Source: an optimization exercise on an open RTL-to-GDS flow (aim: small area, a short achievable clock period and few clock cycles). Production flows keep margins and buffers that such runs may drop.
Where RTL was checked, it was by simulation tests only, not by an equivalence proof against the original.
Some runs may be left out. An edit can pass the tests and still lose a function that they never use.
Only the layout flow was run in runs 3 to 7; the RTL was not checked for function there.

==> design.v <==
module ALU #(parameter WIDTH = 32)
            (input  logic [WIDTH-1:0] i_a,
             input  logic [WIDTH-1:0] i_b,
             input  logic [2:0]       i_alucontrol,
             output logic [WIDTH-1:0] o_result,
             output logic             o_zero);
  logic [WIDTH-1:0] b2, andresult, orresult, sumresult, sltresult;
    assign andresult = i_a & i_b;
    assign orresult = i_a | i_b;
    always_comb begin
        case(i_alucontrol[2])
            1'b1: b2 = ~i_b;
            1'b0: b2 = i_b;
        endcase
    end
    always_comb
/*verilator lint_off WIDTH*/
        sumresult = i_a + b2 + i_alucontrol[2];
    assign sltresult = sumresult[WIDTH-1];
/*verilator lint_on WIDTH*/
    always_comb
        case(i_alucontrol[1:0])
            2'b00: o_result = orresult;
            2'b01: o_result = andresult;
            2'b10: o_result = sumresult;
            2'b11: o_result = sltresult;
        endcase
  assign o_zero = (o_result==0);
endmodule
module ALUmux #  ( parameter WIDTH = 32) (
    input logic                 i_AluSrcA,
    input logic  [1:0]          i_AluSrcB,
    input logic  [WIDTH-1:0]    i_PC,
    input logic  [WIDTH-1:0]    i_RegA,
    input logic  [WIDTH-1:0]    i_RegB,
    input logic  [WIDTH-1:0]    i_Imm,
    output logic [WIDTH-1:0]    o_AluA,
    output logic [WIDTH-1:0]    o_AluB);
logic [WIDTH-1:0] imm_shift;
assign imm_shift = i_Imm;
always_comb begin
    /*verilator lint_off WIDTH*/
    case(i_AluSrcA)
        1'b0 : o_AluA = i_PC;
        1'b1 : o_AluA = i_RegA;
    endcase  
    case(i_AluSrcB)
        2'b00 : o_AluB = i_RegB;
        2'b01 : o_AluB = 'b1;
        2'b10 : o_AluB = i_Imm;
        2'b11 : o_AluB = imm_shift;
    endcase  
end
endmodule  
/*verilator lint_off UNUSED*/
module InstrDecoder #(parameter WIDTH = 32) (
    input logic                i_clk,
    input logic                i_reset,
    input logic                i_instrwrite,
    input logic                i_regdst,
    input logic  [WIDTH-1:0]   i_Memdata,
    output logic [4:0]         o_RegA_addr,
    output logic [4:0]         o_RegB_addr,
    output logic [4:0]         o_RegD_addr,
    output logic [5:0]         o_op,
    output logic [5:0]         o_funct,
    output logic [WIDTH-1:0]   o_Imm);
logic  [WIDTH-1:0] instruction;
always_ff @(posedge i_clk) begin
        if(i_instrwrite) begin
            instruction <= i_Memdata;
    end
end
assign o_RegA_addr = instruction[25:21];
assign o_RegB_addr = instruction[20:16];
assign o_RegD_addr = i_regdst ? instruction[15:11] : instruction[20:16];
assign o_op = instruction[WIDTH-1:WIDTH-6];
assign o_funct = instruction[5:0];
assign o_Imm = {16'b0, instruction[15:0]};
endmodule  
module PCdec #(parameter WIDTH = 32 ) (
    input logic                i_clk,
    input logic                i_reset,
    input logic                i_PCen,
    input logic                i_IorD,
    input logic [1:0]          i_PCsrc,
    input logic [WIDTH-1:0]    i_ALUresult,
    input logic [WIDTH-1:0]    i_Imm,
    output logic [WIDTH-1:0]   o_Address,
    output logic [WIDTH-1:0]   o_ALUout,
    output logic [WIDTH-1:0]   o_PC);
logic [WIDTH-1:0] ALU_sig;
always_ff @(posedge i_clk) begin
    if(i_reset) begin
        ALU_sig <= 'b0;
    end
    else begin
        ALU_sig <= i_ALUresult;
    end
end
always_ff @(posedge i_clk) begin
    if(i_reset) begin
        o_PC <= 'b0;
    end
    else begin
        if(i_PCen) begin
            case (i_PCsrc)
                2'b01 : o_PC <= ALU_sig;
                2'b10 : o_PC <= i_Imm;
                default : o_PC <= i_ALUresult;
            endcase
        end
    end
end
assign o_Address = i_IorD ? ALU_sig : o_PC;
assign o_ALUout = ALU_sig;
endmodule  
/*verilator lint_off WIDTH*/
/*verilator lint_off UNUSED*/
module Registers #(parameter WIDTH = 32) (
    input logic               i_clk,
    input logic               i_reset,
    input logic               i_regwrite,
    input logic               i_memtoreg,
    input logic [4:0]         i_RegA_addr,
    input logic [4:0]         i_RegB_addr,
    input logic [4:0]         i_RegD_addr,
    input logic  [WIDTH-1:0]  i_Memdata,
    input logic  [WIDTH-1:0]  i_ALUout,
    output logic [WIDTH-1:0]    o_RegA,
    output logic [WIDTH-1:0]    o_RegB);
    logic [WIDTH-1:0] RegTable [7:1];
    logic [WIDTH-1:0]    Data;
always_ff @(posedge i_clk) begin : proc_Data
    Data <= i_Memdata;
end
always_ff @(posedge i_clk) begin
    if (i_regwrite && (|i_RegD_addr[2:0])) begin
        if (i_memtoreg)
            RegTable[i_RegD_addr[2:0]] <= Data;
        else
            RegTable[i_RegD_addr[2:0]] <= i_ALUout;
    end
end
always_ff @(posedge i_clk) begin
        o_RegA <= 'b0;
        o_RegB <= 'b0;
        if (|i_RegA_addr[2:0])
            o_RegA <= RegTable[i_RegA_addr[2:0]];
        if (|i_RegB_addr[2:0])
            o_RegB <= RegTable[i_RegB_addr[2:0]];
    end
endmodule  
module Datapath #(parameter WIDTH = 32) (
    input logic              i_clk,
    input logic              i_reset,
    input logic              i_regwrite,
    input logic              i_memtoreg,
    input logic              i_regdst,
    input logic              i_instrwrite,
    input logic              i_PCen,
    input logic              i_IorD,
    input logic              i_AluSrcA,
    input logic  [1:0]       i_PCsrc,
    input logic  [1:0]       i_AluSrcB,
    input logic  [2:0]       i_alucontrol,
    output logic [5:0]       o_op,
    output logic [5:0]       o_funct,
    output logic             o_zero,
    input logic  [WIDTH-1:0] i_Memdata,
    output logic [WIDTH-1:0] o_WriteData,
    output logic [WIDTH-1:0] o_Address);
/*verilator lint_off UNDRIVEN*/
    logic [4:0]        RegA_addr;
    logic [4:0]        RegB_addr;
    logic [4:0]        RegD_addr;
    logic [WIDTH-1:0]  RegA;
    logic [WIDTH-1:0]  RegB;
    logic [WIDTH-1:0]  AluA;
    logic [WIDTH-1:0]  AluB;
    logic [WIDTH-1:0]  ALUresult;
    logic [WIDTH-1:0]  Imm;
    logic [WIDTH-1:0]  ALUout;
    logic [WIDTH-1:0]  PC;
Registers registers(
    .i_clk          ( i_clk ),   
    .i_reset        ( i_reset ),   
    .i_regwrite     ( i_regwrite ),   
    .i_memtoreg     ( i_memtoreg ),   
    .i_RegA_addr    ( RegA_addr ),   
    .i_RegB_addr    ( RegB_addr ),   
    .i_RegD_addr    ( RegD_addr ),   
    .i_Memdata      ( i_Memdata ),   
    .i_ALUout       ( ALUout ),   
    .o_RegA         ( RegA ),   
    .o_RegB         ( RegB )   
);
InstrDecoder instr_decoder(
    .i_clk          ( i_clk ),   
    .i_reset        ( i_reset ),   
    .i_instrwrite   ( i_instrwrite ),   
    .i_regdst       ( i_regdst ),   
    .i_Memdata      ( i_Memdata ),   
    .o_RegA_addr    ( RegA_addr ),   
    .o_RegB_addr    ( RegB_addr ),   
    .o_RegD_addr    ( RegD_addr ),   
    .o_Imm          ( Imm ),   
    .o_op           ( o_op ),   
    .o_funct        ( o_funct )   
);
PCdec pc_decoder(
    .i_clk          ( i_clk ),   
    .i_reset        ( i_reset ),   
    .i_PCen         ( i_PCen ),   
    .i_IorD         ( i_IorD ),   
    .i_PCsrc        ( i_PCsrc ),   
    .i_ALUresult    ( ALUresult ),   
    .i_Imm          ( Imm ),   
    .o_ALUout       ( ALUout ),   
    .o_PC           ( PC ),   
    .o_Address      ( o_Address )   
);
ALU alu(
    .i_a            ( AluA ),   
    .i_b            ( AluB ),   
    .i_alucontrol   ( i_alucontrol ),   
    .o_result       ( ALUresult ),   
    .o_zero         ( o_zero )   
);
ALUmux alu_mux(
    .i_AluSrcA      ( i_AluSrcA ),   
    .i_AluSrcB      ( i_AluSrcB ),   
    .i_PC           ( PC ),   
    .i_RegA         ( RegA ),   
    .i_RegB         ( RegB ),   
    .i_Imm          ( Imm ),   
    .o_AluA         ( AluA ),   
    .o_AluB         ( AluB )   
);
assign o_WriteData = RegB;
endmodule  
module ALUDec(
        input  logic [1:0] i_aluop,
        input  logic [5:0] i_funct,
        output logic [2:0] o_alucontrol);
typedef enum logic [5:0] {ADD = 6'b100000,
                          SUB = 6'b100010,
                          AND = 6'b100100,
                          OR  = 6'b100101,
                          SLT = 6'b101010} functcode;
always_comb
    case (i_aluop)
        2'b01 : o_alucontrol = 3'b110;
        2'b00 : o_alucontrol = 3'b010;
        default : case (i_funct)
            ADD : o_alucontrol = 3'b010;
            SUB : o_alucontrol = 3'b110;
            AND : o_alucontrol = 3'b001;
            OR  : o_alucontrol = 3'b000;
            SLT : o_alucontrol = 3'b111;
            default : o_alucontrol = 3'b010;
        endcase
    endcase
endmodule  
module StateMachine(
    input logic         i_clk,
    input logic         i_reset,
    input logic [5:0]   i_op,
    output logic        o_memwrite,
    output logic        o_alusrca,
    output logic        o_memtoreg,
    output logic        o_instrwrite,
    output logic        o_iord,
    output logic        o_pcwrite,
    output logic        o_regwrite,
    output logic        o_regdst,
    output logic        o_branch,
    output logic [1:0]  o_pcsrc,
    output logic [1:0]  o_alusrcb,
    output logic [1:0]  o_aluop);
typedef enum logic [3:0] {S_RESET = 4'b0000,
                          S_FETCH,
                          S_DECODE,
                          S_MEMADR,
                          S_LBRD,
                          S_LBWR,
                          S_SBWR,
                          S_RTYPEEX,
                          S_RTYPEWR,
                          S_BEQEX,
                          S_JEX} statetype;
statetype state, nextstate;
typedef enum logic [5:0] {LB    = 6'b100000,
                          SB    = 6'b101000,
                          RTYPE = 6'b000000,
                          BEQ   = 6'b000100,
                          J     = 6'b000010} opcode;
always_ff @(posedge i_clk)
    if(i_reset) begin
        state <= S_RESET;
    end
    else begin
        state <= nextstate;
    end
always_comb begin
    o_memwrite   = 'b0;
    o_alusrca    = 'b0;
    o_memtoreg   = 'b0;
    o_instrwrite = 'b0;
    o_iord       = 'b0;
    o_pcwrite    = 'b0;
    o_regwrite   = 'b0;
    o_regdst     = 'b0;
    o_branch     = 'b0;
    o_pcsrc      = 'b0;
    o_alusrcb    = 'b0;
    o_aluop      = 'b0;
    case (state)
        S_RESET: begin
            o_pcwrite = 1'b1;
            o_instrwrite = 1'b1;
            o_alusrcb = 2'b01;
            if(i_reset)
                nextstate = S_RESET;
            else begin
                nextstate = S_DECODE;
            end
        end
        S_FETCH: begin
            o_pcwrite = 1'b1;
            o_instrwrite = 1'b1;
            o_alusrcb = 2'b01;
            nextstate = S_DECODE;
        end
        S_DECODE: begin
            o_alusrcb = 2'b11;
            case (i_op)
                LB:     nextstate = S_MEMADR;
                SB:     nextstate = S_MEMADR;
                RTYPE:  nextstate = S_RTYPEEX;
                BEQ:    nextstate = S_BEQEX;
                J:      nextstate = S_JEX;
                default:    nextstate = S_FETCH;
            endcase
        end
        S_MEMADR: begin
            o_alusrca = 1'b1;
            o_alusrcb = 2'b10;
            case (i_op)
                LB:     nextstate = S_LBRD;
                SB:     nextstate = S_SBWR;
                default:    nextstate = S_FETCH;
            endcase
        end
        S_RTYPEEX: begin
            o_alusrca = 1'b1;
            o_aluop = 2'b10;
            nextstate = S_RTYPEWR;
        end
        S_BEQEX: begin
            o_alusrca = 1'b1;
            o_pcsrc = 2'b01;
            o_aluop = 2'b01;
            o_branch = 1'b1;
            nextstate = S_FETCH;
        end
        S_JEX: begin
            o_pcwrite = 1'b1;
            o_pcsrc = 2'b10;
            nextstate = S_FETCH;
        end
        S_LBRD: begin
            o_iord = 1'b1;
            nextstate = S_LBWR;
        end
        S_SBWR: begin
            o_memwrite = 1'b1;
            o_iord = 1'b1;
            nextstate = S_FETCH;
        end
        S_RTYPEWR: begin
            o_regwrite = 1'b1;
            o_regdst = 1'b1;
            nextstate = S_FETCH;
        end
        S_LBWR: begin
            o_memtoreg = 1'b1;
            o_regwrite = 1'b1;
            nextstate = S_FETCH;
        end
        default:    nextstate = S_FETCH;
    endcase
end
endmodule
module Controller(
    input logic         i_clk,
    input logic         i_reset,
    input logic         i_zero,
    input logic [5:0]   i_funct,
    input logic [5:0]   i_op,
    output logic        o_memwrite,
    output logic        o_alusrca,
    output logic        o_memtoreg,
    output logic        o_instrwrite,
    output logic        o_pcen,
    output logic        o_regwrite,
    output logic        o_regdst,
    output logic        o_iord,
    output logic [1:0]  o_pcsrc,
    output logic [1:0]  o_alusrcb,
    output logic [2:0]  o_alucontrol);
    logic [1:0]     aluop;
    logic           branch;
    logic           pcwrite;
ALUDec aludec(
    .i_aluop        ( aluop ),   
    .i_funct        ( i_funct ),   
    .o_alucontrol   ( o_alucontrol )   
    );
StateMachine fsm(
    .i_clk          ( i_clk ),   
    .i_reset        ( i_reset ),   
    .i_op           ( i_op ),   
    .o_memwrite     ( o_memwrite ),   
    .o_alusrca      ( o_alusrca ),   
    .o_memtoreg     ( o_memtoreg ),   
    .o_instrwrite   ( o_instrwrite ),   
    .o_iord         ( o_iord ),   
    .o_pcwrite      ( pcwrite ),   
    .o_regwrite     ( o_regwrite ),   
    .o_regdst       ( o_regdst ),   
    .o_branch       ( branch ),   
    .o_pcsrc        ( o_pcsrc ),   
    .o_alusrcb      ( o_alusrcb ),   
    .o_aluop        ( aluop )   
    );
assign o_pcen = pcwrite | (i_zero & branch);
endmodule  
module Processor #(parameter WIDTH = 32) (
    input logic                i_clk,
    input logic                i_reset,
    input logic [WIDTH-1:0]    i_ReadData,
    output logic               o_memwrite,
    output logic [WIDTH-1:0]   o_WriteData,
    output logic [WIDTH-1:0]   o_Address);
    logic       zero;
    logic [5:0] funct;
    logic [5:0] op;
    logic       alusrca;
    logic       memtoreg;
    logic       instrwrite;
    logic       pcen;
    logic       regwrite;
    logic       regdst;
    logic       iord;
    logic [1:0] pcsrc;
    logic [1:0] alusrcb;
    logic [2:0] alucontrol;
Datapath datapath_0 (
    .i_clk          ( i_clk ),   
    .i_reset        ( i_reset ),   
    .i_regwrite     ( regwrite ),   
    .i_memtoreg     ( memtoreg ),   
    .i_regdst       ( regdst ),   
    .i_instrwrite   ( instrwrite ),   
    .i_PCen         ( pcen ),   
    .i_IorD         ( iord ),   
    .i_AluSrcA      ( alusrca ),   
    .i_PCsrc        ( pcsrc ),   
    .i_AluSrcB      ( alusrcb ),   
    .i_alucontrol   ( alucontrol ),   
    .i_Memdata      ( i_ReadData ),   
    .o_op           ( op ),   
    .o_funct        ( funct ),   
    .o_zero         ( zero ),   
    .o_WriteData    ( o_WriteData ),   
    .o_Address      ( o_Address )   
);
Controller controller_0 (
    .i_clk          ( i_clk ),   
    .i_reset        ( i_reset ),   
    .i_zero         ( zero ),   
    .i_funct        ( funct ),   
    .i_op           ( op ),   
    .o_memwrite     ( o_memwrite ),   
    .o_alusrca      ( alusrca ),   
    .o_memtoreg     ( memtoreg ),   
    .o_instrwrite   ( instrwrite ),   
    .o_pcen         ( pcen ),   
    .o_regwrite     ( regwrite ),   
    .o_regdst       ( regdst ),   
    .o_iord         ( iord ),   
    .o_pcsrc        ( pcsrc ),   
    .o_alusrcb      ( alusrcb ),   
    .o_alucontrol   ( alucontrol )   
);
endmodule  
==> run.sh <==
#!/bin/bash
# synth_recipe.tcl (not shown) runs the flow's synth.tcl, then flattens the netlist and writes it again
# the make line also repeats each setting of config.mk as NAME=value (left out here)
make -C /OpenROAD-flow-scripts/flow DESIGN_CONFIG=/design/flow/config.mk WORK_HOME=/design/flow/orfs CLKGATE_MAP_FILE= SYNTH_SCRIPT=/design/flow/synth_recipe.tcl finish
==> config.mk <==
export PLATFORM = sky130hd
export DESIGN_NAME = Processor
export DESIGN_NICKNAME = Processor
export VERILOG_FILES = /design/flow/design.v
export SDC_FILE = /design/flow/constraint.sdc
export NUM_CORES = 4
export LEC_CHECK = 0
export CAP_MARGIN = 20
export CORE_MARGIN = 2
export CORE_UTILIZATION = 40
export SLEW_MARGIN = 20
==> constraint.sdc <==
create_clock -name core_clock -period 7.0 [get_ports {i_clk}]
set_input_delay 1.4000 -clock core_clock [delete_from_list [all_inputs] [get_ports {i_clk}]]
set_output_delay 1.4000 -clock core_clock [all_outputs]
set_load 0.01 [all_outputs]
Fig. 1: run 1, routing congestion
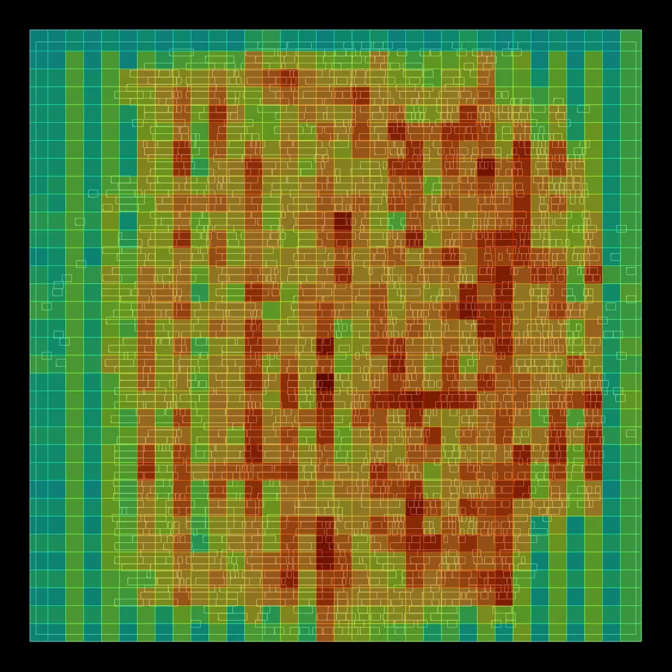
met1 usage: 0.337
drt wl/cell: 25.8 um
final core utilization: 0.464
GRT busiest layer: met2
met2 usage: 0.379

Fig. 2: run 1, final layout
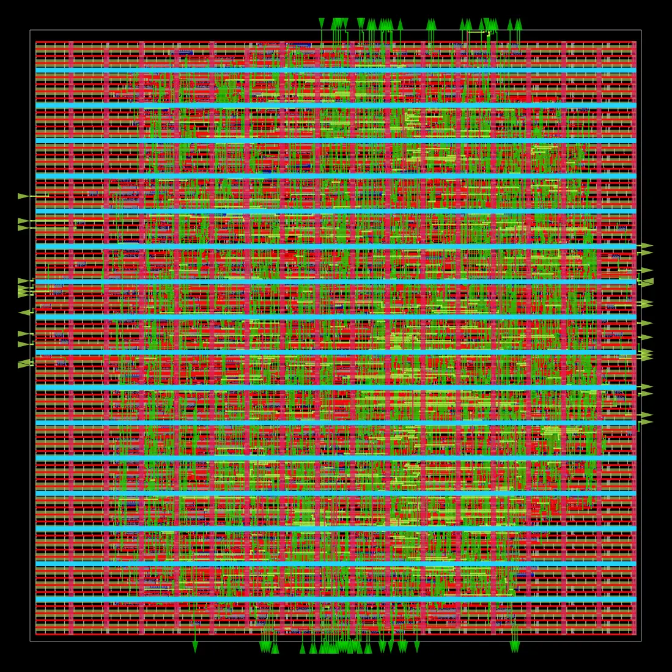
post-route cell area: 24600 um^2
WL final: 67.6 mm
Die X: 236 um
full die area: 55600 um^2

==> results.cfg, run 1 <==
[synthesis]
synth-async-reset-ratio = 0
yosysTopAreaCell = edfxtp_1
synthAdderAreaFrac = 0.0300
synth_top_family_by_area = compound AO/OA/AOI/OAI gates
synthFlopType = edfxtp_1
synthCells = 1851
syn_avg_cell_area_um2 = 11.6
synth.top_cell.area_share = 0.352
ys_types = 94
synth-simple-area-share = 0.109
synthMuxAreaShare = 0.148
synth-seq-cells = 416
yosysWarningCount = 7
synth-compound-area-share = 0.153
synth_seq_area_share = 0.505
yosysMostFrequentCell = edfxtp_1
mappedNetlistArea_um2 = 21500
synth_xor_xnor_area_share = 0.0187
ys_top_cells_by_count = 252 x edfxtp_1, 164 x dfxtp_1, 151 x nand2_1
synth_area_leaders = edfxtp_1 35%, dfxtp_1 15%, mux2_2 7.5%
synthesis.nets = 1919
synth-edff-count = 252

[detailed_routing]
vias = 16200
drt_iter0_drc = 1875
postRouteAntennaNets = 0
drtPass1Iterations = 8
viasPerCell = 6.18
drcViolationCount = 0

[min_path]
hold_end = datapath_0.registers.o_RegA[20]
min_path_cells = 2
hold_class = reg -> reg
min-delay-start = datapath_0.registers.RegTable[4][20]

[sta]
hold_viol = 0
fin_tns_setup_ns = 0
fin_skew_ns = 0.0149
final_max_slew_viol_count = 0
slew_headroom = 0.291
period_share = 0.918
fmax_mhz = 156
finalCriticalPeriod_ns = 6.43
setup_viol = 0
whs_ns = 0.571
max_slew.worst_pin.slew_ns = 1.06
setup_ws_ns = 0.573
rsz0062_at_grt = no

[clock_network]
hold_buffers = 0
insertion_delay_ns = 0.56
ctsLongestPathBuffers = 3
cts_tree = built
cts-buffers-inserted = 43
root_buffer = clkbuf_16
htree_levels = 2
cts_setup_buffers = 0
cts_sinks = 416
path_clk_slew_ns = 0.06

[worst_setup_path]
crit_fanout = 33
crit_chain = nand3b_1 -> o41a_2 -> buf_4 -> xor2_1 -> ha_1 -> a21oi_1 -> o21ai_1 -> a31oi_1 -> a2111oi_0 -> nor3_1 -> nand4b_1 -> nor4_1 -> nand4_1 -> or4_4 -> buf_4 -> nor4_1 -> a211o_1
cp_top_family = simple AND/OR/NAND/NOR gates
cp-endpoint = datapath_0.pc_decoder.o_PC[16]
cp_num_buf_inv = 2
crit_required_ns = 7.50
cp.arrival_ns = 6.93
crit_path_start_kind = flop
r2r_cells = 17
r2r_end = datapath_0.pc_decoder.o_PC[16]
r2r-start = controller_0.fsm.state[2]
crit_type = reg -> reg
crit_path_max_incr_delay_ns = 0.82
crit_cells = 17
cp_slowest_cell = or4_4
startpoint = controller_0.fsm.state[2]
ff2ff_setup_slack_ns = 0.57
cp-end-kind = flop

[global_route]
grtUsageTotal = 0.237
grt_pass1_wl_mm = 100
grt.overflow.total = 0
met3_usage = 0.0315
grt_max_degree = 79
antenna_found_initial = 2
grt_pass1_vias = 15600

[final_layout]
area_growth_pct = 14.2
drive_above_1_share = 0.186
mostFrequentLayoutCell = edfxtp_1
final_cell_mix = 252 x edfxtp_1, 163 x dfxtp_1, 151 x nand2_1, 143 x mux2_2, 103 x a21oi_1
nNetsFinal = 1960
antenna_cells = 0

[floorplanning]
coreArea_um2 = 52900
rows = 84
start_util = 0.407

[status]
status = finished clean

[placed_design]
hpwl_mm = 46.3
place_congestion = 0.893
dpl_worst_slack_ns = 0.409

[run]
maxCapViolCount = 0
Testbench counts for the RTL of run 1, summed over its fixed seeds: cycles 79,598.
Fig. 3: run 1, where the registers sit
The bar under the picture is 50 um long.
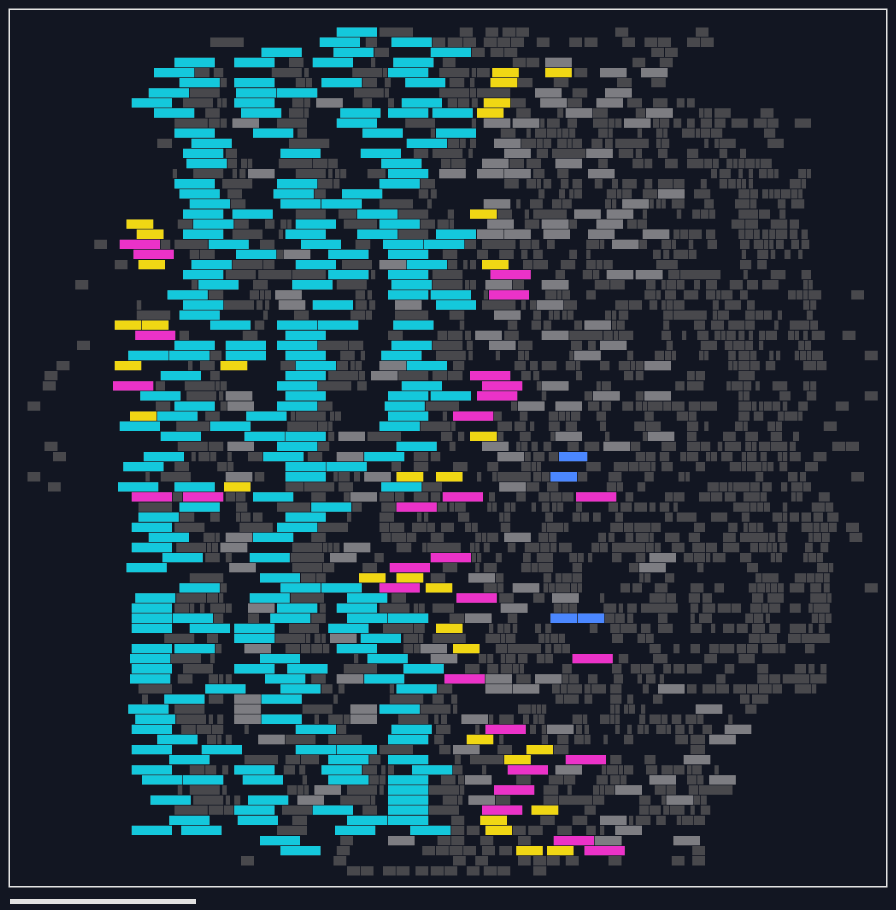
signal	colour	flops
`datapath_0.instr_decoder.instruction`	magenta	28
`controller_0.fsm.state`	blue	4
`datapath_0.registers.Data`	yellow	32
`datapath_0.registers.RegTable`	cyan	224
not coloured	128
Seq/total area: 0.442
register area: 10900 um^2

Fig. 4: run 1, wires at chosen ports, followed through buffers
The bar under the picture is 50 um long.
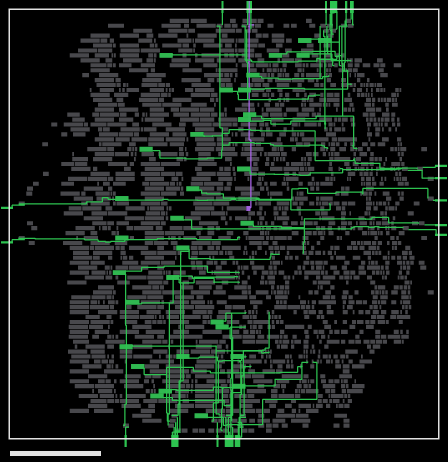
port	colour	direction	end cells	buffers	wire
`o_WriteData`	green	output	32	32	3660 um
`o_memwrite`	purple	output	1	1	114 um
Port Buf Inserts: 98
I/O Pins: 99

-- run 1: routing by layer --
| layer | up-vias | part of all wire |
|---|---|---|
| met1 | 8085 | 0.44 |
| met3 | 104 | 0.072 |
| li1 | 7242 | - |
| met4 | 0 | 0.023 |
| met2 | 726 | 0.47 |
| met5 | - | 0 |
-- run 1: layout make-up --
| class | count | area (um^2) |
|---|---|---|
| Sequential cell | 416 | 10900 |
| Clock inverter | 16 | 141 |
| Multi-Input combinational cell | 1230 | 9940 |
| Inverter | 56 | 210 |
| Clock buffer | 64 | 1220 |
| Tap cell | 688 | 861 |
| Timing Repair Buffer | 145 | 1330 |
| Fill cell | 4746 | 28300 |
-- run 1: sequential cells by signal, indices dropped and copies added, names as in the netlist --
name and flops:
datapath_0.instr_decoder.instruction 28, datapath_0.pc_decoder.o_PC 32, datapath_0.registers.Data 32, datapath_0.registers.o_RegA 32
datapath_0.registers.o_RegB 32, controller_0.fsm.state 4, datapath_0.pc_decoder.ALU_sig 32, datapath_0.registers.RegTable 224
-- run 1: stage by stage --
| stage | area (um^2) | util | cells |
|---|---|---|---|
| 2_1_floorplan | 21500 | - | 1851 |
| 3_3_place_gp | 23200 | 0.439 | 2535 |
| 3_5_place_dp | 23200 | 0.439 | 2535 |
| 4_1_cts | 24600 | 0.464 | 2615 |
| 5_1_grt | 24600 | 0.464 | 2615 |
| 6_report | 24600 | 0.464 | 2615 |
-- run 1: worst register-to-register path: stages (launching register included) --
cell and delay (ns):
dfxtp_1 0.70, nand3b_1 0.18, o41a_2 0.71, buf_4 0.26, xor2_1 0.17, ha_1 0.41, a21oi_1 0.18, o21ai_1 0.11
a31oi_1 0.52, a2111oi_0 0.23, nor3_1 0.52, nand4b_1 0.16, nor4_1 0.52, nand4_1 0.24, or4_4 0.82, buf_4 0.29
nor4_1 0.24, a211o_1 0.14
-- run 1: timing repair --
item                                    4_1_cts  5_1_grt
gates resized for setup                       0        1
endpoints found under the setup margin        0       11
hold endpoints to repair                      0        0
Fig. 5: run 1, placement by cell class
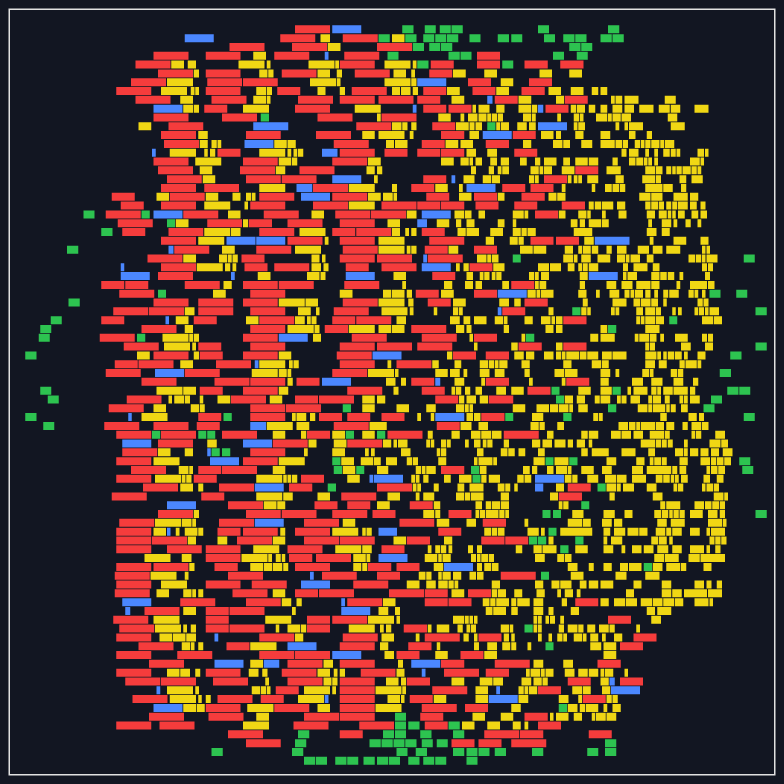

--- run 2 (changed files replaced; the others as in run 1) ---
==> design.v <==
module Processor #(parameter WIDTH = 32) (
    input  logic               i_clk,
    input  logic               i_reset,
    input  logic [WIDTH-1:0]   i_ReadData,
    output logic               o_memwrite,
    output logic [WIDTH-1:0]   o_WriteData,
    output logic [WIDTH-1:0]   o_Address);
    logic [15:0] pc;         
    logic        mem_ld;     
    logic        mem_st;     
    logic [31:0] ea;         
    logic [2:0]  rt_q;       
    logic [31:0] rf [1:7];
    wire        mem   = mem_ld | mem_st;
    wire [31:0] ins   = i_ReadData;
    wire [5:0]  op    = ins[31:26];
    wire [5:0]  funct = ins[5:0];
    wire [15:0] imm   = ins[15:0];
    wire is_r  = (op == 6'h00);
    wire is_lb = (op == 6'h20);
    wire is_sb = (op == 6'h28);
    wire is_bq = (op == 6'h04);
    wire is_j  = (op == 6'h02);
    wire [2:0]  ra = mem ? rt_q : ins[23:21];
    wire [2:0]  rb = ins[18:16];
    wire [31:0] a  = (ra == 3'd0) ? 32'd0 : rf[ra];
    wire [31:0] b  = (rb == 3'd0) ? 32'd0 : rf[rb];
    wire        f_sub = is_r & ((funct == 6'h22) | (funct == 6'h2A));
    wire        f_and = is_r & (funct == 6'h24);
    wire        f_or  = is_r & (funct == 6'h25);
    wire        f_slt = is_r & (funct == 6'h2A);
    wire [31:0] bop   = is_r ? (b ^ {32{f_sub}}) : {16'd0, imm};
    wire [31:0] sum   = a + bop + {31'd0, f_sub};
    logic [31:0] res;
    always_comb begin
        if (f_and)      res = a & b;
        else if (f_or)  res = a | b;
        else if (f_slt) res = {31'd0, sum[31]};
        else            res = sum;
    end
    wire [15:0] pc1   = pc + 16'd1;
    wire [15:0] btgt  = pc1 + imm;
    wire        taken = is_bq & (a == b);
    always_ff @(posedge i_clk) begin
        if (i_reset) begin
            pc     <= 16'd0;
            mem_ld <= 1'b0;
            mem_st <= 1'b0;
        end else if (mem) begin
            mem_ld <= 1'b0;
            mem_st <= 1'b0;
        end else begin
            mem_ld <= is_lb;
            mem_st <= is_sb;
            if (is_j)       pc <= imm;
            else if (taken) pc <= btgt;
            else            pc <= pc1;
        end
    end
    always_ff @(posedge i_clk) begin
        ea   <= sum;
        rt_q <= ins[18:16];
    end
    wire [2:0]  wa = mem_ld ? rt_q : ins[13:11];
    wire [31:0] wd = mem_ld ? ins : res;
    wire        we = mem_ld | (~mem & is_r);
    always_ff @(posedge i_clk) begin
        for (int i = 1; i < 8; i++)
            if (we && wa == i[2:0]) rf[i] <= wd;
    end
    assign o_memwrite  = mem_st;
    assign o_WriteData = a;
    assign o_Address   = mem ? ea : {16'd0, pc};
endmodule
Fig. 6: run 2, placement by cell class
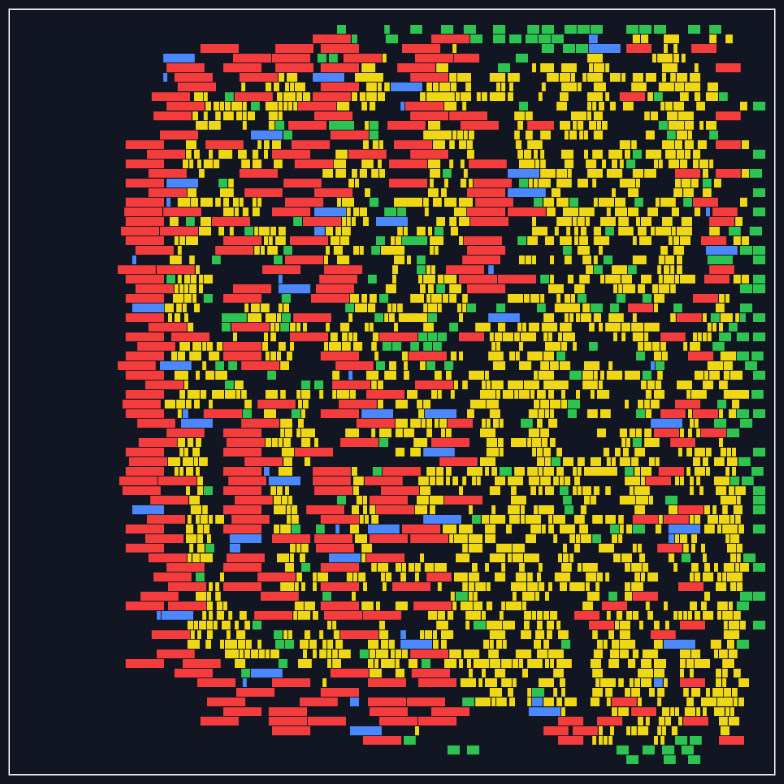
class	colour	cells
combinational and other logic	yellow	1526
clock drivers and dummy loads	blue	55
flops	red	277
other buffers and delay cells	green	227
final core utilization: 0.481
Seq/total area: 0.366

Fig. 7: run 2, final layout
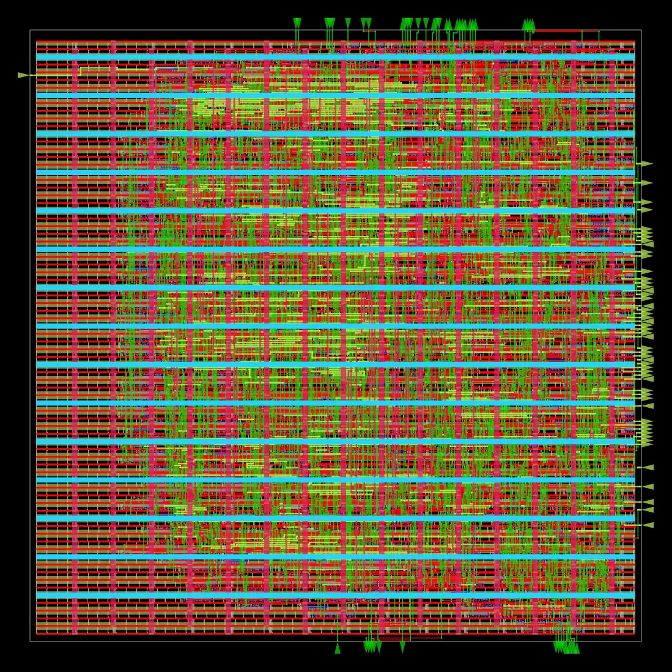
Die Ht: 216 um
num rows: 77
Die X: 216 um

==> results.cfg, run 2 <==
[status]
status = finished clean

[global_route]
grt_pass1_vias = 15300
grt_max_degree = 59
antenna_found_initial = 0
grt.overflow.total = 0

[synthesis]
synth-seq-cells = 277
synth_area_leaders = edfxtp_1 37%, ha_1 7.6%, dfxtp_1 5.9%
yosysMostFrequentCell = nand2_1
synthesis.nets = 2065
ys_types = 84
synth_xor_xnor_area_share = 0.0418
synth-async-reset-ratio = 0
yosysWarningCount = 34
synthFlopType = edfxtp_1
ys_top_cells_by_count = 227 x nand2_1, 224 x edfxtp_1, 182 x a21oi_1
synthMuxAreaShare = 0.0549
mappedNetlistArea_um2 = 18000
yosysTopAreaCell = edfxtp_1
synth_top_family_by_area = compound AO/OA/AOI/OAI gates
synth_seq_area_share = 0.432
synth.top_cell.area_share = 0.373
synthCells = 1918
syn_avg_cell_area_um2 = 9.40
synth-edff-count = 224
synthAdderAreaFrac = 0.0797
synth-compound-area-share = 0.205
synth-simple-area-share = 0.132

[final_layout]
antenna_cells = 0
largest_reg_flops = 224
reg.largest.list = rf (224), ea (32), pc (16)
final_cell_mix = 227 x nand2_1, 224 x edfxtp_1, 182 x a21oi_1, 144 x nor2_1, 132 x inv_1
drive_above_1_share = 0.113
stdcell_count = 2677
mostFrequentLayoutCell = nand2_1
area_growth_pct = 18.2

[sta]
hold_viol = 0
final_max_slew_viol_count = 0
fin_tns_setup_ns = 0
setup_ws_ns = 0.754
finalCriticalPeriod_ns = 6.25
setup_viol = 0
rsz0062_at_grt = no
fmax_mhz = 160
period_share = 0.892
max_slew.worst_pin.slew_ns = 1.04
fin_skew_ns = 0.0313
slew_headroom = 0.304

[worst_setup_path]
ff2ff_setup_slack_ns = 1.23
cp_top_family = buffers and inverters
cp_num_buf_inv = 7
cp-end-kind = primary output
crit_type = in -> out
r2r-start = mem_ld
crit_required_ns = 5.60
r2r_cells = 23
cp.arrival_ns = 4.85
crit_path_start_kind = input pin
cp_slowest_cell = clkdlybuf4s50_1
crit_chain = clkdlybuf4s50_1 -> inv_1 -> o21ai_2 -> buf_12 -> and2_1 -> buf_4 -> buf_4 -> a21oi_1 -> o21ai_0 -> a21oi_1 -> or3_1 -> inv_1 -> clkdlybuf4s50_1
crit_path_max_incr_delay_ns = 0.60

[detailed_routing]
drt_iter0_drc = 1875
postRouteAntennaNets = 0
viasPerCell = 6.05
wl_per_cell_um = 24.7
vias = 16200
drtPass1Iterations = 6
wl_mm = 66.0

[min_path]
min-delay-start = pc[6]
hold_end = pc[6]
min_path_cells = 2
hold_class = reg -> reg

[placed_design]
place_congestion = 0.973
hpwl_mm = 48.0
dpl_worst_slack_ns = 0.285
numPortBuffers = 98
dp_cells = 2622

[clock_network]
htree_levels = 1
cts_setup_buffers = 0
ctsLongestPathBuffers = 3
cts-buffers-inserted = 31
cts_tree = built
insertion_delay_ns = 0.60
path_clk_slew_ns = 0.06
cts_resized = 0
root_buffer = clkbuf_16
hold_buffers = 0

[floorplanning]
start_util = 0.407
ios = 99
coreArea_um2 = 44300
Testbench counts for the RTL of run 2, summed over its fixed seeds: cycles 29,356.
Fig. 8: run 2, routing congestion
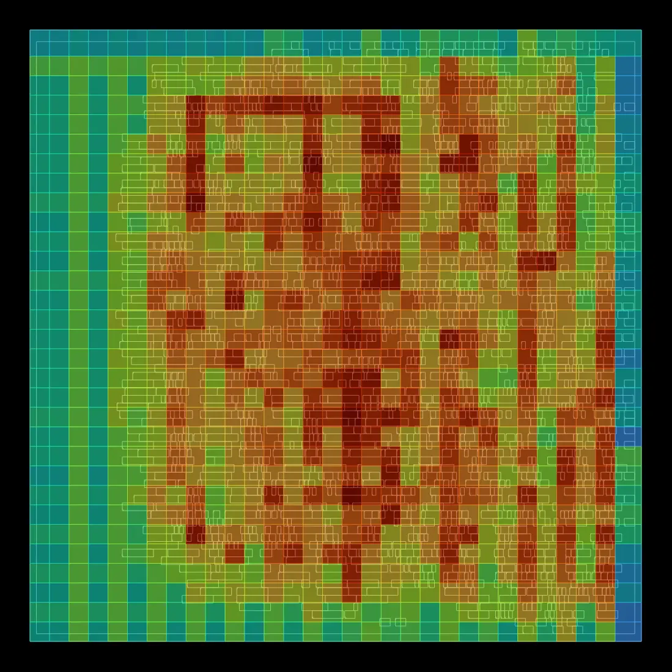
Tot GR Track Use: 0.274
met3 Use GR: 0.0498
met1 usage: 0.368

Fig. 9: run 2, where the registers sit
The bar under the picture is 50 um long.
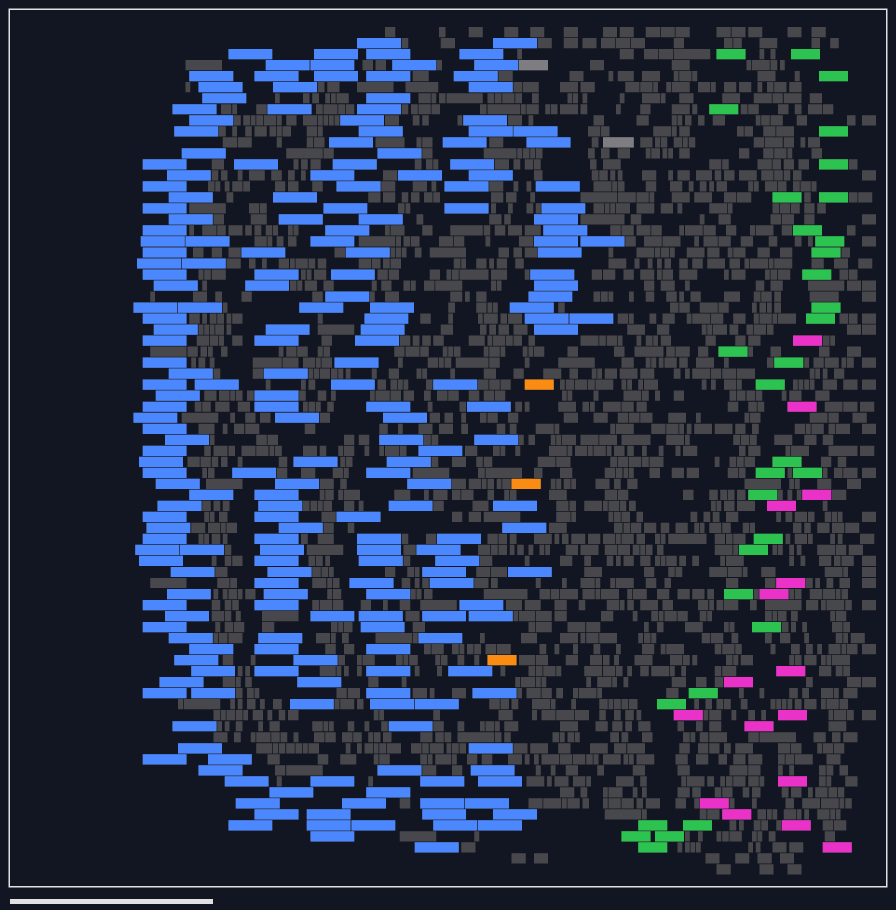
signal	colour	flops
`pc`	magenta	16
`ea`	green	32
`rt_q`	orange	3
`rf`	blue	224
register area: 7790 um^2

run 2: changes by cell type in the layout (fill, tap and decap cells not counted), moves of 58 or more:
cell,before,now
ha_1,33,110
mux2i_1,13,71
inv_1,53,132
a21oi_1,103,182
buf_4,48,126
mux4_2,64,3
nor2_1,56,144
dfxtp_1,163,52
nand2_1,151,227
mux2_2,143,17
run 2: cell families after synthesis:
family / Yosys count
xor+xnor: 86
buf+inv: 248
flops: 277
fa+ha+maj: 113
mux: 93
simple gates: 535
compound gates: 566
run 2: how the worst max path moves through the flow:
stage	startpoint	endpoint	slack, ns	cells past startpoint
floorplan	i_ReadData[16]	rf[1][28]	0.87	20
global placement	i_ReadData[29]	rf[7][22]	0.38	18
detailed placement	i_ReadData[29]	rf[1][20]	0.28	17
CTS	i_ReadData[23]	o_WriteData[26]	0.83	13
global route	i_ReadData[23]	rf[1][25]	0.42	21
finish	i_ReadData[23]	o_WriteData[26]	0.75	13
run 2: per-layer routing:
metal  track usage  wire (um)
met5             0          0
met4         0.125       3040
met3        0.0498       6530
met2         0.430      29400
met1         0.368      27100
run 2: worst register-to-register path, delay by kind of cell, from the launching register on:
kind / cells / cell delay (ns)
AOI/OAI and AO/OA: 9 / 2.19
DFF: 1 / 0.40
xor gates and xnor gates: 1 / 0.24
buffers and inverters: 5 / 0.90
and+or+nand+nor: 7 / 1.37
adders and majority gates: 1 / 0.40
run 2: layout make-up:
type,count,area [um^2]
clock inverter,18,153
multi-input combinational,1393,9340
fill,4160,23000
clock buffer,37,798
inverter,133,499
sequential,277,7790
tap,592,741
timing repair buffer,227,1980
run 2: metrics by stage:
step                      cell area, um^2  hold WS [ns]
after detailed placement            20400         0.541
final                               21300         0.553
after global placement              20400         0.537
after floorplan                     18000         0.504
after CTS                           21300         0.552
after global routing                21300         0.591
Fig. 10: run 2, signal wires on met1
The bar under the picture is 50 um long. Supply wires on this layer in grey.
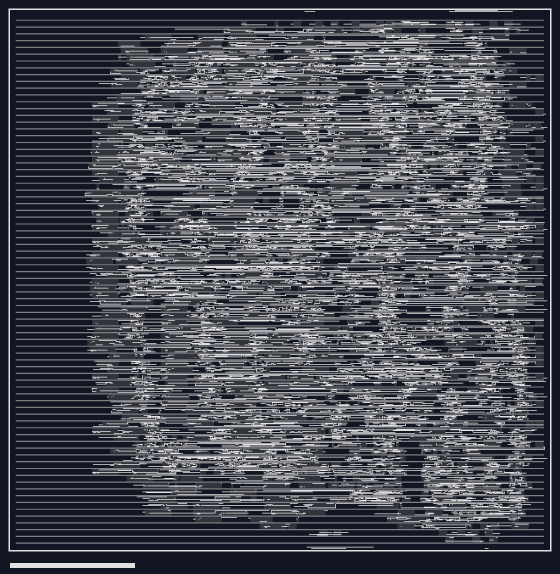

--- run 3 (diff from run 2) ---
==> design.v (replaced) <==
module Processor #(parameter WIDTH = 32) (
    input  logic               i_clk,
    input  logic               i_reset,
    input  logic [WIDTH-1:0]   i_ReadData,
    output logic               o_memwrite,
    output logic [WIDTH-1:0]   o_WriteData,
    output logic [WIDTH-1:0]   o_Address);
    logic [31:0] rf [1:7];
    logic [15:0] pc;         
    logic        e_r, e_ld, e_st, e_bq;    
    logic        e_sub, e_and, e_or, e_slt;
    logic [2:0]  e_rd;                     
    logic [31:0] opA, opB;
    logic [15:0] e_tgt;                    
    wire        e_mem = e_ld | e_st;
    wire [31:0] bop   = e_mem ? {16'd0, e_tgt} : (opB ^ {32{e_sub}});
    wire [31:0] sum   = opA + bop + {31'd0, e_sub};
    logic [31:0] res;
    always_comb begin
        if (e_and)      res = opA & opB;
        else if (e_or)  res = opA | opB;
        else if (e_slt) res = {31'd0, sum[31]};
        else            res = sum;
    end
    wire        e_taken = e_bq & (opA == opB);
    wire [31:0] ins   = i_ReadData;
    wire [5:0]  op    = ins[31:26];
    wire [5:0]  funct = ins[5:0];
    wire [15:0] imm   = ins[15:0];
    wire        f_v   = ~e_mem & ~e_taken;
    wire        is_r  = (op == 6'h00);
    wire        is_lb = (op == 6'h20);
    wire        is_sb = (op == 6'h28);
    wire        is_bq = (op == 6'h04);
    wire        is_j  = (op == 6'h02);
    wire [2:0]  ra = ins[23:21];
    wire [2:0]  rb = ins[18:16];
    wire [31:0] rfa = (ra == 3'd0) ? 32'd0 : rf[ra];
    wire [31:0] rfb = (rb == 3'd0) ? 32'd0 : rf[rb];
    wire        fwd_ok = e_r & (e_rd != 3'd0);
    wire [31:0] a = (fwd_ok && ra == e_rd) ? res : rfa;
    wire [31:0] b = (fwd_ok && rb == e_rd) ? res : rfb;
    wire [15:0] pc1 = pc + 16'd1;
    always_ff @(posedge i_clk) begin
        if (i_reset || !f_v) begin
            e_r  <= 1'b0;
            e_ld <= 1'b0;
            e_st <= 1'b0;
            e_bq <= 1'b0;
        end else begin
            e_r  <= is_r;
            e_ld <= is_lb;
            e_st <= is_sb;
            e_bq <= is_bq;
        end
    end
    always_ff @(posedge i_clk) begin
        e_sub <= is_r & ((funct == 6'h22) | (funct == 6'h2A));
        e_and <= is_r & (funct == 6'h24);
        e_or  <= is_r & (funct == 6'h25);
        e_slt <= is_r & (funct == 6'h2A);
        e_rd  <= is_r ? ins[13:11] : ins[18:16];
        opA   <= a;
        opB   <= b;
        e_tgt <= (is_lb | is_sb) ? imm : pc1 + imm;
    end
    always_ff @(posedge i_clk) begin
        if (i_reset)      pc <= 16'd0;
        else if (e_taken) pc <= e_tgt;
        else if (e_mem)   pc <= pc;
        else if (is_j)    pc <= imm;
        else              pc <= pc1;
    end
    wire [31:0] wd = e_ld ? ins : res;
    wire        we = (e_r | e_ld) & (e_rd != 3'd0);
    always_ff @(posedge i_clk) begin
        for (int i = 1; i < 8; i++)
            if (we && e_rd == i[2:0]) rf[i] <= wd;
    end
    assign o_memwrite  = e_st;
    assign o_WriteData = opB;
    assign o_Address   = e_mem ? sum : {16'd0, pc};
endmodule
--- a/config.mk
+++ b/config.mk
@@ -5,7 +5,9 @@
 export SDC_FILE = /design/flow/constraint.sdc
 export NUM_CORES = 4
 export LEC_CHECK = 0
+export ABC_CLOCK_PERIOD_IN_PS = 3500
 export CAP_MARGIN = 20
 export CORE_MARGIN = 2
 export CORE_UTILIZATION = 40
+export SETUP_SLACK_MARGIN = 3.0
 export SLEW_MARGIN = 20
Fig. 11: run 3, signal wires on met1
The bar under the picture is 50 um long. Supply wires on this layer in grey.
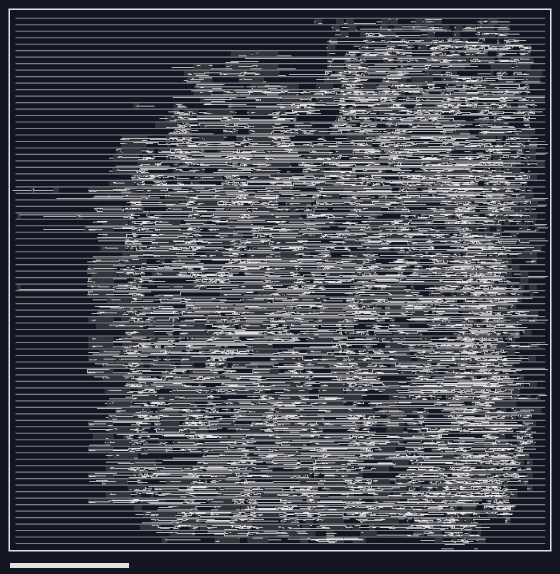
main direction	horizontal
share of all routed wire	43%
WL final: 68.0 mm
met1 usage: 0.362
routed via count: 16900

Fig. 12: run 3, wires at chosen ports, followed through buffers
The bar under the picture is 50 um long.
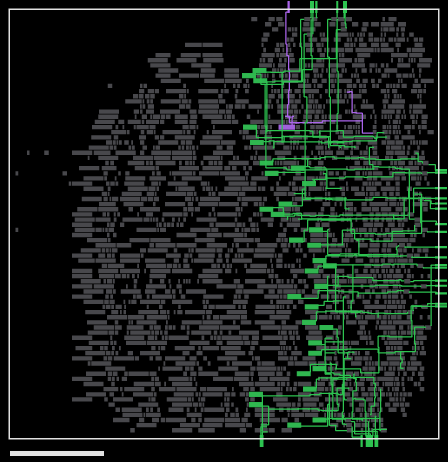
port	colour	direction	end cells	buffers	wire
`o_memwrite`	purple	output	1	2	151 um
`o_WriteData`	green	output	32	32	3240 um

Fig. 13: run 3, final layout
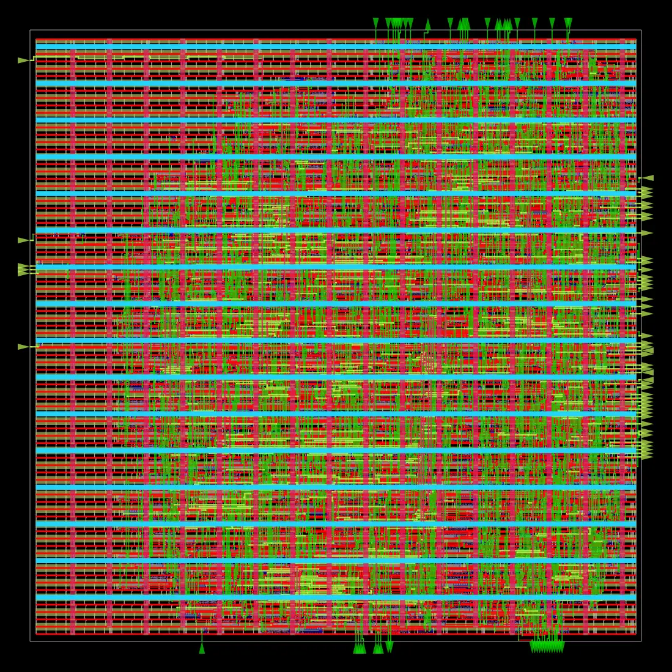
Die X: 227 um
num rows: 81
full die area: 51300 um^2
post-route cell area: 23800 um^2

Fig. 14: run 3, where the registers sit
The bar under the picture is 50 um long.
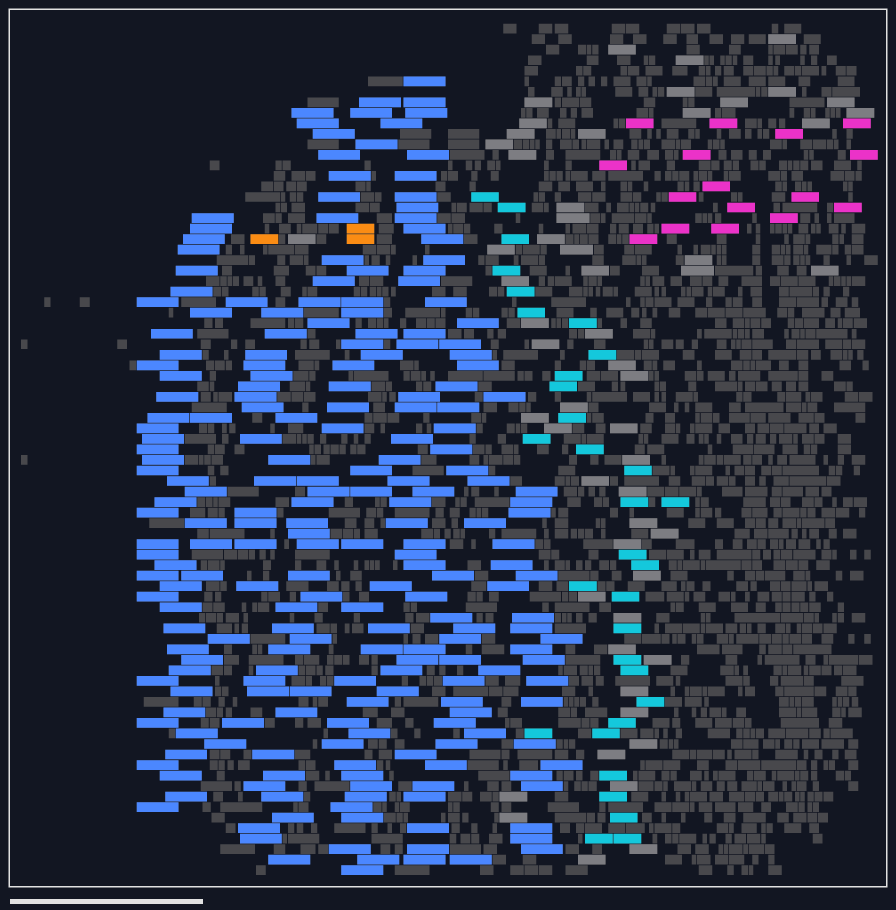
signal	colour	flops
`rf`	blue	224
`pc`	magenta	16
`opA`	cyan	32
`e_rd`	orange	3
register area: 8880 um^2
final core utilization: 0.487
Seq/total area: 0.373

==> results.cfg, run 3 <==
[final_layout]
largest_reg_flops = 224
antenna_cells = 0
final_cell_mix = 224 x edfxtp_1, 170 x nand2_1, 145 x a21oi_1, 144 x nor2_1, 105 x o21ai_0
mostFrequentLayoutCell = edfxtp_1
area_growth_pct = 20.3
drive_above_1_share = 0.182
fillers = 4474

[min_path]
min_path_cells = 2
hold_end = pc[2]
min-delay-start = e_tgt[2]

[sta]
fin_skew_ns = 0.0276
setup_viol = 0
fmax_mhz = 193
finalCriticalPeriod_ns = 5.18
hold_viol = 0
period_share = 0.740
rsz0062_at_grt = yes
final_max_slew_viol_count = 0

[worst_setup_path]
crit_path_max_incr_delay_ns = 0.36
r2r_cells = 17
cp_slowest_cell = ha_1
cp_num_buf_inv = 6
ff2ff_setup_slack_ns = 2.86
crit_required_ns = 5.60

[placed_design]
hpwl_mm = 46.1
numPortBuffers = 98

[status]
status = finished clean

[synthesis]
yosysWarningCount = 34
mappedNetlistArea_um2 = 19800
synth.top_cell.area_share = 0.340
synthFlopType = edfxtp_1
synth_area_leaders = edfxtp_1 34%, dfxtp_1 11%, ha_1 6.9%
synthesis.nets = 2156
synth-async-reset-ratio = 0
yosysMostFrequentCell = edfxtp_1
synth_seq_area_share = 0.448

[clock_network]
path_clk_slew_ns = 0.06
cts_tree = built
htree_levels = 2
root_buffer = clkbuf_16
ctsLongestPathBuffers = 3
hold_buffers = 0
cts-buffers-inserted = 38

[floorplanning]
ios = 99
start_util = 0.405

[detailed_routing]
drtPass1Iterations = 6
postRouteAntennaNets = 0

[global_route]
grt_max_degree = 62
[run 3: cell count changes after synthesis, moves of 24 or more]
cell,delta
o22ai_1,+56
dfxtp_1,+54
nand2_1,-51
a211oi_1,+37
clkbuf_1,+36
inv_1,-36
a221oi_1,-33
o21ai_0,+33
mux4_2,+24
[run 3: how the worst max path moves through the flow]
stage / start / end / slack, ns / cells past startpoint
floorplan: e_ld / o_Address[28] / 2.13 / 18
global placement: e_sub / o_Address[28] / 1.35 / 14
detailed placement: e_sub / o_Address[28] / 1.28 / 14
CTS: e_ld / o_Address[30] / 1.83 / 17
global route: e_st / o_Address[30] / 1.73 / 17
finish: e_st / o_Address[18] / 1.82 / 17
[run 3: logic make-up (layout without fill, tap and decap cells)]
group / after synthesis / count (layout) / share of synthesized area
compound gates: 606 / 606 / 0.195
xor+xnor: 89 / 89 / 0.0394
fa+ha+maj: 113 / 113 / 0.0725
buf+inv: 242 / 376 / 0.0471
flops: 331 / 331 / 0.448
mux: 130 / 130 / 0.0840
simple gates: 498 / 500 / 0.114
[run 3: worst min-delay path: cells and delay by family, from the launching register on]
| kind | cells | cell delay [ns] |
|---|---|---|
| flops | 1 | 0.33 |
| simple gates | 1 | 0.06 |
| compound gates | 1 | 0.05 |
[run 3: stage by stage]
step / std cells / worst slack (ns)
global placement: 2653 / 1.35
finish: 2809 / 1.82
global route: 2809 / 1.73
floorplan: 2009 / 2.13
CTS: 2782 / 1.83
detailed placement: 2653 / 1.28
[run 3: layout make-up]
cell class / instances / area [um^2] / area share
clock buffer: 48 / 1020 / 0.0428
clock inverter: 21 / 141 / 0.00593
inverter: 96 / 360 / 0.0151
multi-input combinational: 1438 / 10800 / 0.454
sequential: 331 / 8880 / 0.373
tap: 664 / 831 / 0.0349
timing repair buffer: 211 / 1790 / 0.0751
[run 3: layer usage]
metal  share of wire  GRT usage  wire, um  up-vias
met1            0.43      0.362     29200     8279
met3           0.083     0.0397      5620      132
met5               0          0         0        -
met4           0.029     0.0817      1950        0
met2            0.46      0.418     31300      813
li1                -          -         -     7659
[run 3: what timing repair did]
action	CTS	global route
endpoints found under the setup margin	283	203
buffers inserted	57	27
gates cloned	3	0
pin swaps	52	34
gates resized for setup	180	87
Fig. 15: run 3, placement by cell class
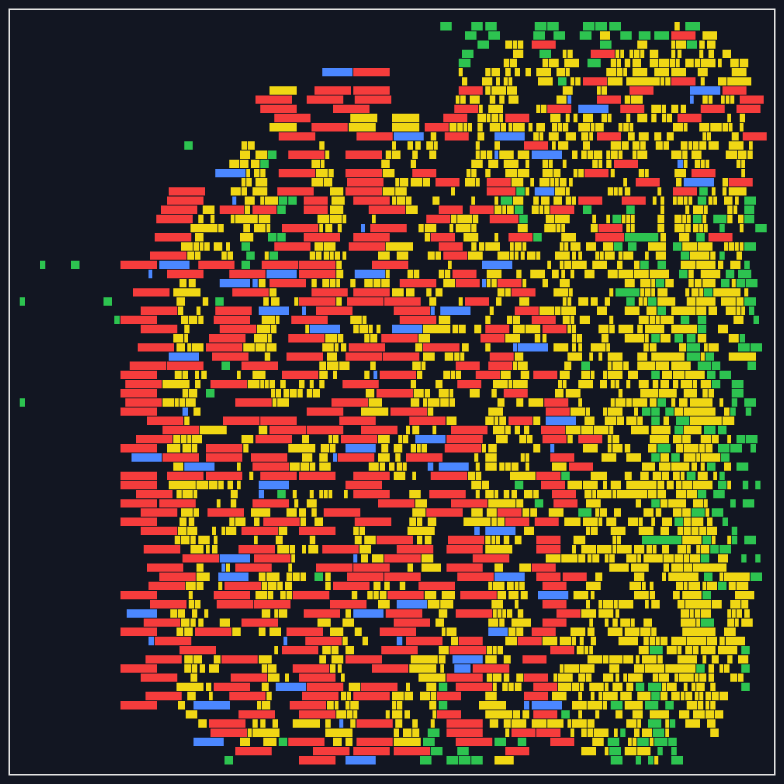

--- run 4 (diff from run 3) ---
--- a/config.mk
+++ b/config.mk
@@ -5,9 +5,7 @@
 export SDC_FILE = /design/flow/constraint.sdc
 export NUM_CORES = 4
 export LEC_CHECK = 0
-export ABC_CLOCK_PERIOD_IN_PS = 3500
 export CAP_MARGIN = 20
 export CORE_MARGIN = 2
 export CORE_UTILIZATION = 40
-export SETUP_SLACK_MARGIN = 3.0
 export SLEW_MARGIN = 20
Fig. 16: run 4, placement by cell class
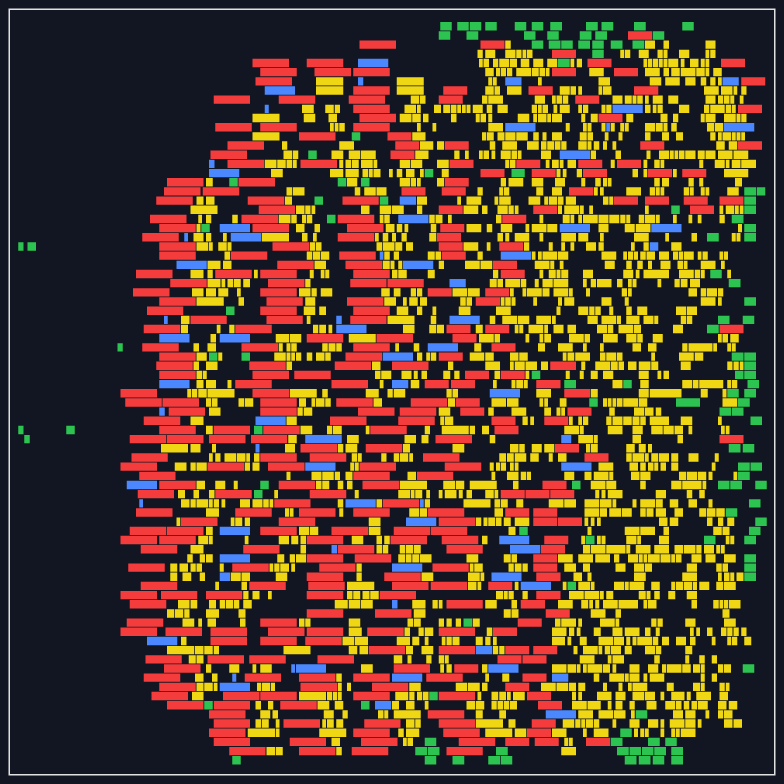
class	colour	cells
other buffers and delay cells	green	131
combinational and other logic	yellow	1532
flops	red	331
clock drivers and dummy loads	blue	70
core area: 49000 um^2
final core utilization: 0.462

Fig. 17: run 4, routing congestion
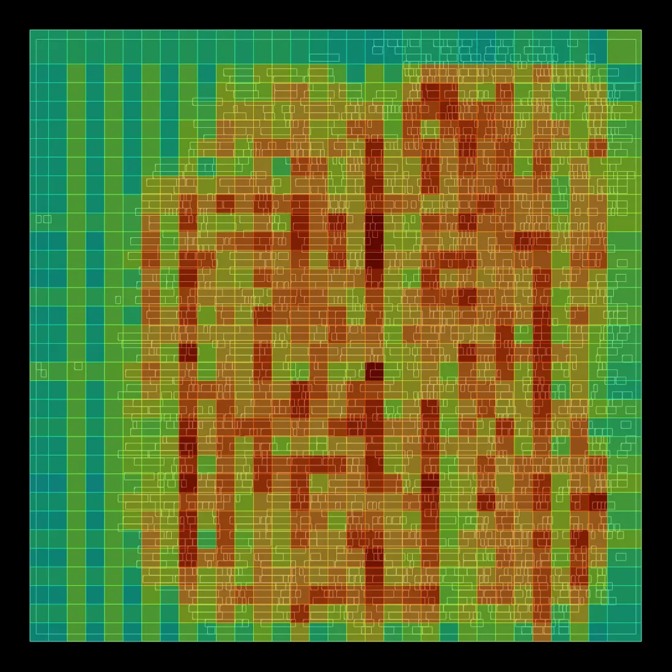
met2 usage: 0.404
drt wl/cell: 24.1 um

==> results.cfg, run 4 <==
[final_layout]
area_growth_pct = 14.3
drive_above_1_share = 0.0858
antenna_cells = 0
largest_reg_flops = 224
mostFrequentLayoutCell = edfxtp_1
final_cell_mix = 224 x edfxtp_1, 176 x nand2_1, 162 x a21oi_1, 151 x nor2_1, 134 x o21ai_0

[min_path]
hold_end = pc[5]
min_path_cells = 2
min-delay-start = e_tgt[5]

[global_route]
grt_max_degree = 75
grt.overflow.total = 0
antenna_found_initial = 0

[sta]
final_max_slew_viol_count = 0
fmax_mhz = 160
max_slew.worst_pin.slew_ns = 1.09
rsz0062_at_grt = no
setup_viol = 0
finalCriticalPeriod_ns = 6.23
setup_ws_ns = 0.766
hold_viol = 0
fin_skew_ns = 0.0227
period_share = 0.891

[worst_setup_path]
cp_num_buf_inv = 1
cp.arrival_ns = 4.83
r2r_cells = 14
ff2ff_setup_slack_ns = 2.14
crit_fanout = 24
r2r-start = e_st
cp_slowest_cell = clkdlybuf4s50_1
crit_required_ns = 5.60
startpoint = e_st
crit_path_max_incr_delay_ns = 0.56

[clock_network]
hold_buffers = 0
path_clk_slew_ns = 0.06
cts_resized = 0
htree_levels = 2
cts_tree = built
cts_setup_buffers = 0
cts-buffers-inserted = 39
root_buffer = clkbuf_16
ctsLongestPathBuffers = 3

[synthesis]
yosysMostFrequentCell = edfxtp_1
yosysTopAreaCell = edfxtp_1
synth_seq_area_share = 0.448
yosysWarningCount = 34
synth-async-reset-ratio = 0
synthFlopType = edfxtp_1
mappedNetlistArea_um2 = 19800
synthesis.nets = 2156
synth.top_cell.area_share = 0.340

[floorplanning]
start_util = 0.405
die_w_um = 227
die_area_um2 = 51300
rows = 81
ios = 99

[detailed_routing]
drtPass1Iterations = 6
postRouteAntennaNets = 0

[status]
status = finished clean

[placed_design]
dpl_worst_slack_ns = 1.31
place_congestion = 0.938
hpwl_mm = 45.8
numPortBuffers = 98
Fig. 18: run 4, signal wires on met1
The bar under the picture is 50 um long. Supply wires on this layer in grey.
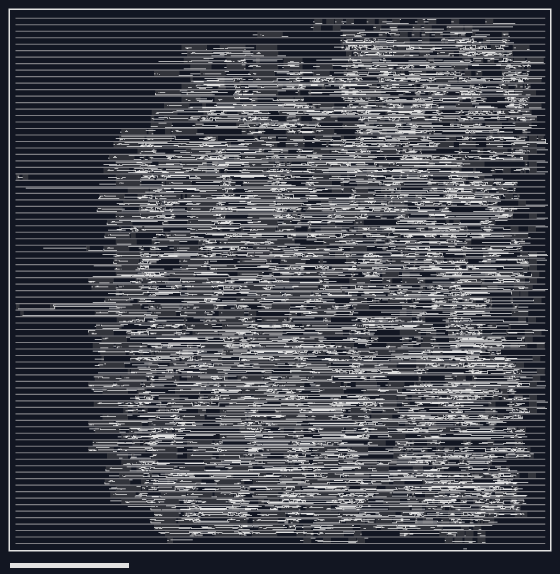
share of all routed wire	43%
longest straight run	82.3 um
routed via count: 16300
WL final: 65.7 mm

Fig. 19: run 4, final layout
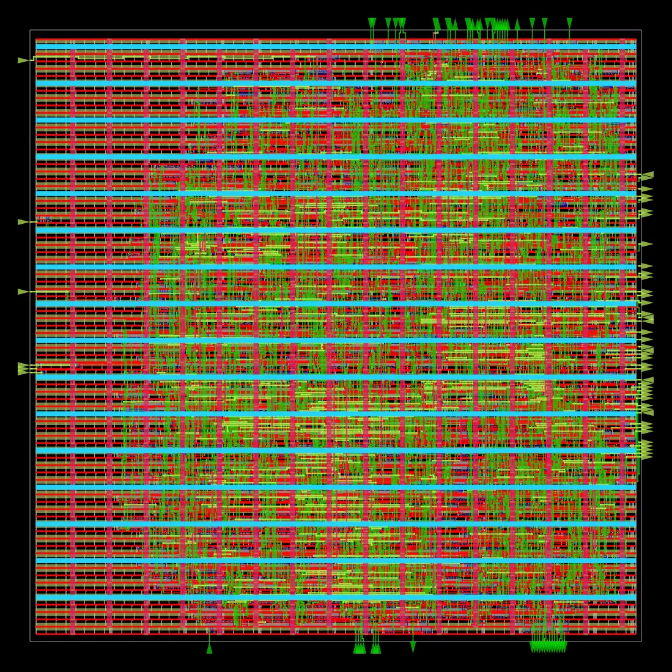
Die Ht: 227 um
non-filler instance count after layout: 2728
post-route cell area: 22600 um^2

[run 4: cell counts after synthesis]
No cell type changed its count.
[run 4: final cells by class]
class / count / area (um^2)
clock buffers: 58 / 1190
clock inverters: 12 / 92.6
multi-input cells: 1436 / 10100
inverters: 96 / 360
fillers: 4608 / 26300
flip-flops and latches: 331 / 8870
repair buffers: 131 / 1220
well taps: 664 / 831
[run 4: per-stage QoR]
| stage | hold slack (ns) | std cells | util |
|---|---|---|---|
| 2_1_floorplan | 0.432 | 2009 | - |
| 3_3_place_gp | 0.459 | 2657 | 0.436 |
| 3_5_place_dp | 0.461 | 2657 | 0.436 |
| 4_1_cts | 0.470 | 2727 | 0.462 |
| 5_1_grt | 0.496 | 2728 | 0.462 |
| 6_report | 0.471 | 2728 | 0.462 |
[run 4: metal layers]
layer	vias to the layer above	GRT usage	wire length, um	part of all wire
li1	7496	-	-	-
met1	7965	0.350	28300	0.43
met2	751	0.404	30100	0.46
met3	112	0.0524	5720	0.087
met4	0	0.0751	1600	0.024
met5	-	0	0	0
[run 4: worst register-to-register path: stages (launching register included)]
cell       delay, ns
dfxtp_1         0.33
or2_2           0.50
nand2_1         0.15
o21ai_0         0.11
fa_1            0.44
fa_1            0.45
a21oi_1         0.20
o22ai_1         0.18
o31ai_4         0.38
o21ai_4         0.14
a21oi_4         0.25
o21ai_0         0.20
a2111oi_0       0.57
o21bai_1        0.30
o21ai_1         0.31
[run 4: worst max path at each step]
stage | end | slack, ns | depth (start not counted)
after floorplan | o_Address[28] | 1.77 | 18
after global placement | o_Address[28] | 1.37 | 15
after detailed placement | o_Address[28] | 1.31 | 15
after CTS | o_Address[28] | 0.72 | 15
after global routing | o_Address[28] | 0.45 | 15
final | o_Address[28] | 0.77 | 15
[run 4: cell families (layout without fill, tap and decap cells)]
| kind of cell | count (synthesis) | after routing | synth area share |
|---|---|---|---|
| simple gates | 498 | 498 | 0.114 |
| fa+ha+maj | 113 | 113 | 0.0725 |
| compound gates | 606 | 606 | 0.195 |
| buf+inv | 242 | 297 | 0.0471 |
| flops | 331 | 331 | 0.448 |
| xor+xnor | 89 | 89 | 0.0394 |
| mux | 130 | 130 | 0.0840 |
Fig. 20: run 4, wires at chosen ports, followed through buffers
The bar under the picture is 50 um long.
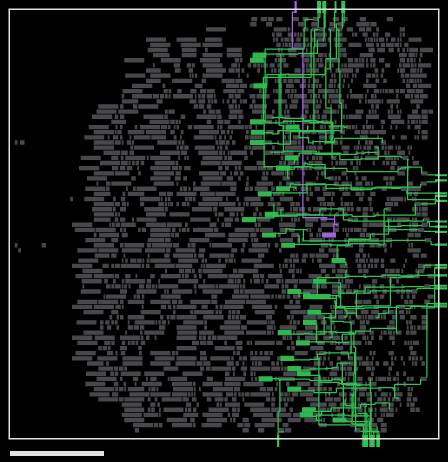

--- run 5 (diff from run 4) ---
--- a/design.v
+++ b/design.v
@@ -12,8 +12,9 @@
     logic [2:0]  e_rd;                     
     logic [31:0] opA, opB;
     logic [15:0] e_tgt;                    
-    wire        e_mem = e_ld | e_st;
-    wire [31:0] bop   = e_mem ? {16'd0, e_tgt} : (opB ^ {32{e_sub}});
+    logic       e_mem;                     
+    wire [31:0] ea    = opA + {16'd0, e_tgt};
+    wire [31:0] bop   = opB ^ {32{e_sub}};
     wire [31:0] sum   = opA + bop + {31'd0, e_sub};
     logic [31:0] res;
     always_comb begin
@@ -47,11 +48,13 @@
             e_ld <= 1'b0;
             e_st <= 1'b0;
             e_bq <= 1'b0;
+            e_mem <= 1'b0;
         end else begin
             e_r  <= is_r;
             e_ld <= is_lb;
             e_st <= is_sb;
             e_bq <= is_bq;
+            e_mem <= is_lb | is_sb;
         end
     end
     always_ff @(posedge i_clk) begin
@@ -79,5 +82,5 @@
     end
     assign o_memwrite  = e_st;
     assign o_WriteData = opB;
-    assign o_Address   = e_mem ? sum : {16'd0, pc};
+    assign o_Address   = e_mem ? ea : {16'd0, pc};
 endmodule
--- a/config.mk
+++ b/config.mk
@@ -5,7 +5,9 @@
 export SDC_FILE = /design/flow/constraint.sdc
 export NUM_CORES = 4
 export LEC_CHECK = 0
+export ABC_CLOCK_PERIOD_IN_PS = 3000
 export CAP_MARGIN = 20
 export CORE_MARGIN = 2
 export CORE_UTILIZATION = 40
+export SETUP_SLACK_MARGIN = 3.6
 export SLEW_MARGIN = 20
Fig. 21: run 5, wires at chosen ports, followed through buffers
The bar under the picture is 50 um long.
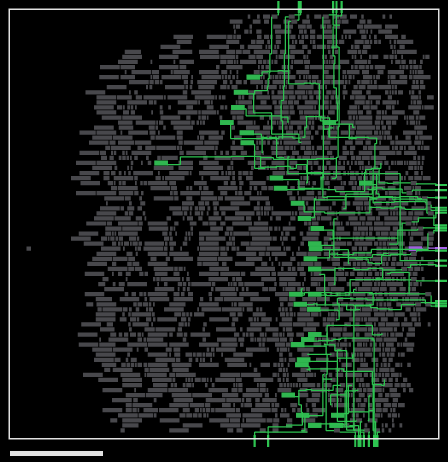
port	colour	direction	end cells	buffers	wire
`o_WriteData`	green	output	32	32	3250 um
`o_memwrite`	purple	output	1	1	6.10 um

Fig. 22: run 5, routing congestion
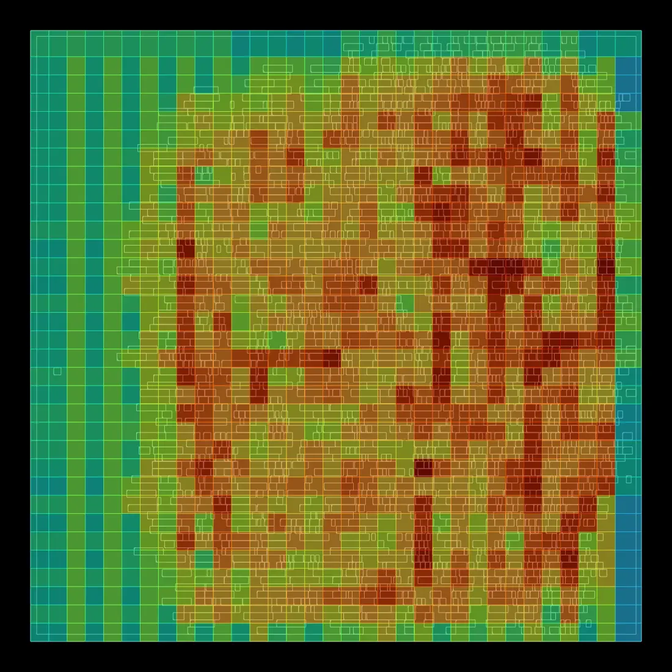
met3 Use GR: 0.0371
Tot GR Track Use: 0.259

==> results.cfg, run 5 <==
[sta]
finalCriticalPeriod_ns = 4.63
slew_headroom = 0.187
final_max_slew_viol_count = 0
hold_viol = 0
rsz0062_at_grt = yes
period_share = 0.661
setup_ws_ns = 2.37
fmax_mhz = 216
setup_viol = 0
max_slew.worst_pin.slew_ns = 1.21
fin_skew_ns = 0.0181
whs_ns = 0.516

[synthesis]
yosysWarningCount = 34
synth-seq-cells = 332
synth_seq_area_share = 0.433
synth-compound-area-share = 0.180
synthAdderAreaFrac = 0.0839
synth_area_leaders = edfxtp_1 33%, dfxtp_1 11%, ha_1 8.1%
synth-edff-count = 224
synth-async-reset-ratio = 0
synth_xor_xnor_area_share = 0.0443
ys_top_cells_by_count = 224 x edfxtp_1, 179 x a21oi_1, 159 x nor2_1
synthMuxAreaShare = 0.103
synthesis.nets = 2215
synth.top_cell.area_share = 0.327
yosysTopAreaCell = edfxtp_1
synth-simple-area-share = 0.115
ys_types = 82
synthFlopType = edfxtp_1
synth_top_family_by_area = compound AO/OA/AOI/OAI gates
syn_avg_cell_area_um2 = 10.0
yosysMostFrequentCell = edfxtp_1
mappedNetlistArea_um2 = 20500

[final_layout]
stdcell_count = 2913
multi_input_area_um2 = 12600
reg.largest.list = rf (224), opA (32), opB (32)
largest_reg_flops = 224
area_growth_pct = 28.0
regArea_um2 = 8920
nNetsFinal = 2374
drive_above_1_share = 0.252
utilization = 0.515
fillers = 4441
mostFrequentLayoutCell = edfxtp_1
final_cell_mix = 224 x edfxtp_1, 154 x nor2_1, 152 x a21oi_1, 122 x nand2_1, 108 x ha_1
stdcell_area_um2 = 26300

[global_route]
antenna_found_initial = 2
grt.overflow.total = 0
grt_max_degree = 62
grt_pass1_vias = 16700
grt_pass1_wl_mm = 105

[floorplanning]
die_h_um = 231
start_util = 0.402
die_area_um2 = 53200
ios = 99
die_w_um = 231

[worst_setup_path]
r2r-start = e_sub
crit_type = reg -> out
cp-end-kind = primary output
r2r_end = rf[7][0]
ff2ff_setup_slack_ns = 3.29
crit_required_ns = 5.60
crit_fanout = 3
cp.arrival_ns = 3.23
r2r_cells = 15

[clock_network]
insertion_delay_ns = 0.56
cts_sinks = 332
cts_tree = built
htree_levels = 2
ctsLongestPathBuffers = 3
hold_buffers = 0
root_buffer = clkbuf_16
path_clk_slew_ns = 0.06
cts-buffers-inserted = 39

[placed_design]
dpl_worst_slack_ns = 2.31
place_congestion = 0.946
placed_area_um2 = 22300
numPortBuffers = 98
dp_cells = 2734
hpwl_mm = 46.9

[detailed_routing]
postRouteAntennaNets = 0
drcViolationCount = 0
drtPass1Iterations = 6
wl_per_cell_um = 24.6
viasPerCell = 6.03

[min_path]
hold_end = pc[4]
min-delay-start = e_tgt[4]
min_path_cells = 2
hold_class = reg -> reg

[status]
status = finished clean
Fig. 23: run 5, placement by cell class
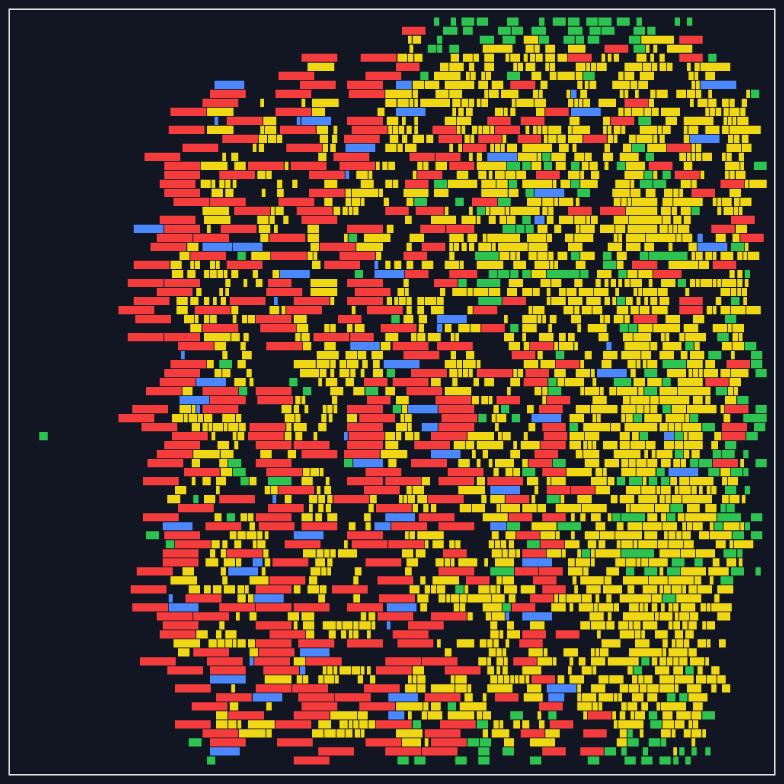
class	colour	cells
clock drivers and dummy loads	blue	69
other buffers and delay cells	green	238
flops	red	332
combinational and other logic	yellow	1593
core area: 51100 um^2
num rows: 83

Fig. 24: run 5, signal wires on met1
The bar under the picture is 50 um long. Supply wires on this layer in grey.
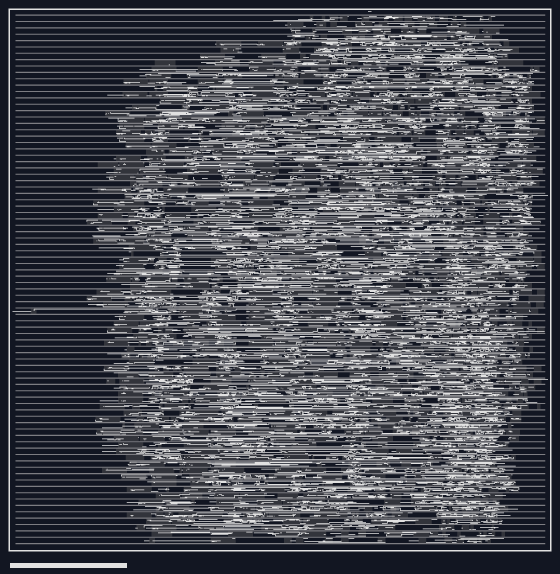
wire length on this layer	30.4 mm
nets with wire on the layer	2227
share of all routed wire	42%
main direction	horizontal
routed via count: 17600
met1 usage: 0.365
WL final: 71.7 mm

[run 5: final cells by class]
cell class                 count  share of cell area
antenna                        1           0.0000951
clock buffer                  54              0.0415
clock inverter                15             0.00594
inverter                     104              0.0149
multi-input combinational   1489               0.480
sequential                   332               0.339
tap                          680              0.0323
timing repair buffer         238              0.0857
[run 5: kinds of logic (layout without fill, tap and decap cells)]
group                      after synthesis  in the layout
AOI/OAI and AO/OA                      584            585
and+or+nand+nor                        498            498
DFF                                    332            332
buffers and inverters                  225            411
muxes                                  166            166
adders and majority gates              136            136
xor gates and xnor gates               104            104
other                                    0              1
[run 5: worst max-delay path by stage]
stage | end | startpoint | cells after the start
finish | o_Address[12] | opA[0] | 15
detailed placement | o_Address[24] | opA[2] | 10
global placement | o_Address[28] | opA[0] | 13
CTS | o_Address[22] | opA[0] | 14
global route | o_Address[22] | opA[0] | 14
floorplan | o_Address[28] | opA[0] | 12
[run 5: critical path: stages, from the launching register on]
cell and delay (ns):
dfxtp_4 0.35, ha_4 0.16, inv_2 0.05, fa_2 0.20, nor2b_2 0.05, o21ai_2 0.16
a21boi_2 0.10, o21a_1 0.20, buf_4 0.14, buf_6 0.11, nand3_2 0.08, a21oi_2 0.07
o21ai_2 0.16, or4b_1 0.46, o211ai_1 0.19, buf_2 0.20
[run 5: timing repair]
action,4_1_cts,5_1_grt
endpoints found under the hold margin,0,0
endpoints found under the setup margin,284,268
gates cloned,4,0
gates resized for setup,370,165
setup buffers,65,40
pin swaps,96,97
[run 5: per-layer routing]
| layer | wire length (um) | vias up | part of all wire | global-route usage |
|---|---|---|---|---|
| met5 | 0 | - | 0 | 0 |
| met1 | 30400 | 8672 | 0.42 | 0.365 |
| met3 | 5840 | 144 | 0.081 | 0.0371 |
| met4 | 2410 | 0 | 0.034 | 0.0837 |
| met2 | 33100 | 804 | 0.46 | 0.412 |
| li1 | - | 7950 | - | - |
Fig. 25: run 5, where the registers sit
The bar under the picture is 50 um long.
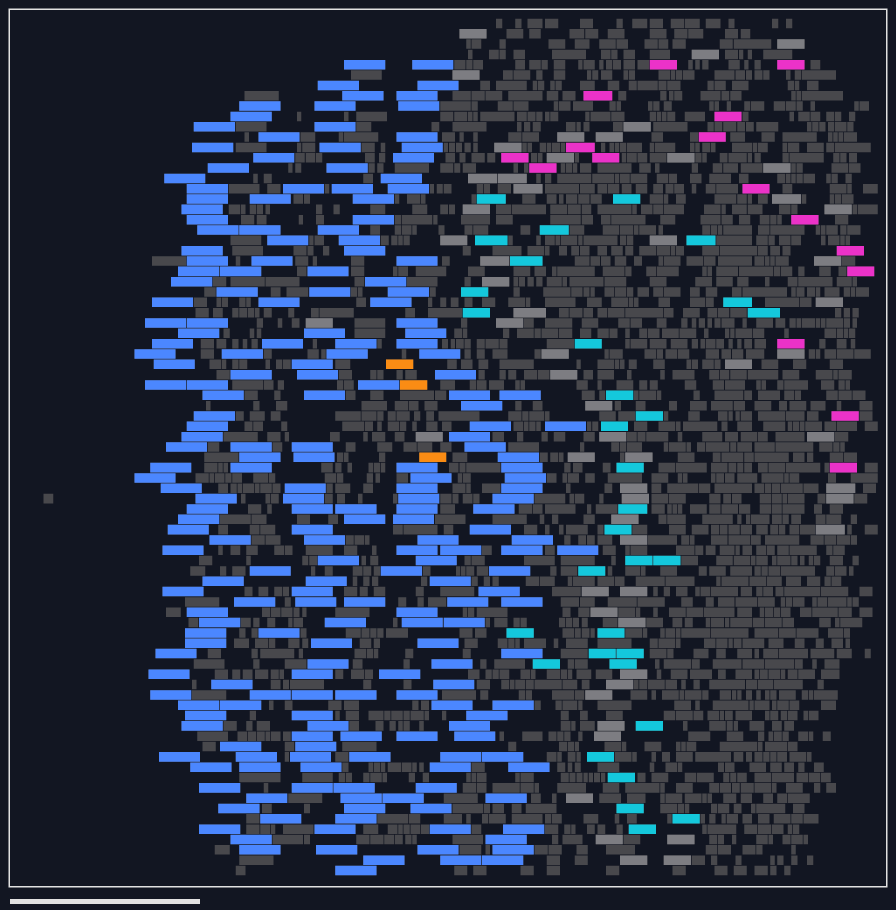

--- run 6 (diff from run 5) ---
--- a/config.mk
+++ b/config.mk
@@ -5,9 +5,9 @@
 export SDC_FILE = /design/flow/constraint.sdc
 export NUM_CORES = 4
 export LEC_CHECK = 0
-export ABC_CLOCK_PERIOD_IN_PS = 3000
+export ABC_CLOCK_PERIOD_IN_PS = 3500
 export CAP_MARGIN = 20
 export CORE_MARGIN = 2
 export CORE_UTILIZATION = 40
-export SETUP_SLACK_MARGIN = 3.6
+export SETUP_SLACK_MARGIN = 3.0
 export SLEW_MARGIN = 20
Fig. 26: run 6, where the registers sit
The bar under the picture is 50 um long.
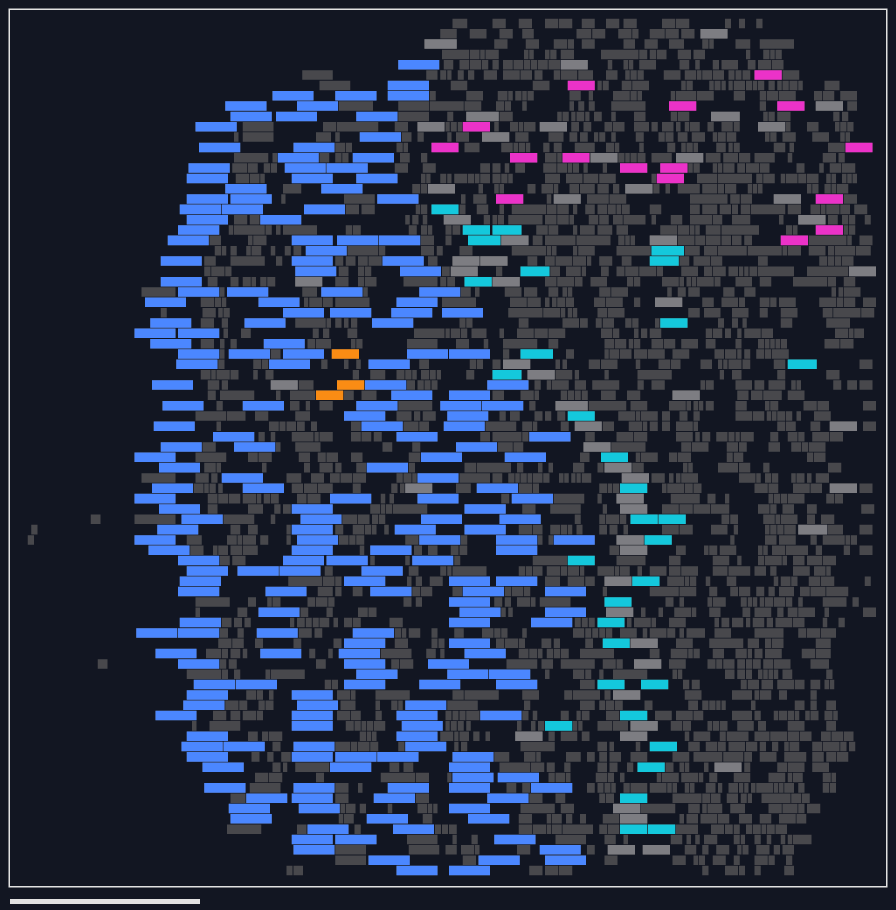
signal	colour	flops
`e_rd`	orange	3
`opA`	cyan	32
`pc`	magenta	16
`rf`	blue	224
not coloured	57
final core utilization: 0.480
register area: 8920 um^2
Seq/total area: 0.364

Fig. 27: run 6, placement by cell class
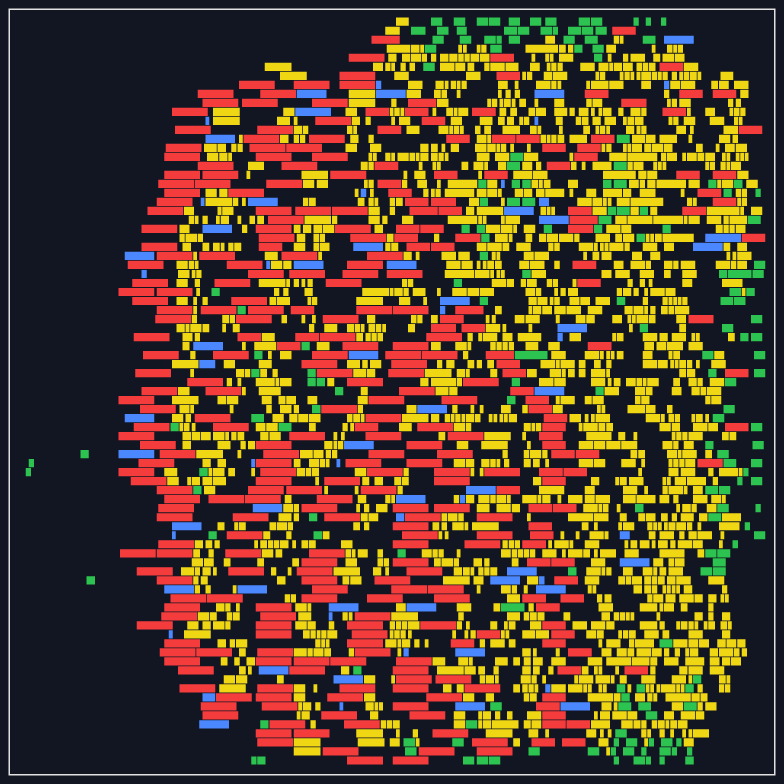
class	colour	cells
combinational and other logic	yellow	1593
other buffers and delay cells	green	182
flops	red	332
clock drivers and dummy loads	blue	69
post-route cell area: 24500 um^2

==> results.cfg, run 6 <==
[status]
status = finished clean

[final_layout]
antenna_cells = 0
stdcell_count = 2856
largest_reg_flops = 224
multi_input_area_um2 = 11500
fillers = 4644
drive_above_1_share = 0.166
area_growth_pct = 19.4
nNetsFinal = 2317
reg.largest.list = rf (224), opA (32), opB (32)
mostFrequentLayoutCell = edfxtp_1

[worst_setup_path]
crit_fanout = 5
ff2ff_setup_slack_ns = 3.17
cp_slowest_cell = dfxtp_4
cp.arrival_ns = 3.22
crit_path_max_incr_delay_ns = 0.37
crit_required_ns = 5.60
cp_num_buf_inv = 4
crit_cells = 14
r2r-start = e_sub
r2r_end = rf[3][24]
crit_chain = ha_4 -> inv_2 -> fa_2 -> nor2b_2 -> o21ai_2 -> a21boi_2 -> o21a_1 -> a21o_1 -> o41ai_4 -> buf_4 -> buf_6 -> or3_1 -> a21oi_1 -> buf_2
cp-end-kind = primary output
cp_top_family = compound AO/OA/AOI/OAI gates
r2r_cells = 12
cp-endpoint = o_Address[24]
crit_path_start_kind = flop

[sta]
hold_viol = 0
period_share = 0.661
fmax_mhz = 216
fin_skew_ns = 0.0185
finalCriticalPeriod_ns = 4.62
slew_headroom = 0.259
max_slew.worst_pin.slew_ns = 1.11
setup_ws_ns = 2.38
rsz0062_at_grt = yes
whs_ns = 0.492
final_max_slew_viol_count = 0
setup_viol = 0

[placed_design]
dp_cells = 2736
dpl_worst_slack_ns = 2.22
hpwl_mm = 47.4
placed_area_um2 = 22200
place_congestion = 0.925
numPortBuffers = 98

[clock_network]
path_clk_slew_ns = 0.06
cts-buffers-inserted = 38
htree_levels = 2
cts_tree = built
ctsLongestPathBuffers = 3
cts_sinks = 332
insertion_delay_ns = 0.56
hold_buffers = 0

[synthesis]
synth-seq-cells = 332
mappedNetlistArea_um2 = 20500
yosysTopAreaCell = edfxtp_1
synth.top_cell.area_share = 0.327
synth_area_leaders = edfxtp_1 33%, dfxtp_1 11%, ha_1 8.1%
synthFlopType = edfxtp_1
synthesis.nets = 2215
yosysMostFrequentCell = edfxtp_1
synth-async-reset-ratio = 0
yosysWarningCount = 34
synth_seq_area_share = 0.433
synth-edff-count = 224

[global_route]
grt_pass1_wl_mm = 102
grt.overflow.total = 0
grt_max_degree = 62
grt_pass1_vias = 16400

[min_path]
hold_class = reg -> reg

[detailed_routing]
viasPerCell = 5.99
drcViolationCount = 0
postRouteAntennaNets = 0
drtPass1Iterations = 6
drt_iter0_drc = 1738

[floorplanning]
die_area_um2 = 53200
ios = 99
die_w_um = 231
die_h_um = 231
rows = 83
start_util = 0.402
coreArea_um2 = 51100

[run]
maxCapViolCount = 0
Fig. 28: run 6, signal wires on met1
The bar under the picture is 50 um long. Supply wires on this layer in grey.
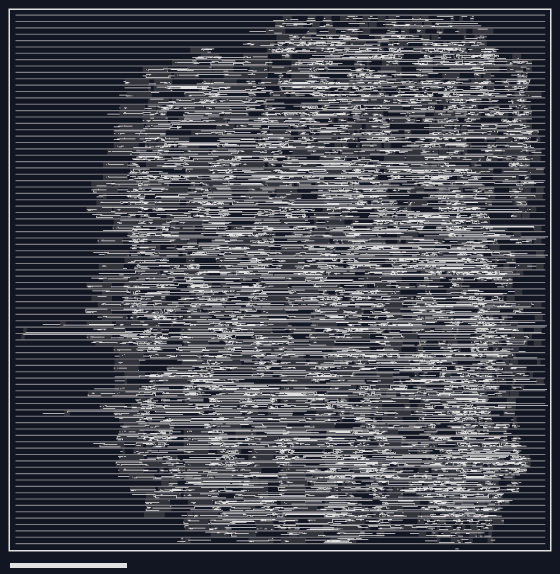
wire length on this layer	29.0 mm
nets with wire on the layer	2168
routed via count: 17100
met1 usage: 0.340
WL final: 68.9 mm

Fig. 29: run 6, routing congestion
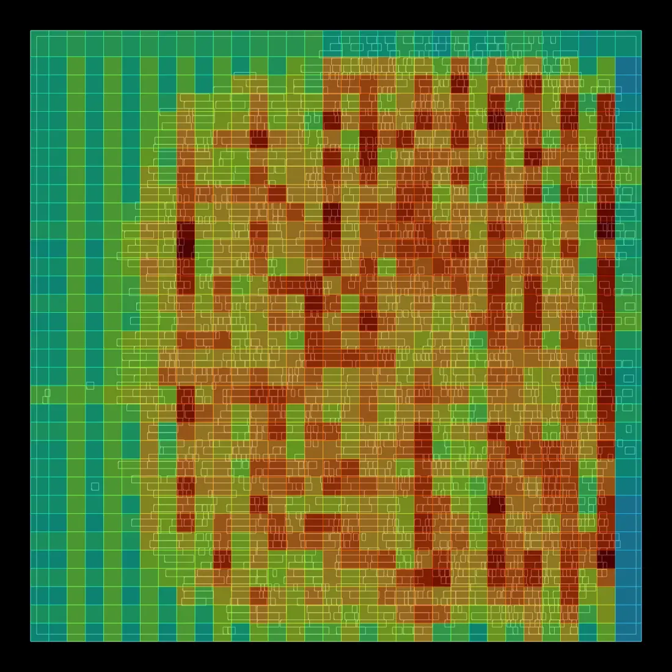
Tot GR Track Use: 0.253
drt wl/cell: 24.1 um

-- run 6: cell types whose count changed in the layout (fill, tap and decap cells not counted), moves of 11 or more --
cell	before	now
buf_4	91	63
o22ai_1	58	69
clkdlybuf4s50_1	50	63
o21ai_0	74	88
ha_4	18	7
a21oi_2	20	6
a21oi_1	152	171
buf_6	50	26
ha_1	108	125
-- run 6: worst min-delay path by stage --
stage                        start  cells past startpoint  endpoint  slack [ns]
after detailed placement  e_tgt[6]                      2     pc[6]        0.49
after floorplan           e_tgt[8]                      2     pc[8]        0.46
final                     e_tgt[6]                      2     pc[6]        0.49
after CTS                 e_tgt[6]                      2     pc[6]        0.50
after global routing      e_tgt[6]                      2     pc[6]        0.52
after global placement    e_tgt[6]                      2     pc[6]        0.48
-- run 6: cell type report --
type | count | share of cell area
Clock buffer | 46 | 0.0423
Clock inverter | 23 | 0.00796
Inverter | 104 | 0.0159
Multi-Input combinational cell | 1489 | 0.470
Sequential cell | 332 | 0.364
Tap cell | 680 | 0.0347
Timing Repair Buffer | 182 | 0.0659
-- run 6: worst reg2reg max path: stages, from the launching register on --
cell	delay [ns]
dfxtp_4	0.52
buf_4	0.21
xor2_1	0.20
ha_1	0.29
nand3_1	0.11
or2_1	0.18
o21ba_1	0.19
o31a_1	0.37
o31ai_4	0.34
a311oi_1	0.16
or3_1	0.41
a32oi_2	0.34
mux2_2	0.33
-- run 6: per-layer routing --
metal / up-vias / track usage / share of wire
met3: 148 / 0.0615 / 0.092
li1: 7823 / - / -
met4: 2 / 0.0901 / 0.036
met5: - / 0 / 0.00016
met2: 816 / 0.398 / 0.45
met1: 8305 / 0.340 / 0.42
-- run 6: repair_timing --
| action | in CTS | in global routing |
|---|---|---|
| gates resized for setup | 198 | 78 |
| cloned | 2 | 0 |
| pin swaps | 37 | 41 |
| setup endpoints to repair | 223 | 192 |
| buffers inserted | 28 | 21 |
-- run 6: kinds of logic (layout without fill, tap and decap cells) --
kind of cell / after synthesis / in the layout / synth area share
XOR/XNOR: 104 / 104 / 0.0443
adder cells (fa/ha/maj): 136 / 136 / 0.0839
multiplexers: 166 / 166 / 0.103
AND/OR/NAND/NOR: 498 / 498 / 0.115
buffers and inverters: 225 / 355 / 0.0413
AO/OA/AOI/OAI: 584 / 585 / 0.180
flip-flops: 332 / 332 / 0.433
Fig. 30: run 6, final layout
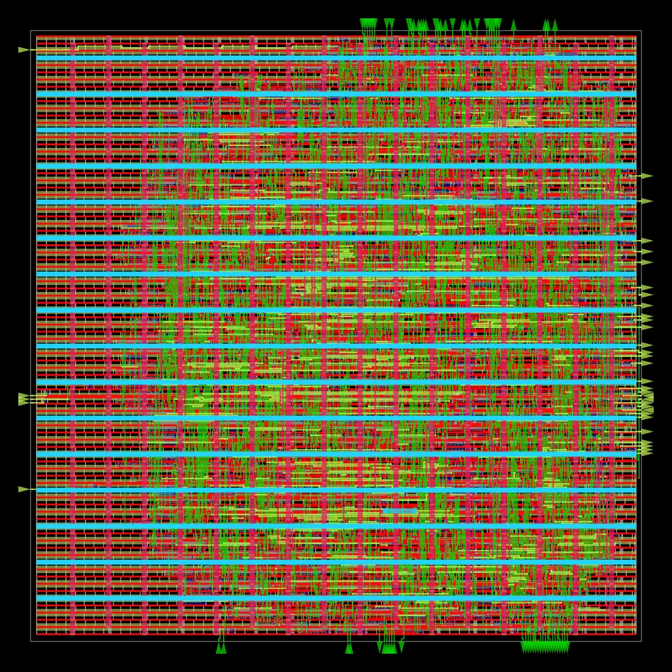

--- run 7 (diff from run 6) ---
--- a/design.v
+++ b/design.v
@@ -1,3 +1,12 @@
+module RdMux #(parameter WIDTH = 32) (
+    input  logic [7:0]       sel,
+    input  logic [WIDTH-1:0] f, r1, r2, r3, r4, r5, r6, r7,
+    output logic [WIDTH-1:0] q);
+    assign q = (f  & {WIDTH{sel[0]}}) | (r1 & {WIDTH{sel[1]}})
+             | (r2 & {WIDTH{sel[2]}}) | (r3 & {WIDTH{sel[3]}})
+             | (r4 & {WIDTH{sel[4]}}) | (r5 & {WIDTH{sel[5]}})
+             | (r6 & {WIDTH{sel[6]}}) | (r7 & {WIDTH{sel[7]}});
+endmodule
 module Processor #(parameter WIDTH = 32) (
     input  logic               i_clk,
     input  logic               i_reset,
@@ -13,7 +22,9 @@
     logic [31:0] opA, opB;
     logic [15:0] e_tgt;                    
     logic       e_mem;                     
-    wire [31:0] ea    = opA + {16'd0, e_tgt};
+    wire [16:0] ea_lo = {1'b0, opA[15:0]} + {1'b0, e_tgt};
+    wire [15:0] ea_hi1 = opA[31:16] + 16'd1;
+    wire [31:0] ea    = {ea_lo[16] ? ea_hi1 : opA[31:16], ea_lo[15:0]};
     wire [31:0] bop   = opB ^ {32{e_sub}};
     wire [31:0] sum   = opA + bop + {31'd0, e_sub};
     logic [31:0] res;
@@ -23,7 +34,7 @@
         else if (e_slt) res = {31'd0, sum[31]};
         else            res = sum;
     end
-    wire        e_taken = e_bq & (opA == opB);
+    wire        e_taken = e_bq & (sum == 32'd0);    
     wire [31:0] ins   = i_ReadData;
     wire [5:0]  op    = ins[31:26];
     wire [5:0]  funct = ins[5:0];
@@ -36,11 +47,23 @@
     wire        is_j  = (op == 6'h02);
     wire [2:0]  ra = ins[23:21];
     wire [2:0]  rb = ins[18:16];
-    wire [31:0] rfa = (ra == 3'd0) ? 32'd0 : rf[ra];
-    wire [31:0] rfb = (rb == 3'd0) ? 32'd0 : rf[rb];
     wire        fwd_ok = e_r & (e_rd != 3'd0);
-    wire [31:0] a = (fwd_ok && ra == e_rd) ? res : rfa;
-    wire [31:0] b = (fwd_ok && rb == e_rd) ? res : rfb;
+    wire        fwd_a  = fwd_ok & (ra == e_rd);
+    wire        fwd_b  = fwd_ok & (rb == e_rd);
+    logic [7:0] sel_a, sel_b;
+    always_comb begin
+        sel_a[0] = fwd_a;
+        sel_b[0] = fwd_b;
+        for (int i = 1; i < 8; i++) begin
+            sel_a[i] = ~fwd_a & (ra == i[2:0]);
+            sel_b[i] = ~fwd_b & (rb == i[2:0]);
+        end
+    end
+    logic [31:0] a, b;
+    RdMux rd_a (.sel(sel_a), .f(res), .r1(rf[1]), .r2(rf[2]), .r3(rf[3]), .r4(rf[4]),
+                .r5(rf[5]), .r6(rf[6]), .r7(rf[7]), .q(a));
+    RdMux rd_b (.sel(sel_b), .f(res), .r1(rf[1]), .r2(rf[2]), .r3(rf[3]), .r4(rf[4]),
+                .r5(rf[5]), .r6(rf[6]), .r7(rf[7]), .q(b));
     wire [15:0] pc1 = pc + 16'd1;
     always_ff @(posedge i_clk) begin
         if (i_reset || !f_v) begin
@@ -58,7 +81,7 @@
         end
     end
     always_ff @(posedge i_clk) begin
-        e_sub <= is_r & ((funct == 6'h22) | (funct == 6'h2A));
+        e_sub <= is_bq | (is_r & ((funct == 6'h22) | (funct == 6'h2A)));
         e_and <= is_r & (funct == 6'h24);
         e_or  <= is_r & (funct == 6'h25);
         e_slt <= is_r & (funct == 6'h2A);
--- a/config.mk
+++ b/config.mk
@@ -11,3 +11,5 @@
 export CORE_UTILIZATION = 40
 export SETUP_SLACK_MARGIN = 3.0
 export SLEW_MARGIN = 20
+export SYNTH_HIERARCHICAL = 1
+export SYNTH_MINIMUM_KEEP_SIZE = 0
Fig. 31: run 7, final layout
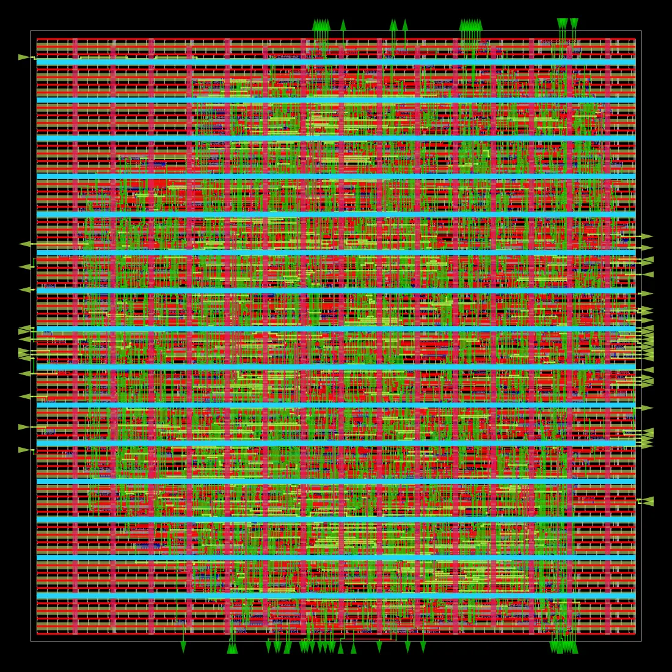
full die area: 47500 um^2
Die X: 218 um
WL final: 63.9 mm

Fig. 32: run 7, routing congestion
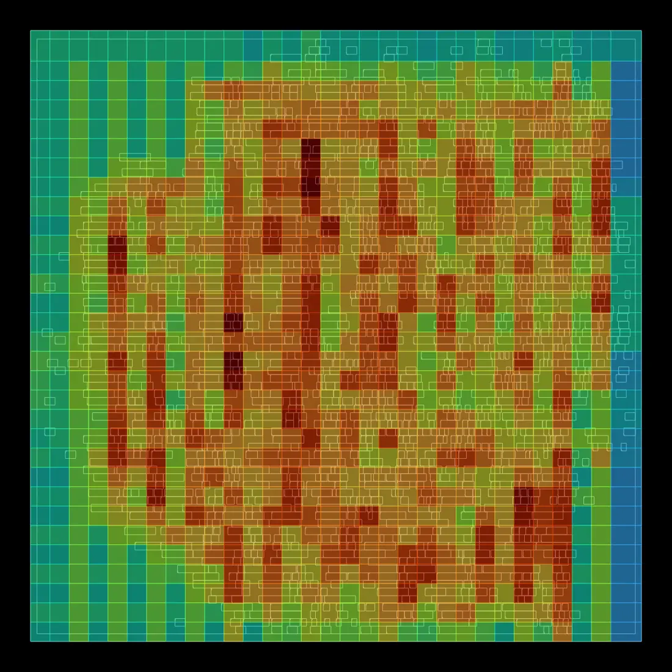
Tot GR Track Use: 0.263
drt wl/cell: 26.2 um
final core utilization: 0.494
met1 usage: 0.370
met2 usage: 0.421

Fig. 33: run 7, where the registers sit
The bar under the picture is 50 um long.
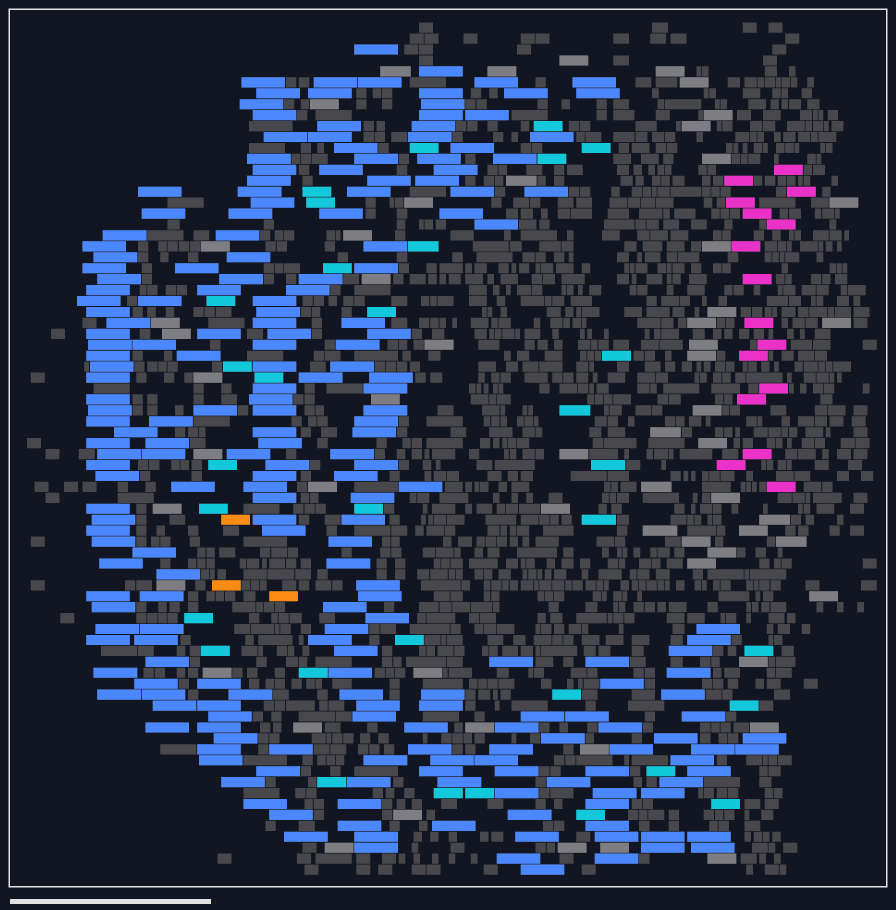
signal	colour	flops
`rf`	blue	224
`e_rd`	orange	3
`opA`	cyan	32
`pc`	magenta	16
not coloured	57
register area: 8910 um^2
Seq/total area: 0.398

Fig. 34: run 7, signal wires on met1
The bar under the picture is 50 um long. Supply wires on this layer in grey.
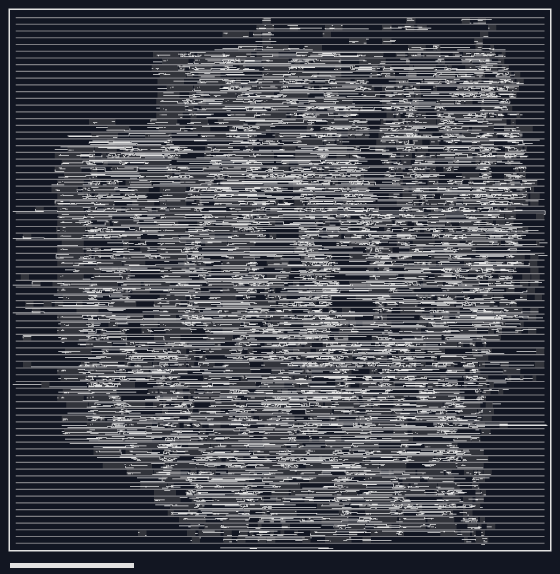
share of all routed wire	43%
longest straight run	78.2 um
main direction	horizontal
wire length on this layer	27.5 mm
routed via count: 15400

==> results.cfg, run 7 <==
[synthesis]
synthesis.nets = 1784
synth.top_cell.area_share = 0.367
yosysMostFrequentCell = a22oi_1
synthFlopType = edfxtp_1
mappedNetlistArea_um2 = 18300
yosysWarningCount = 9
synth-edff-count = 224
synth_seq_area_share = 0.486
synth-seq-cells = 332
synth_area_leaders = edfxtp_1 37%, dfxtp_1 12%, a22oi_1 11%

[sta]
setup_ws_ns = 1.91
max_slew.worst_pin.slew_ns = 1.10
hold_viol = 0
slew_headroom = 0.262
final_max_slew_viol_count = 0
fmax_mhz = 197
fin_skew_ns = 0.0501
setup_viol = 0
period_share = 0.727

[final_layout]
drive_above_1_share = 0.214
stdcell_area_um2 = 22400
area_growth_pct = 22.2
nNetsFinal = 1913
largest_reg_flops = 224
reg.largest.list = rf (224), opA (32), opB (32)
stdcell_count = 2437

[detailed_routing]
routed.top_layer = met4
postRouteAntennaNets = 0
drtPass1Iterations = 6
wl_met2_mm = 29.4
wl_met1_mm = 27.5
met3_length_mm = 5.33

[global_route]
grt_pass1_vias = 15000
grt.overflow.total = 0
grt_max_degree = 57
grt_pass1_wl_mm = 93.7

[placed_design]
hpwl_mm = 43.3
dpl_worst_slack_ns = 1.33
place_congestion = 0.951

[worst_setup_path]
cp_top_family = compound AO/OA/AOI/OAI gates
cp-end-kind = primary output
r2r-start = opB[8]
crit_cells = 17
cp.arrival_ns = 3.69
ff2ff_setup_slack_ns = 3.10
cp-endpoint = o_Address[24]
r2r_cells = 13
crit_chain = ha_4 -> inv_2 -> fa_2 -> nor2b_1 -> o21a_1 -> o21ai_2 -> a21oi_2 -> a211oi_2 -> o41a_1 -> o21ai_4 -> buf_4 -> and3_4 -> buf_6 -> nand2_2 -> xnor2_1 -> and2_1 -> buf_2
crit_path_start_kind = flop
cp_slowest_cell = dfxtp_4

[clock_network]
htree_levels = 2
ctsLongestPathBuffers = 3
cts_sinks = 332
cts-buffers-inserted = 37
path_clk_slew_ns = 0.06
cts_tree = built
hold_buffers = 0

[floorplanning]
coreArea_um2 = 45300
ios = 99
rows = 78

[status]
status = finished clean

[min_path]
min_path_cells = 2
-- run 7: cell types whose count changed after synthesis, moves of 68 or more --
| cell | before | now |
|---|---|---|
| a21oi_1 | 179 | 80 |
| a22oi_1 | 11 | 258 |
| inv_1 | 101 | 33 |
| mux2i_1 | 97 | 11 |
| nand2_1 | 128 | 56 |
| nand4_1 | 8 | 89 |
| nor2_1 | 159 | 81 |
-- run 7: worst min-delay path by stage --
stage | from | to | slack [ns]
finish | rf[3][10] | opB[10] | 0.48
global placement | rf[3][28] | opB[28] | 0.48
CTS | rf[3][10] | opB[10] | 0.49
floorplan | rf[3][0] | opA[0] | 0.47
global route | rf[3][10] | opB[10] | 0.52
detailed placement | rf[3][5] | opB[5] | 0.49
-- run 7: area by class of cell --
| type | instances | area [um^2] |
|---|---|---|
| clock buffers | 46 | 991 |
| repair buffers | 189 | 1700 |
| clock inverters | 21 | 294 |
| fillers | 4059 | 22900 |
| multi-input cells | 1216 | 9600 |
| inverters | 33 | 124 |
| flip-flops and latches | 332 | 8910 |
| well taps | 600 | 751 |
-- run 7: logic make-up (layout without fill, tap and decap cells) --
family / Yosys count / in the layout / share of synthesized area
AOI/OAI and AO/OA: 571 / 571 / 0.222
muxes: 59 / 59 / 0.0355
DFF: 332 / 332 / 0.486
and+or+nand+nor: 401 / 403 / 0.118
buffers and inverters: 134 / 289 / 0.0356
xor gates and xnor gates: 113 / 113 / 0.0541
adders and majority gates: 70 / 70 / 0.0491
-- run 7: tightest hold or removal path, cell delays in order, from the launching register on --
cell	delay, ns
edfxtp_1	0.34
a22oi_1	0.07
nand4_1	0.06
-- run 7: per-stage QoR --
stage / hold slack (ns) / util
floorplan: 0.467 / -
global placement: 0.483 / 0.441
detailed placement: 0.492 / 0.441
global route: 0.519 / 0.494
finish: 0.481 / 0.494
CTS: 0.492 / 0.482
-- run 7: repair_timing --
item                                    CTS  global route
resized for setup                       206            83
endpoints found under the setup margin  209           155
pin swaps                                47            48
gates cloned                              1             1
setup buffers                            30            22
Fig. 35: run 7, wires at chosen ports, followed through buffers
The bar under the picture is 50 um long.
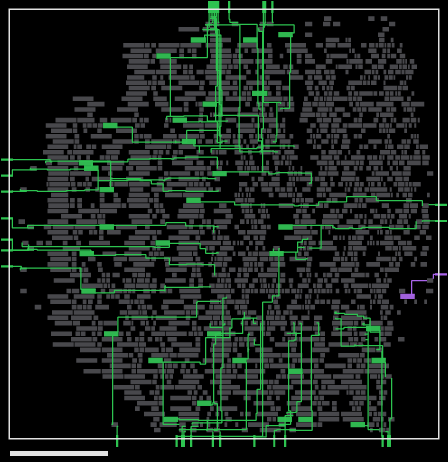

--- run 8 (diff from run 7) ---
--- a/design.v
+++ b/design.v
@@ -22,9 +22,7 @@
     logic [31:0] opA, opB;
     logic [15:0] e_tgt;                    
     logic       e_mem;                     
-    wire [16:0] ea_lo = {1'b0, opA[15:0]} + {1'b0, e_tgt};
-    wire [15:0] ea_hi1 = opA[31:16] + 16'd1;
-    wire [31:0] ea    = {ea_lo[16] ? ea_hi1 : opA[31:16], ea_lo[15:0]};
+    wire [31:0] ea    = opA + {16'd0, e_tgt};
     wire [31:0] bop   = opB ^ {32{e_sub}};
     wire [31:0] sum   = opA + bop + {31'd0, e_sub};
     logic [31:0] res;
Fig. 36: run 8, wires at chosen ports, followed through buffers
The bar under the picture is 50 um long.
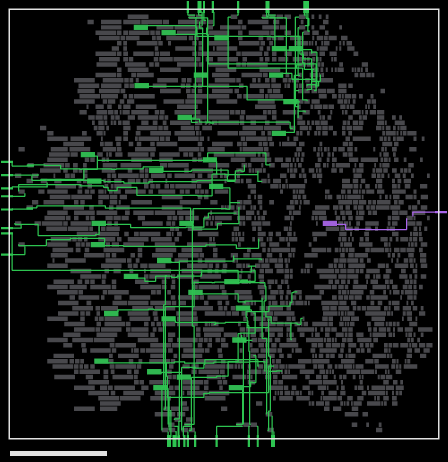
port	colour	direction	end cells	buffers	wire
`o_WriteData`	green	output	32	32	3760 um
`o_memwrite`	purple	output	1	1	59.2 um

Fig. 37: run 8, final layout
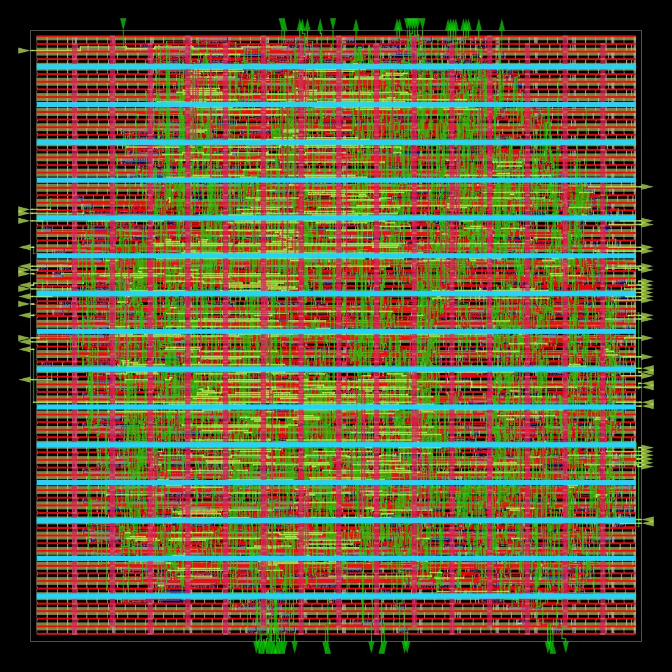
Die Ht: 220 um
num rows: 79
full die area: 48300 um^2
final core utilization: 0.487
Die X: 220 um

Fig. 38: run 8, placement by cell class
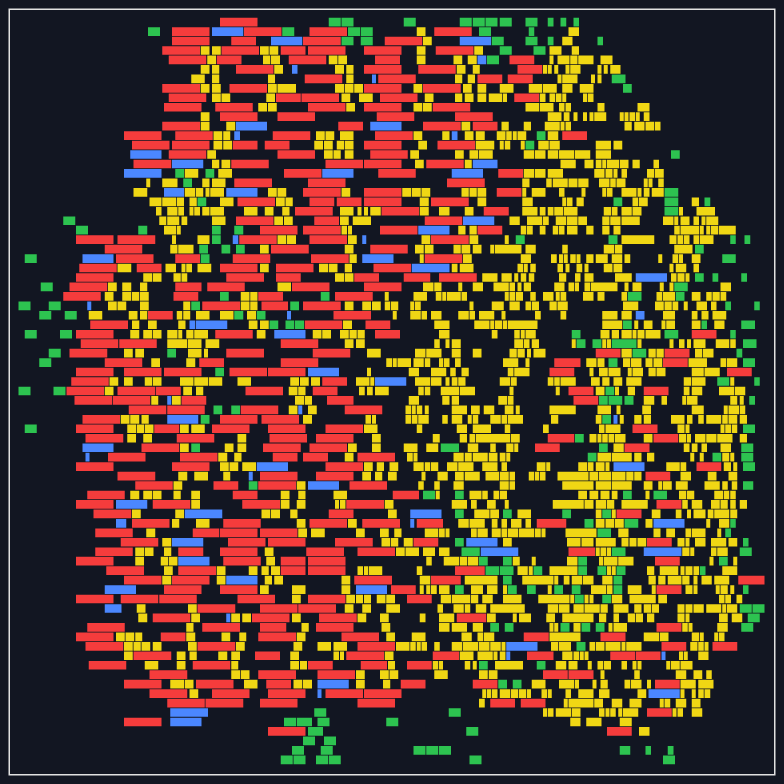
class	colour	cells
combinational and other logic	yellow	1326
other buffers and delay cells	green	203
flops	red	332
clock drivers and dummy loads	blue	68
core area: 46300 um^2
post-route cell area: 22500 um^2
Seq/total area: 0.396

Fig. 39: run 8, routing congestion
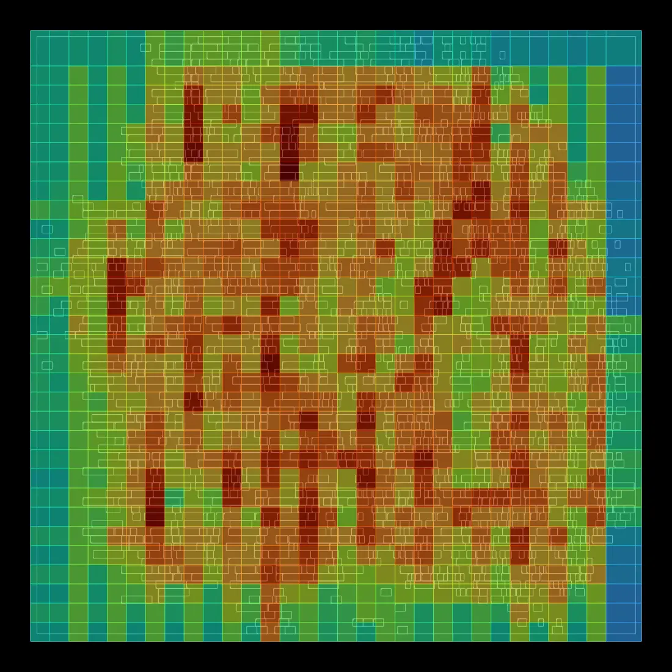
Tot GR Track Use: 0.270
met3 Use GR: 0.0478

==> results.cfg, run 8 <==
[synthesis]
synth-seq-cells = 332
synth_area_leaders = edfxtp_1 36%, dfxtp_1 12%, a22oi_1 10%
synth.top_cell.area_share = 0.361
synth-edff-count = 224
synthesis.nets = 1875
synth_seq_area_share = 0.478
yosysMostFrequentCell = a22oi_1
yosysWarningCount = 9

[worst_setup_path]
cp-end-kind = primary output
r2r-start = e_sub
crit_path_start_kind = flop
crit_chain = ha_4 -> inv_2 -> fa_2 -> nor2b_2 -> o21ai_2 -> a21boi_2 -> o21ai_2 -> a21boi_2 -> o21bai_2 -> a21oi_4 -> buf_6 -> o31a_1 -> buf_4 -> o2111ai_2 -> nand3_1 -> buf_2
r2r_cells = 14
cp_top_family = compound AO/OA/AOI/OAI gates

[sta]
hold_viol = 0
final_max_slew_viol_count = 0
fmax_mhz = 211
slew_headroom = 0.337
setup_viol = 0
whs_ns = 0.500
max_slew.worst_pin.slew_ns = 0.988
setup_ws_ns = 2.26

[clock_network]
ctsLongestPathBuffers = 3
cts_tree = built
cts_sinks = 332
cts-buffers-inserted = 37
path_clk_slew_ns = 0.06

[final_layout]
fillers = 4173
largest_reg_flops = 224
layout.nonclk_buf_frac = 0.0770
regArea_um2 = 8920
largest_cell_class = multi-input gates
reg.largest.list = rf (224), opA (32), opB (32)
stdcell_count = 2536
nNetsFinal = 2003
multi_input_cells = 1260
multi_input_area_share = 0.426

[detailed_routing]
wl_mm = 66.9
vias = 16200
wl_per_cell_um = 26.4
drtPass1Iterations = 6

[floorplanning]
ios = 99

[global_route]
grt_pass1_vias = 15400
grt.overflow.total = 0

[placed_design]
hpwl_mm = 44.3

[min_path]
min-delay-start = rf[3][21]

[status]
status = finished clean
Testbench counts for the RTL of run 8, summed over its fixed seeds: cycles 29,901.
[run 8: cell count changes after synthesis, moves of 12 or more]
cell	previous run	this run
inv_1	33	64
a21oi_1	80	109
nand3_1	22	39
o21a_1	31	15
nand2_1	56	71
and3_1	25	13
o21ai_0	58	70
xnor2_1	56	44
[run 8: worst reg2reg max path, delay by kind of cell (launching register included)]
kind / cells / cell delay [ns]
xor gates and xnor gates: 1 / 0.12
muxes: 2 / 0.58
DFF: 1 / 0.37
AOI/OAI and AO/OA: 3 / 0.81
adders and majority gates: 1 / 0.35
buffers and inverters: 2 / 0.30
and+or+nand+nor: 5 / 1.33
[run 8: layer usage]
metal	wire, um	track usage	vias to the layer above
li1	-	-	7202
met1	27800	0.372	7946
met2	30500	0.430	893
met3	6790	0.0478	134
met4	1830	0.0872	0
met5	0	0	-
[run 8: per-module statistics from Yosys, one instance, submodules excluded]
| module | cell area, um^2 | cells | flops+latches | copies in the design |
|---|---|---|---|---|
| RdMux | 1320 | 184 | 0 | 2 |
| Processor | 16000 | 1404 | 332 | 1 |
[run 8: cell families after synthesis]
group / after synthesis / share of synthesized area
xor+xnor: 97 / 0.0456
fa+ha+maj: 69 / 0.0476
compound gates: 612 / 0.229
mux: 64 / 0.0375
flops: 332 / 0.478
buf+inv: 183 / 0.0449
simple gates: 415 / 0.117
[run 8: what timing repair did]
action	in CTS	in global routing
pin swaps	51	51
cloned	2	1
gates resized for setup	195	93
setup buffers	44	24
endpoints found under the setup margin	145	123
hold buffers	0	0

## port drivers added, routing unchanged
How much do the figures lean on ideal ports? The routed layouts below were timed once more, with nothing changed but the port constraints. Step 1 sets driving cells, clkbuf_16 on the clock port and buf_2 on the other inputs (assumed; they add their load-dependent delay and slew). Step 2 adds t to the input delays and takes it off the output delays; t is the mean of the earliest and latest rising clock arrival at the registers after step 1. Input paths then give back, and output paths get back, about the clock's delay inside the block. Three values: ideal ports, drivers, drivers and shift; two values: the first two.
| run | shift t [ns] | setup WS [ns] | hold slack, ns | worst setup path at the end | cell pins on the clock port's net |
|---|---|---|---|---|---|
| run 1 | 0.607 | 0.573 / 0.573 / 0.573 | 0.571 / 0.571 / 0.571 | register to register | 1 |
| run 2 | 0.651 | 0.754 / 0.729 / 0.152 | 0.553 / 0.553 / 0.553 | input to register | 1 |
| run 3 | 0.617 | 1.823 / 1.762 / 2.379 | 0.482 / 0.482 / 0.482 | register to output | 1 |
| run 4 | 0.601 | 0.766 / 0.713 / 1.314 | 0.471 / 0.471 / 0.471 | register to output | 1 |
| run 5 | 0.615 | 2.374 / 2.313 / 2.928 | 0.516 / 0.516 / 0.516 | register to output | 1 |
| run 6 | 0.611 | 2.375 / 2.313 / 2.534 | 0.492 / 0.492 / 0.492 | input to register | 1 |
| run 7 | 0.609 | 1.912 / 1.856 / 2.466 | 0.481 / 0.481 / 0.481 | register to output | 1 |
| run 8 | 0.619 | 2.265 / 2.207 / 2.579 | 0.500 / 0.500 / 0.500 | input to register | 1 |
After both steps every run listed still meets setup and hold. The setup slack of run 2, which loses most, moves by -0.025 ns with the drivers and by -0.602 ns with both steps.
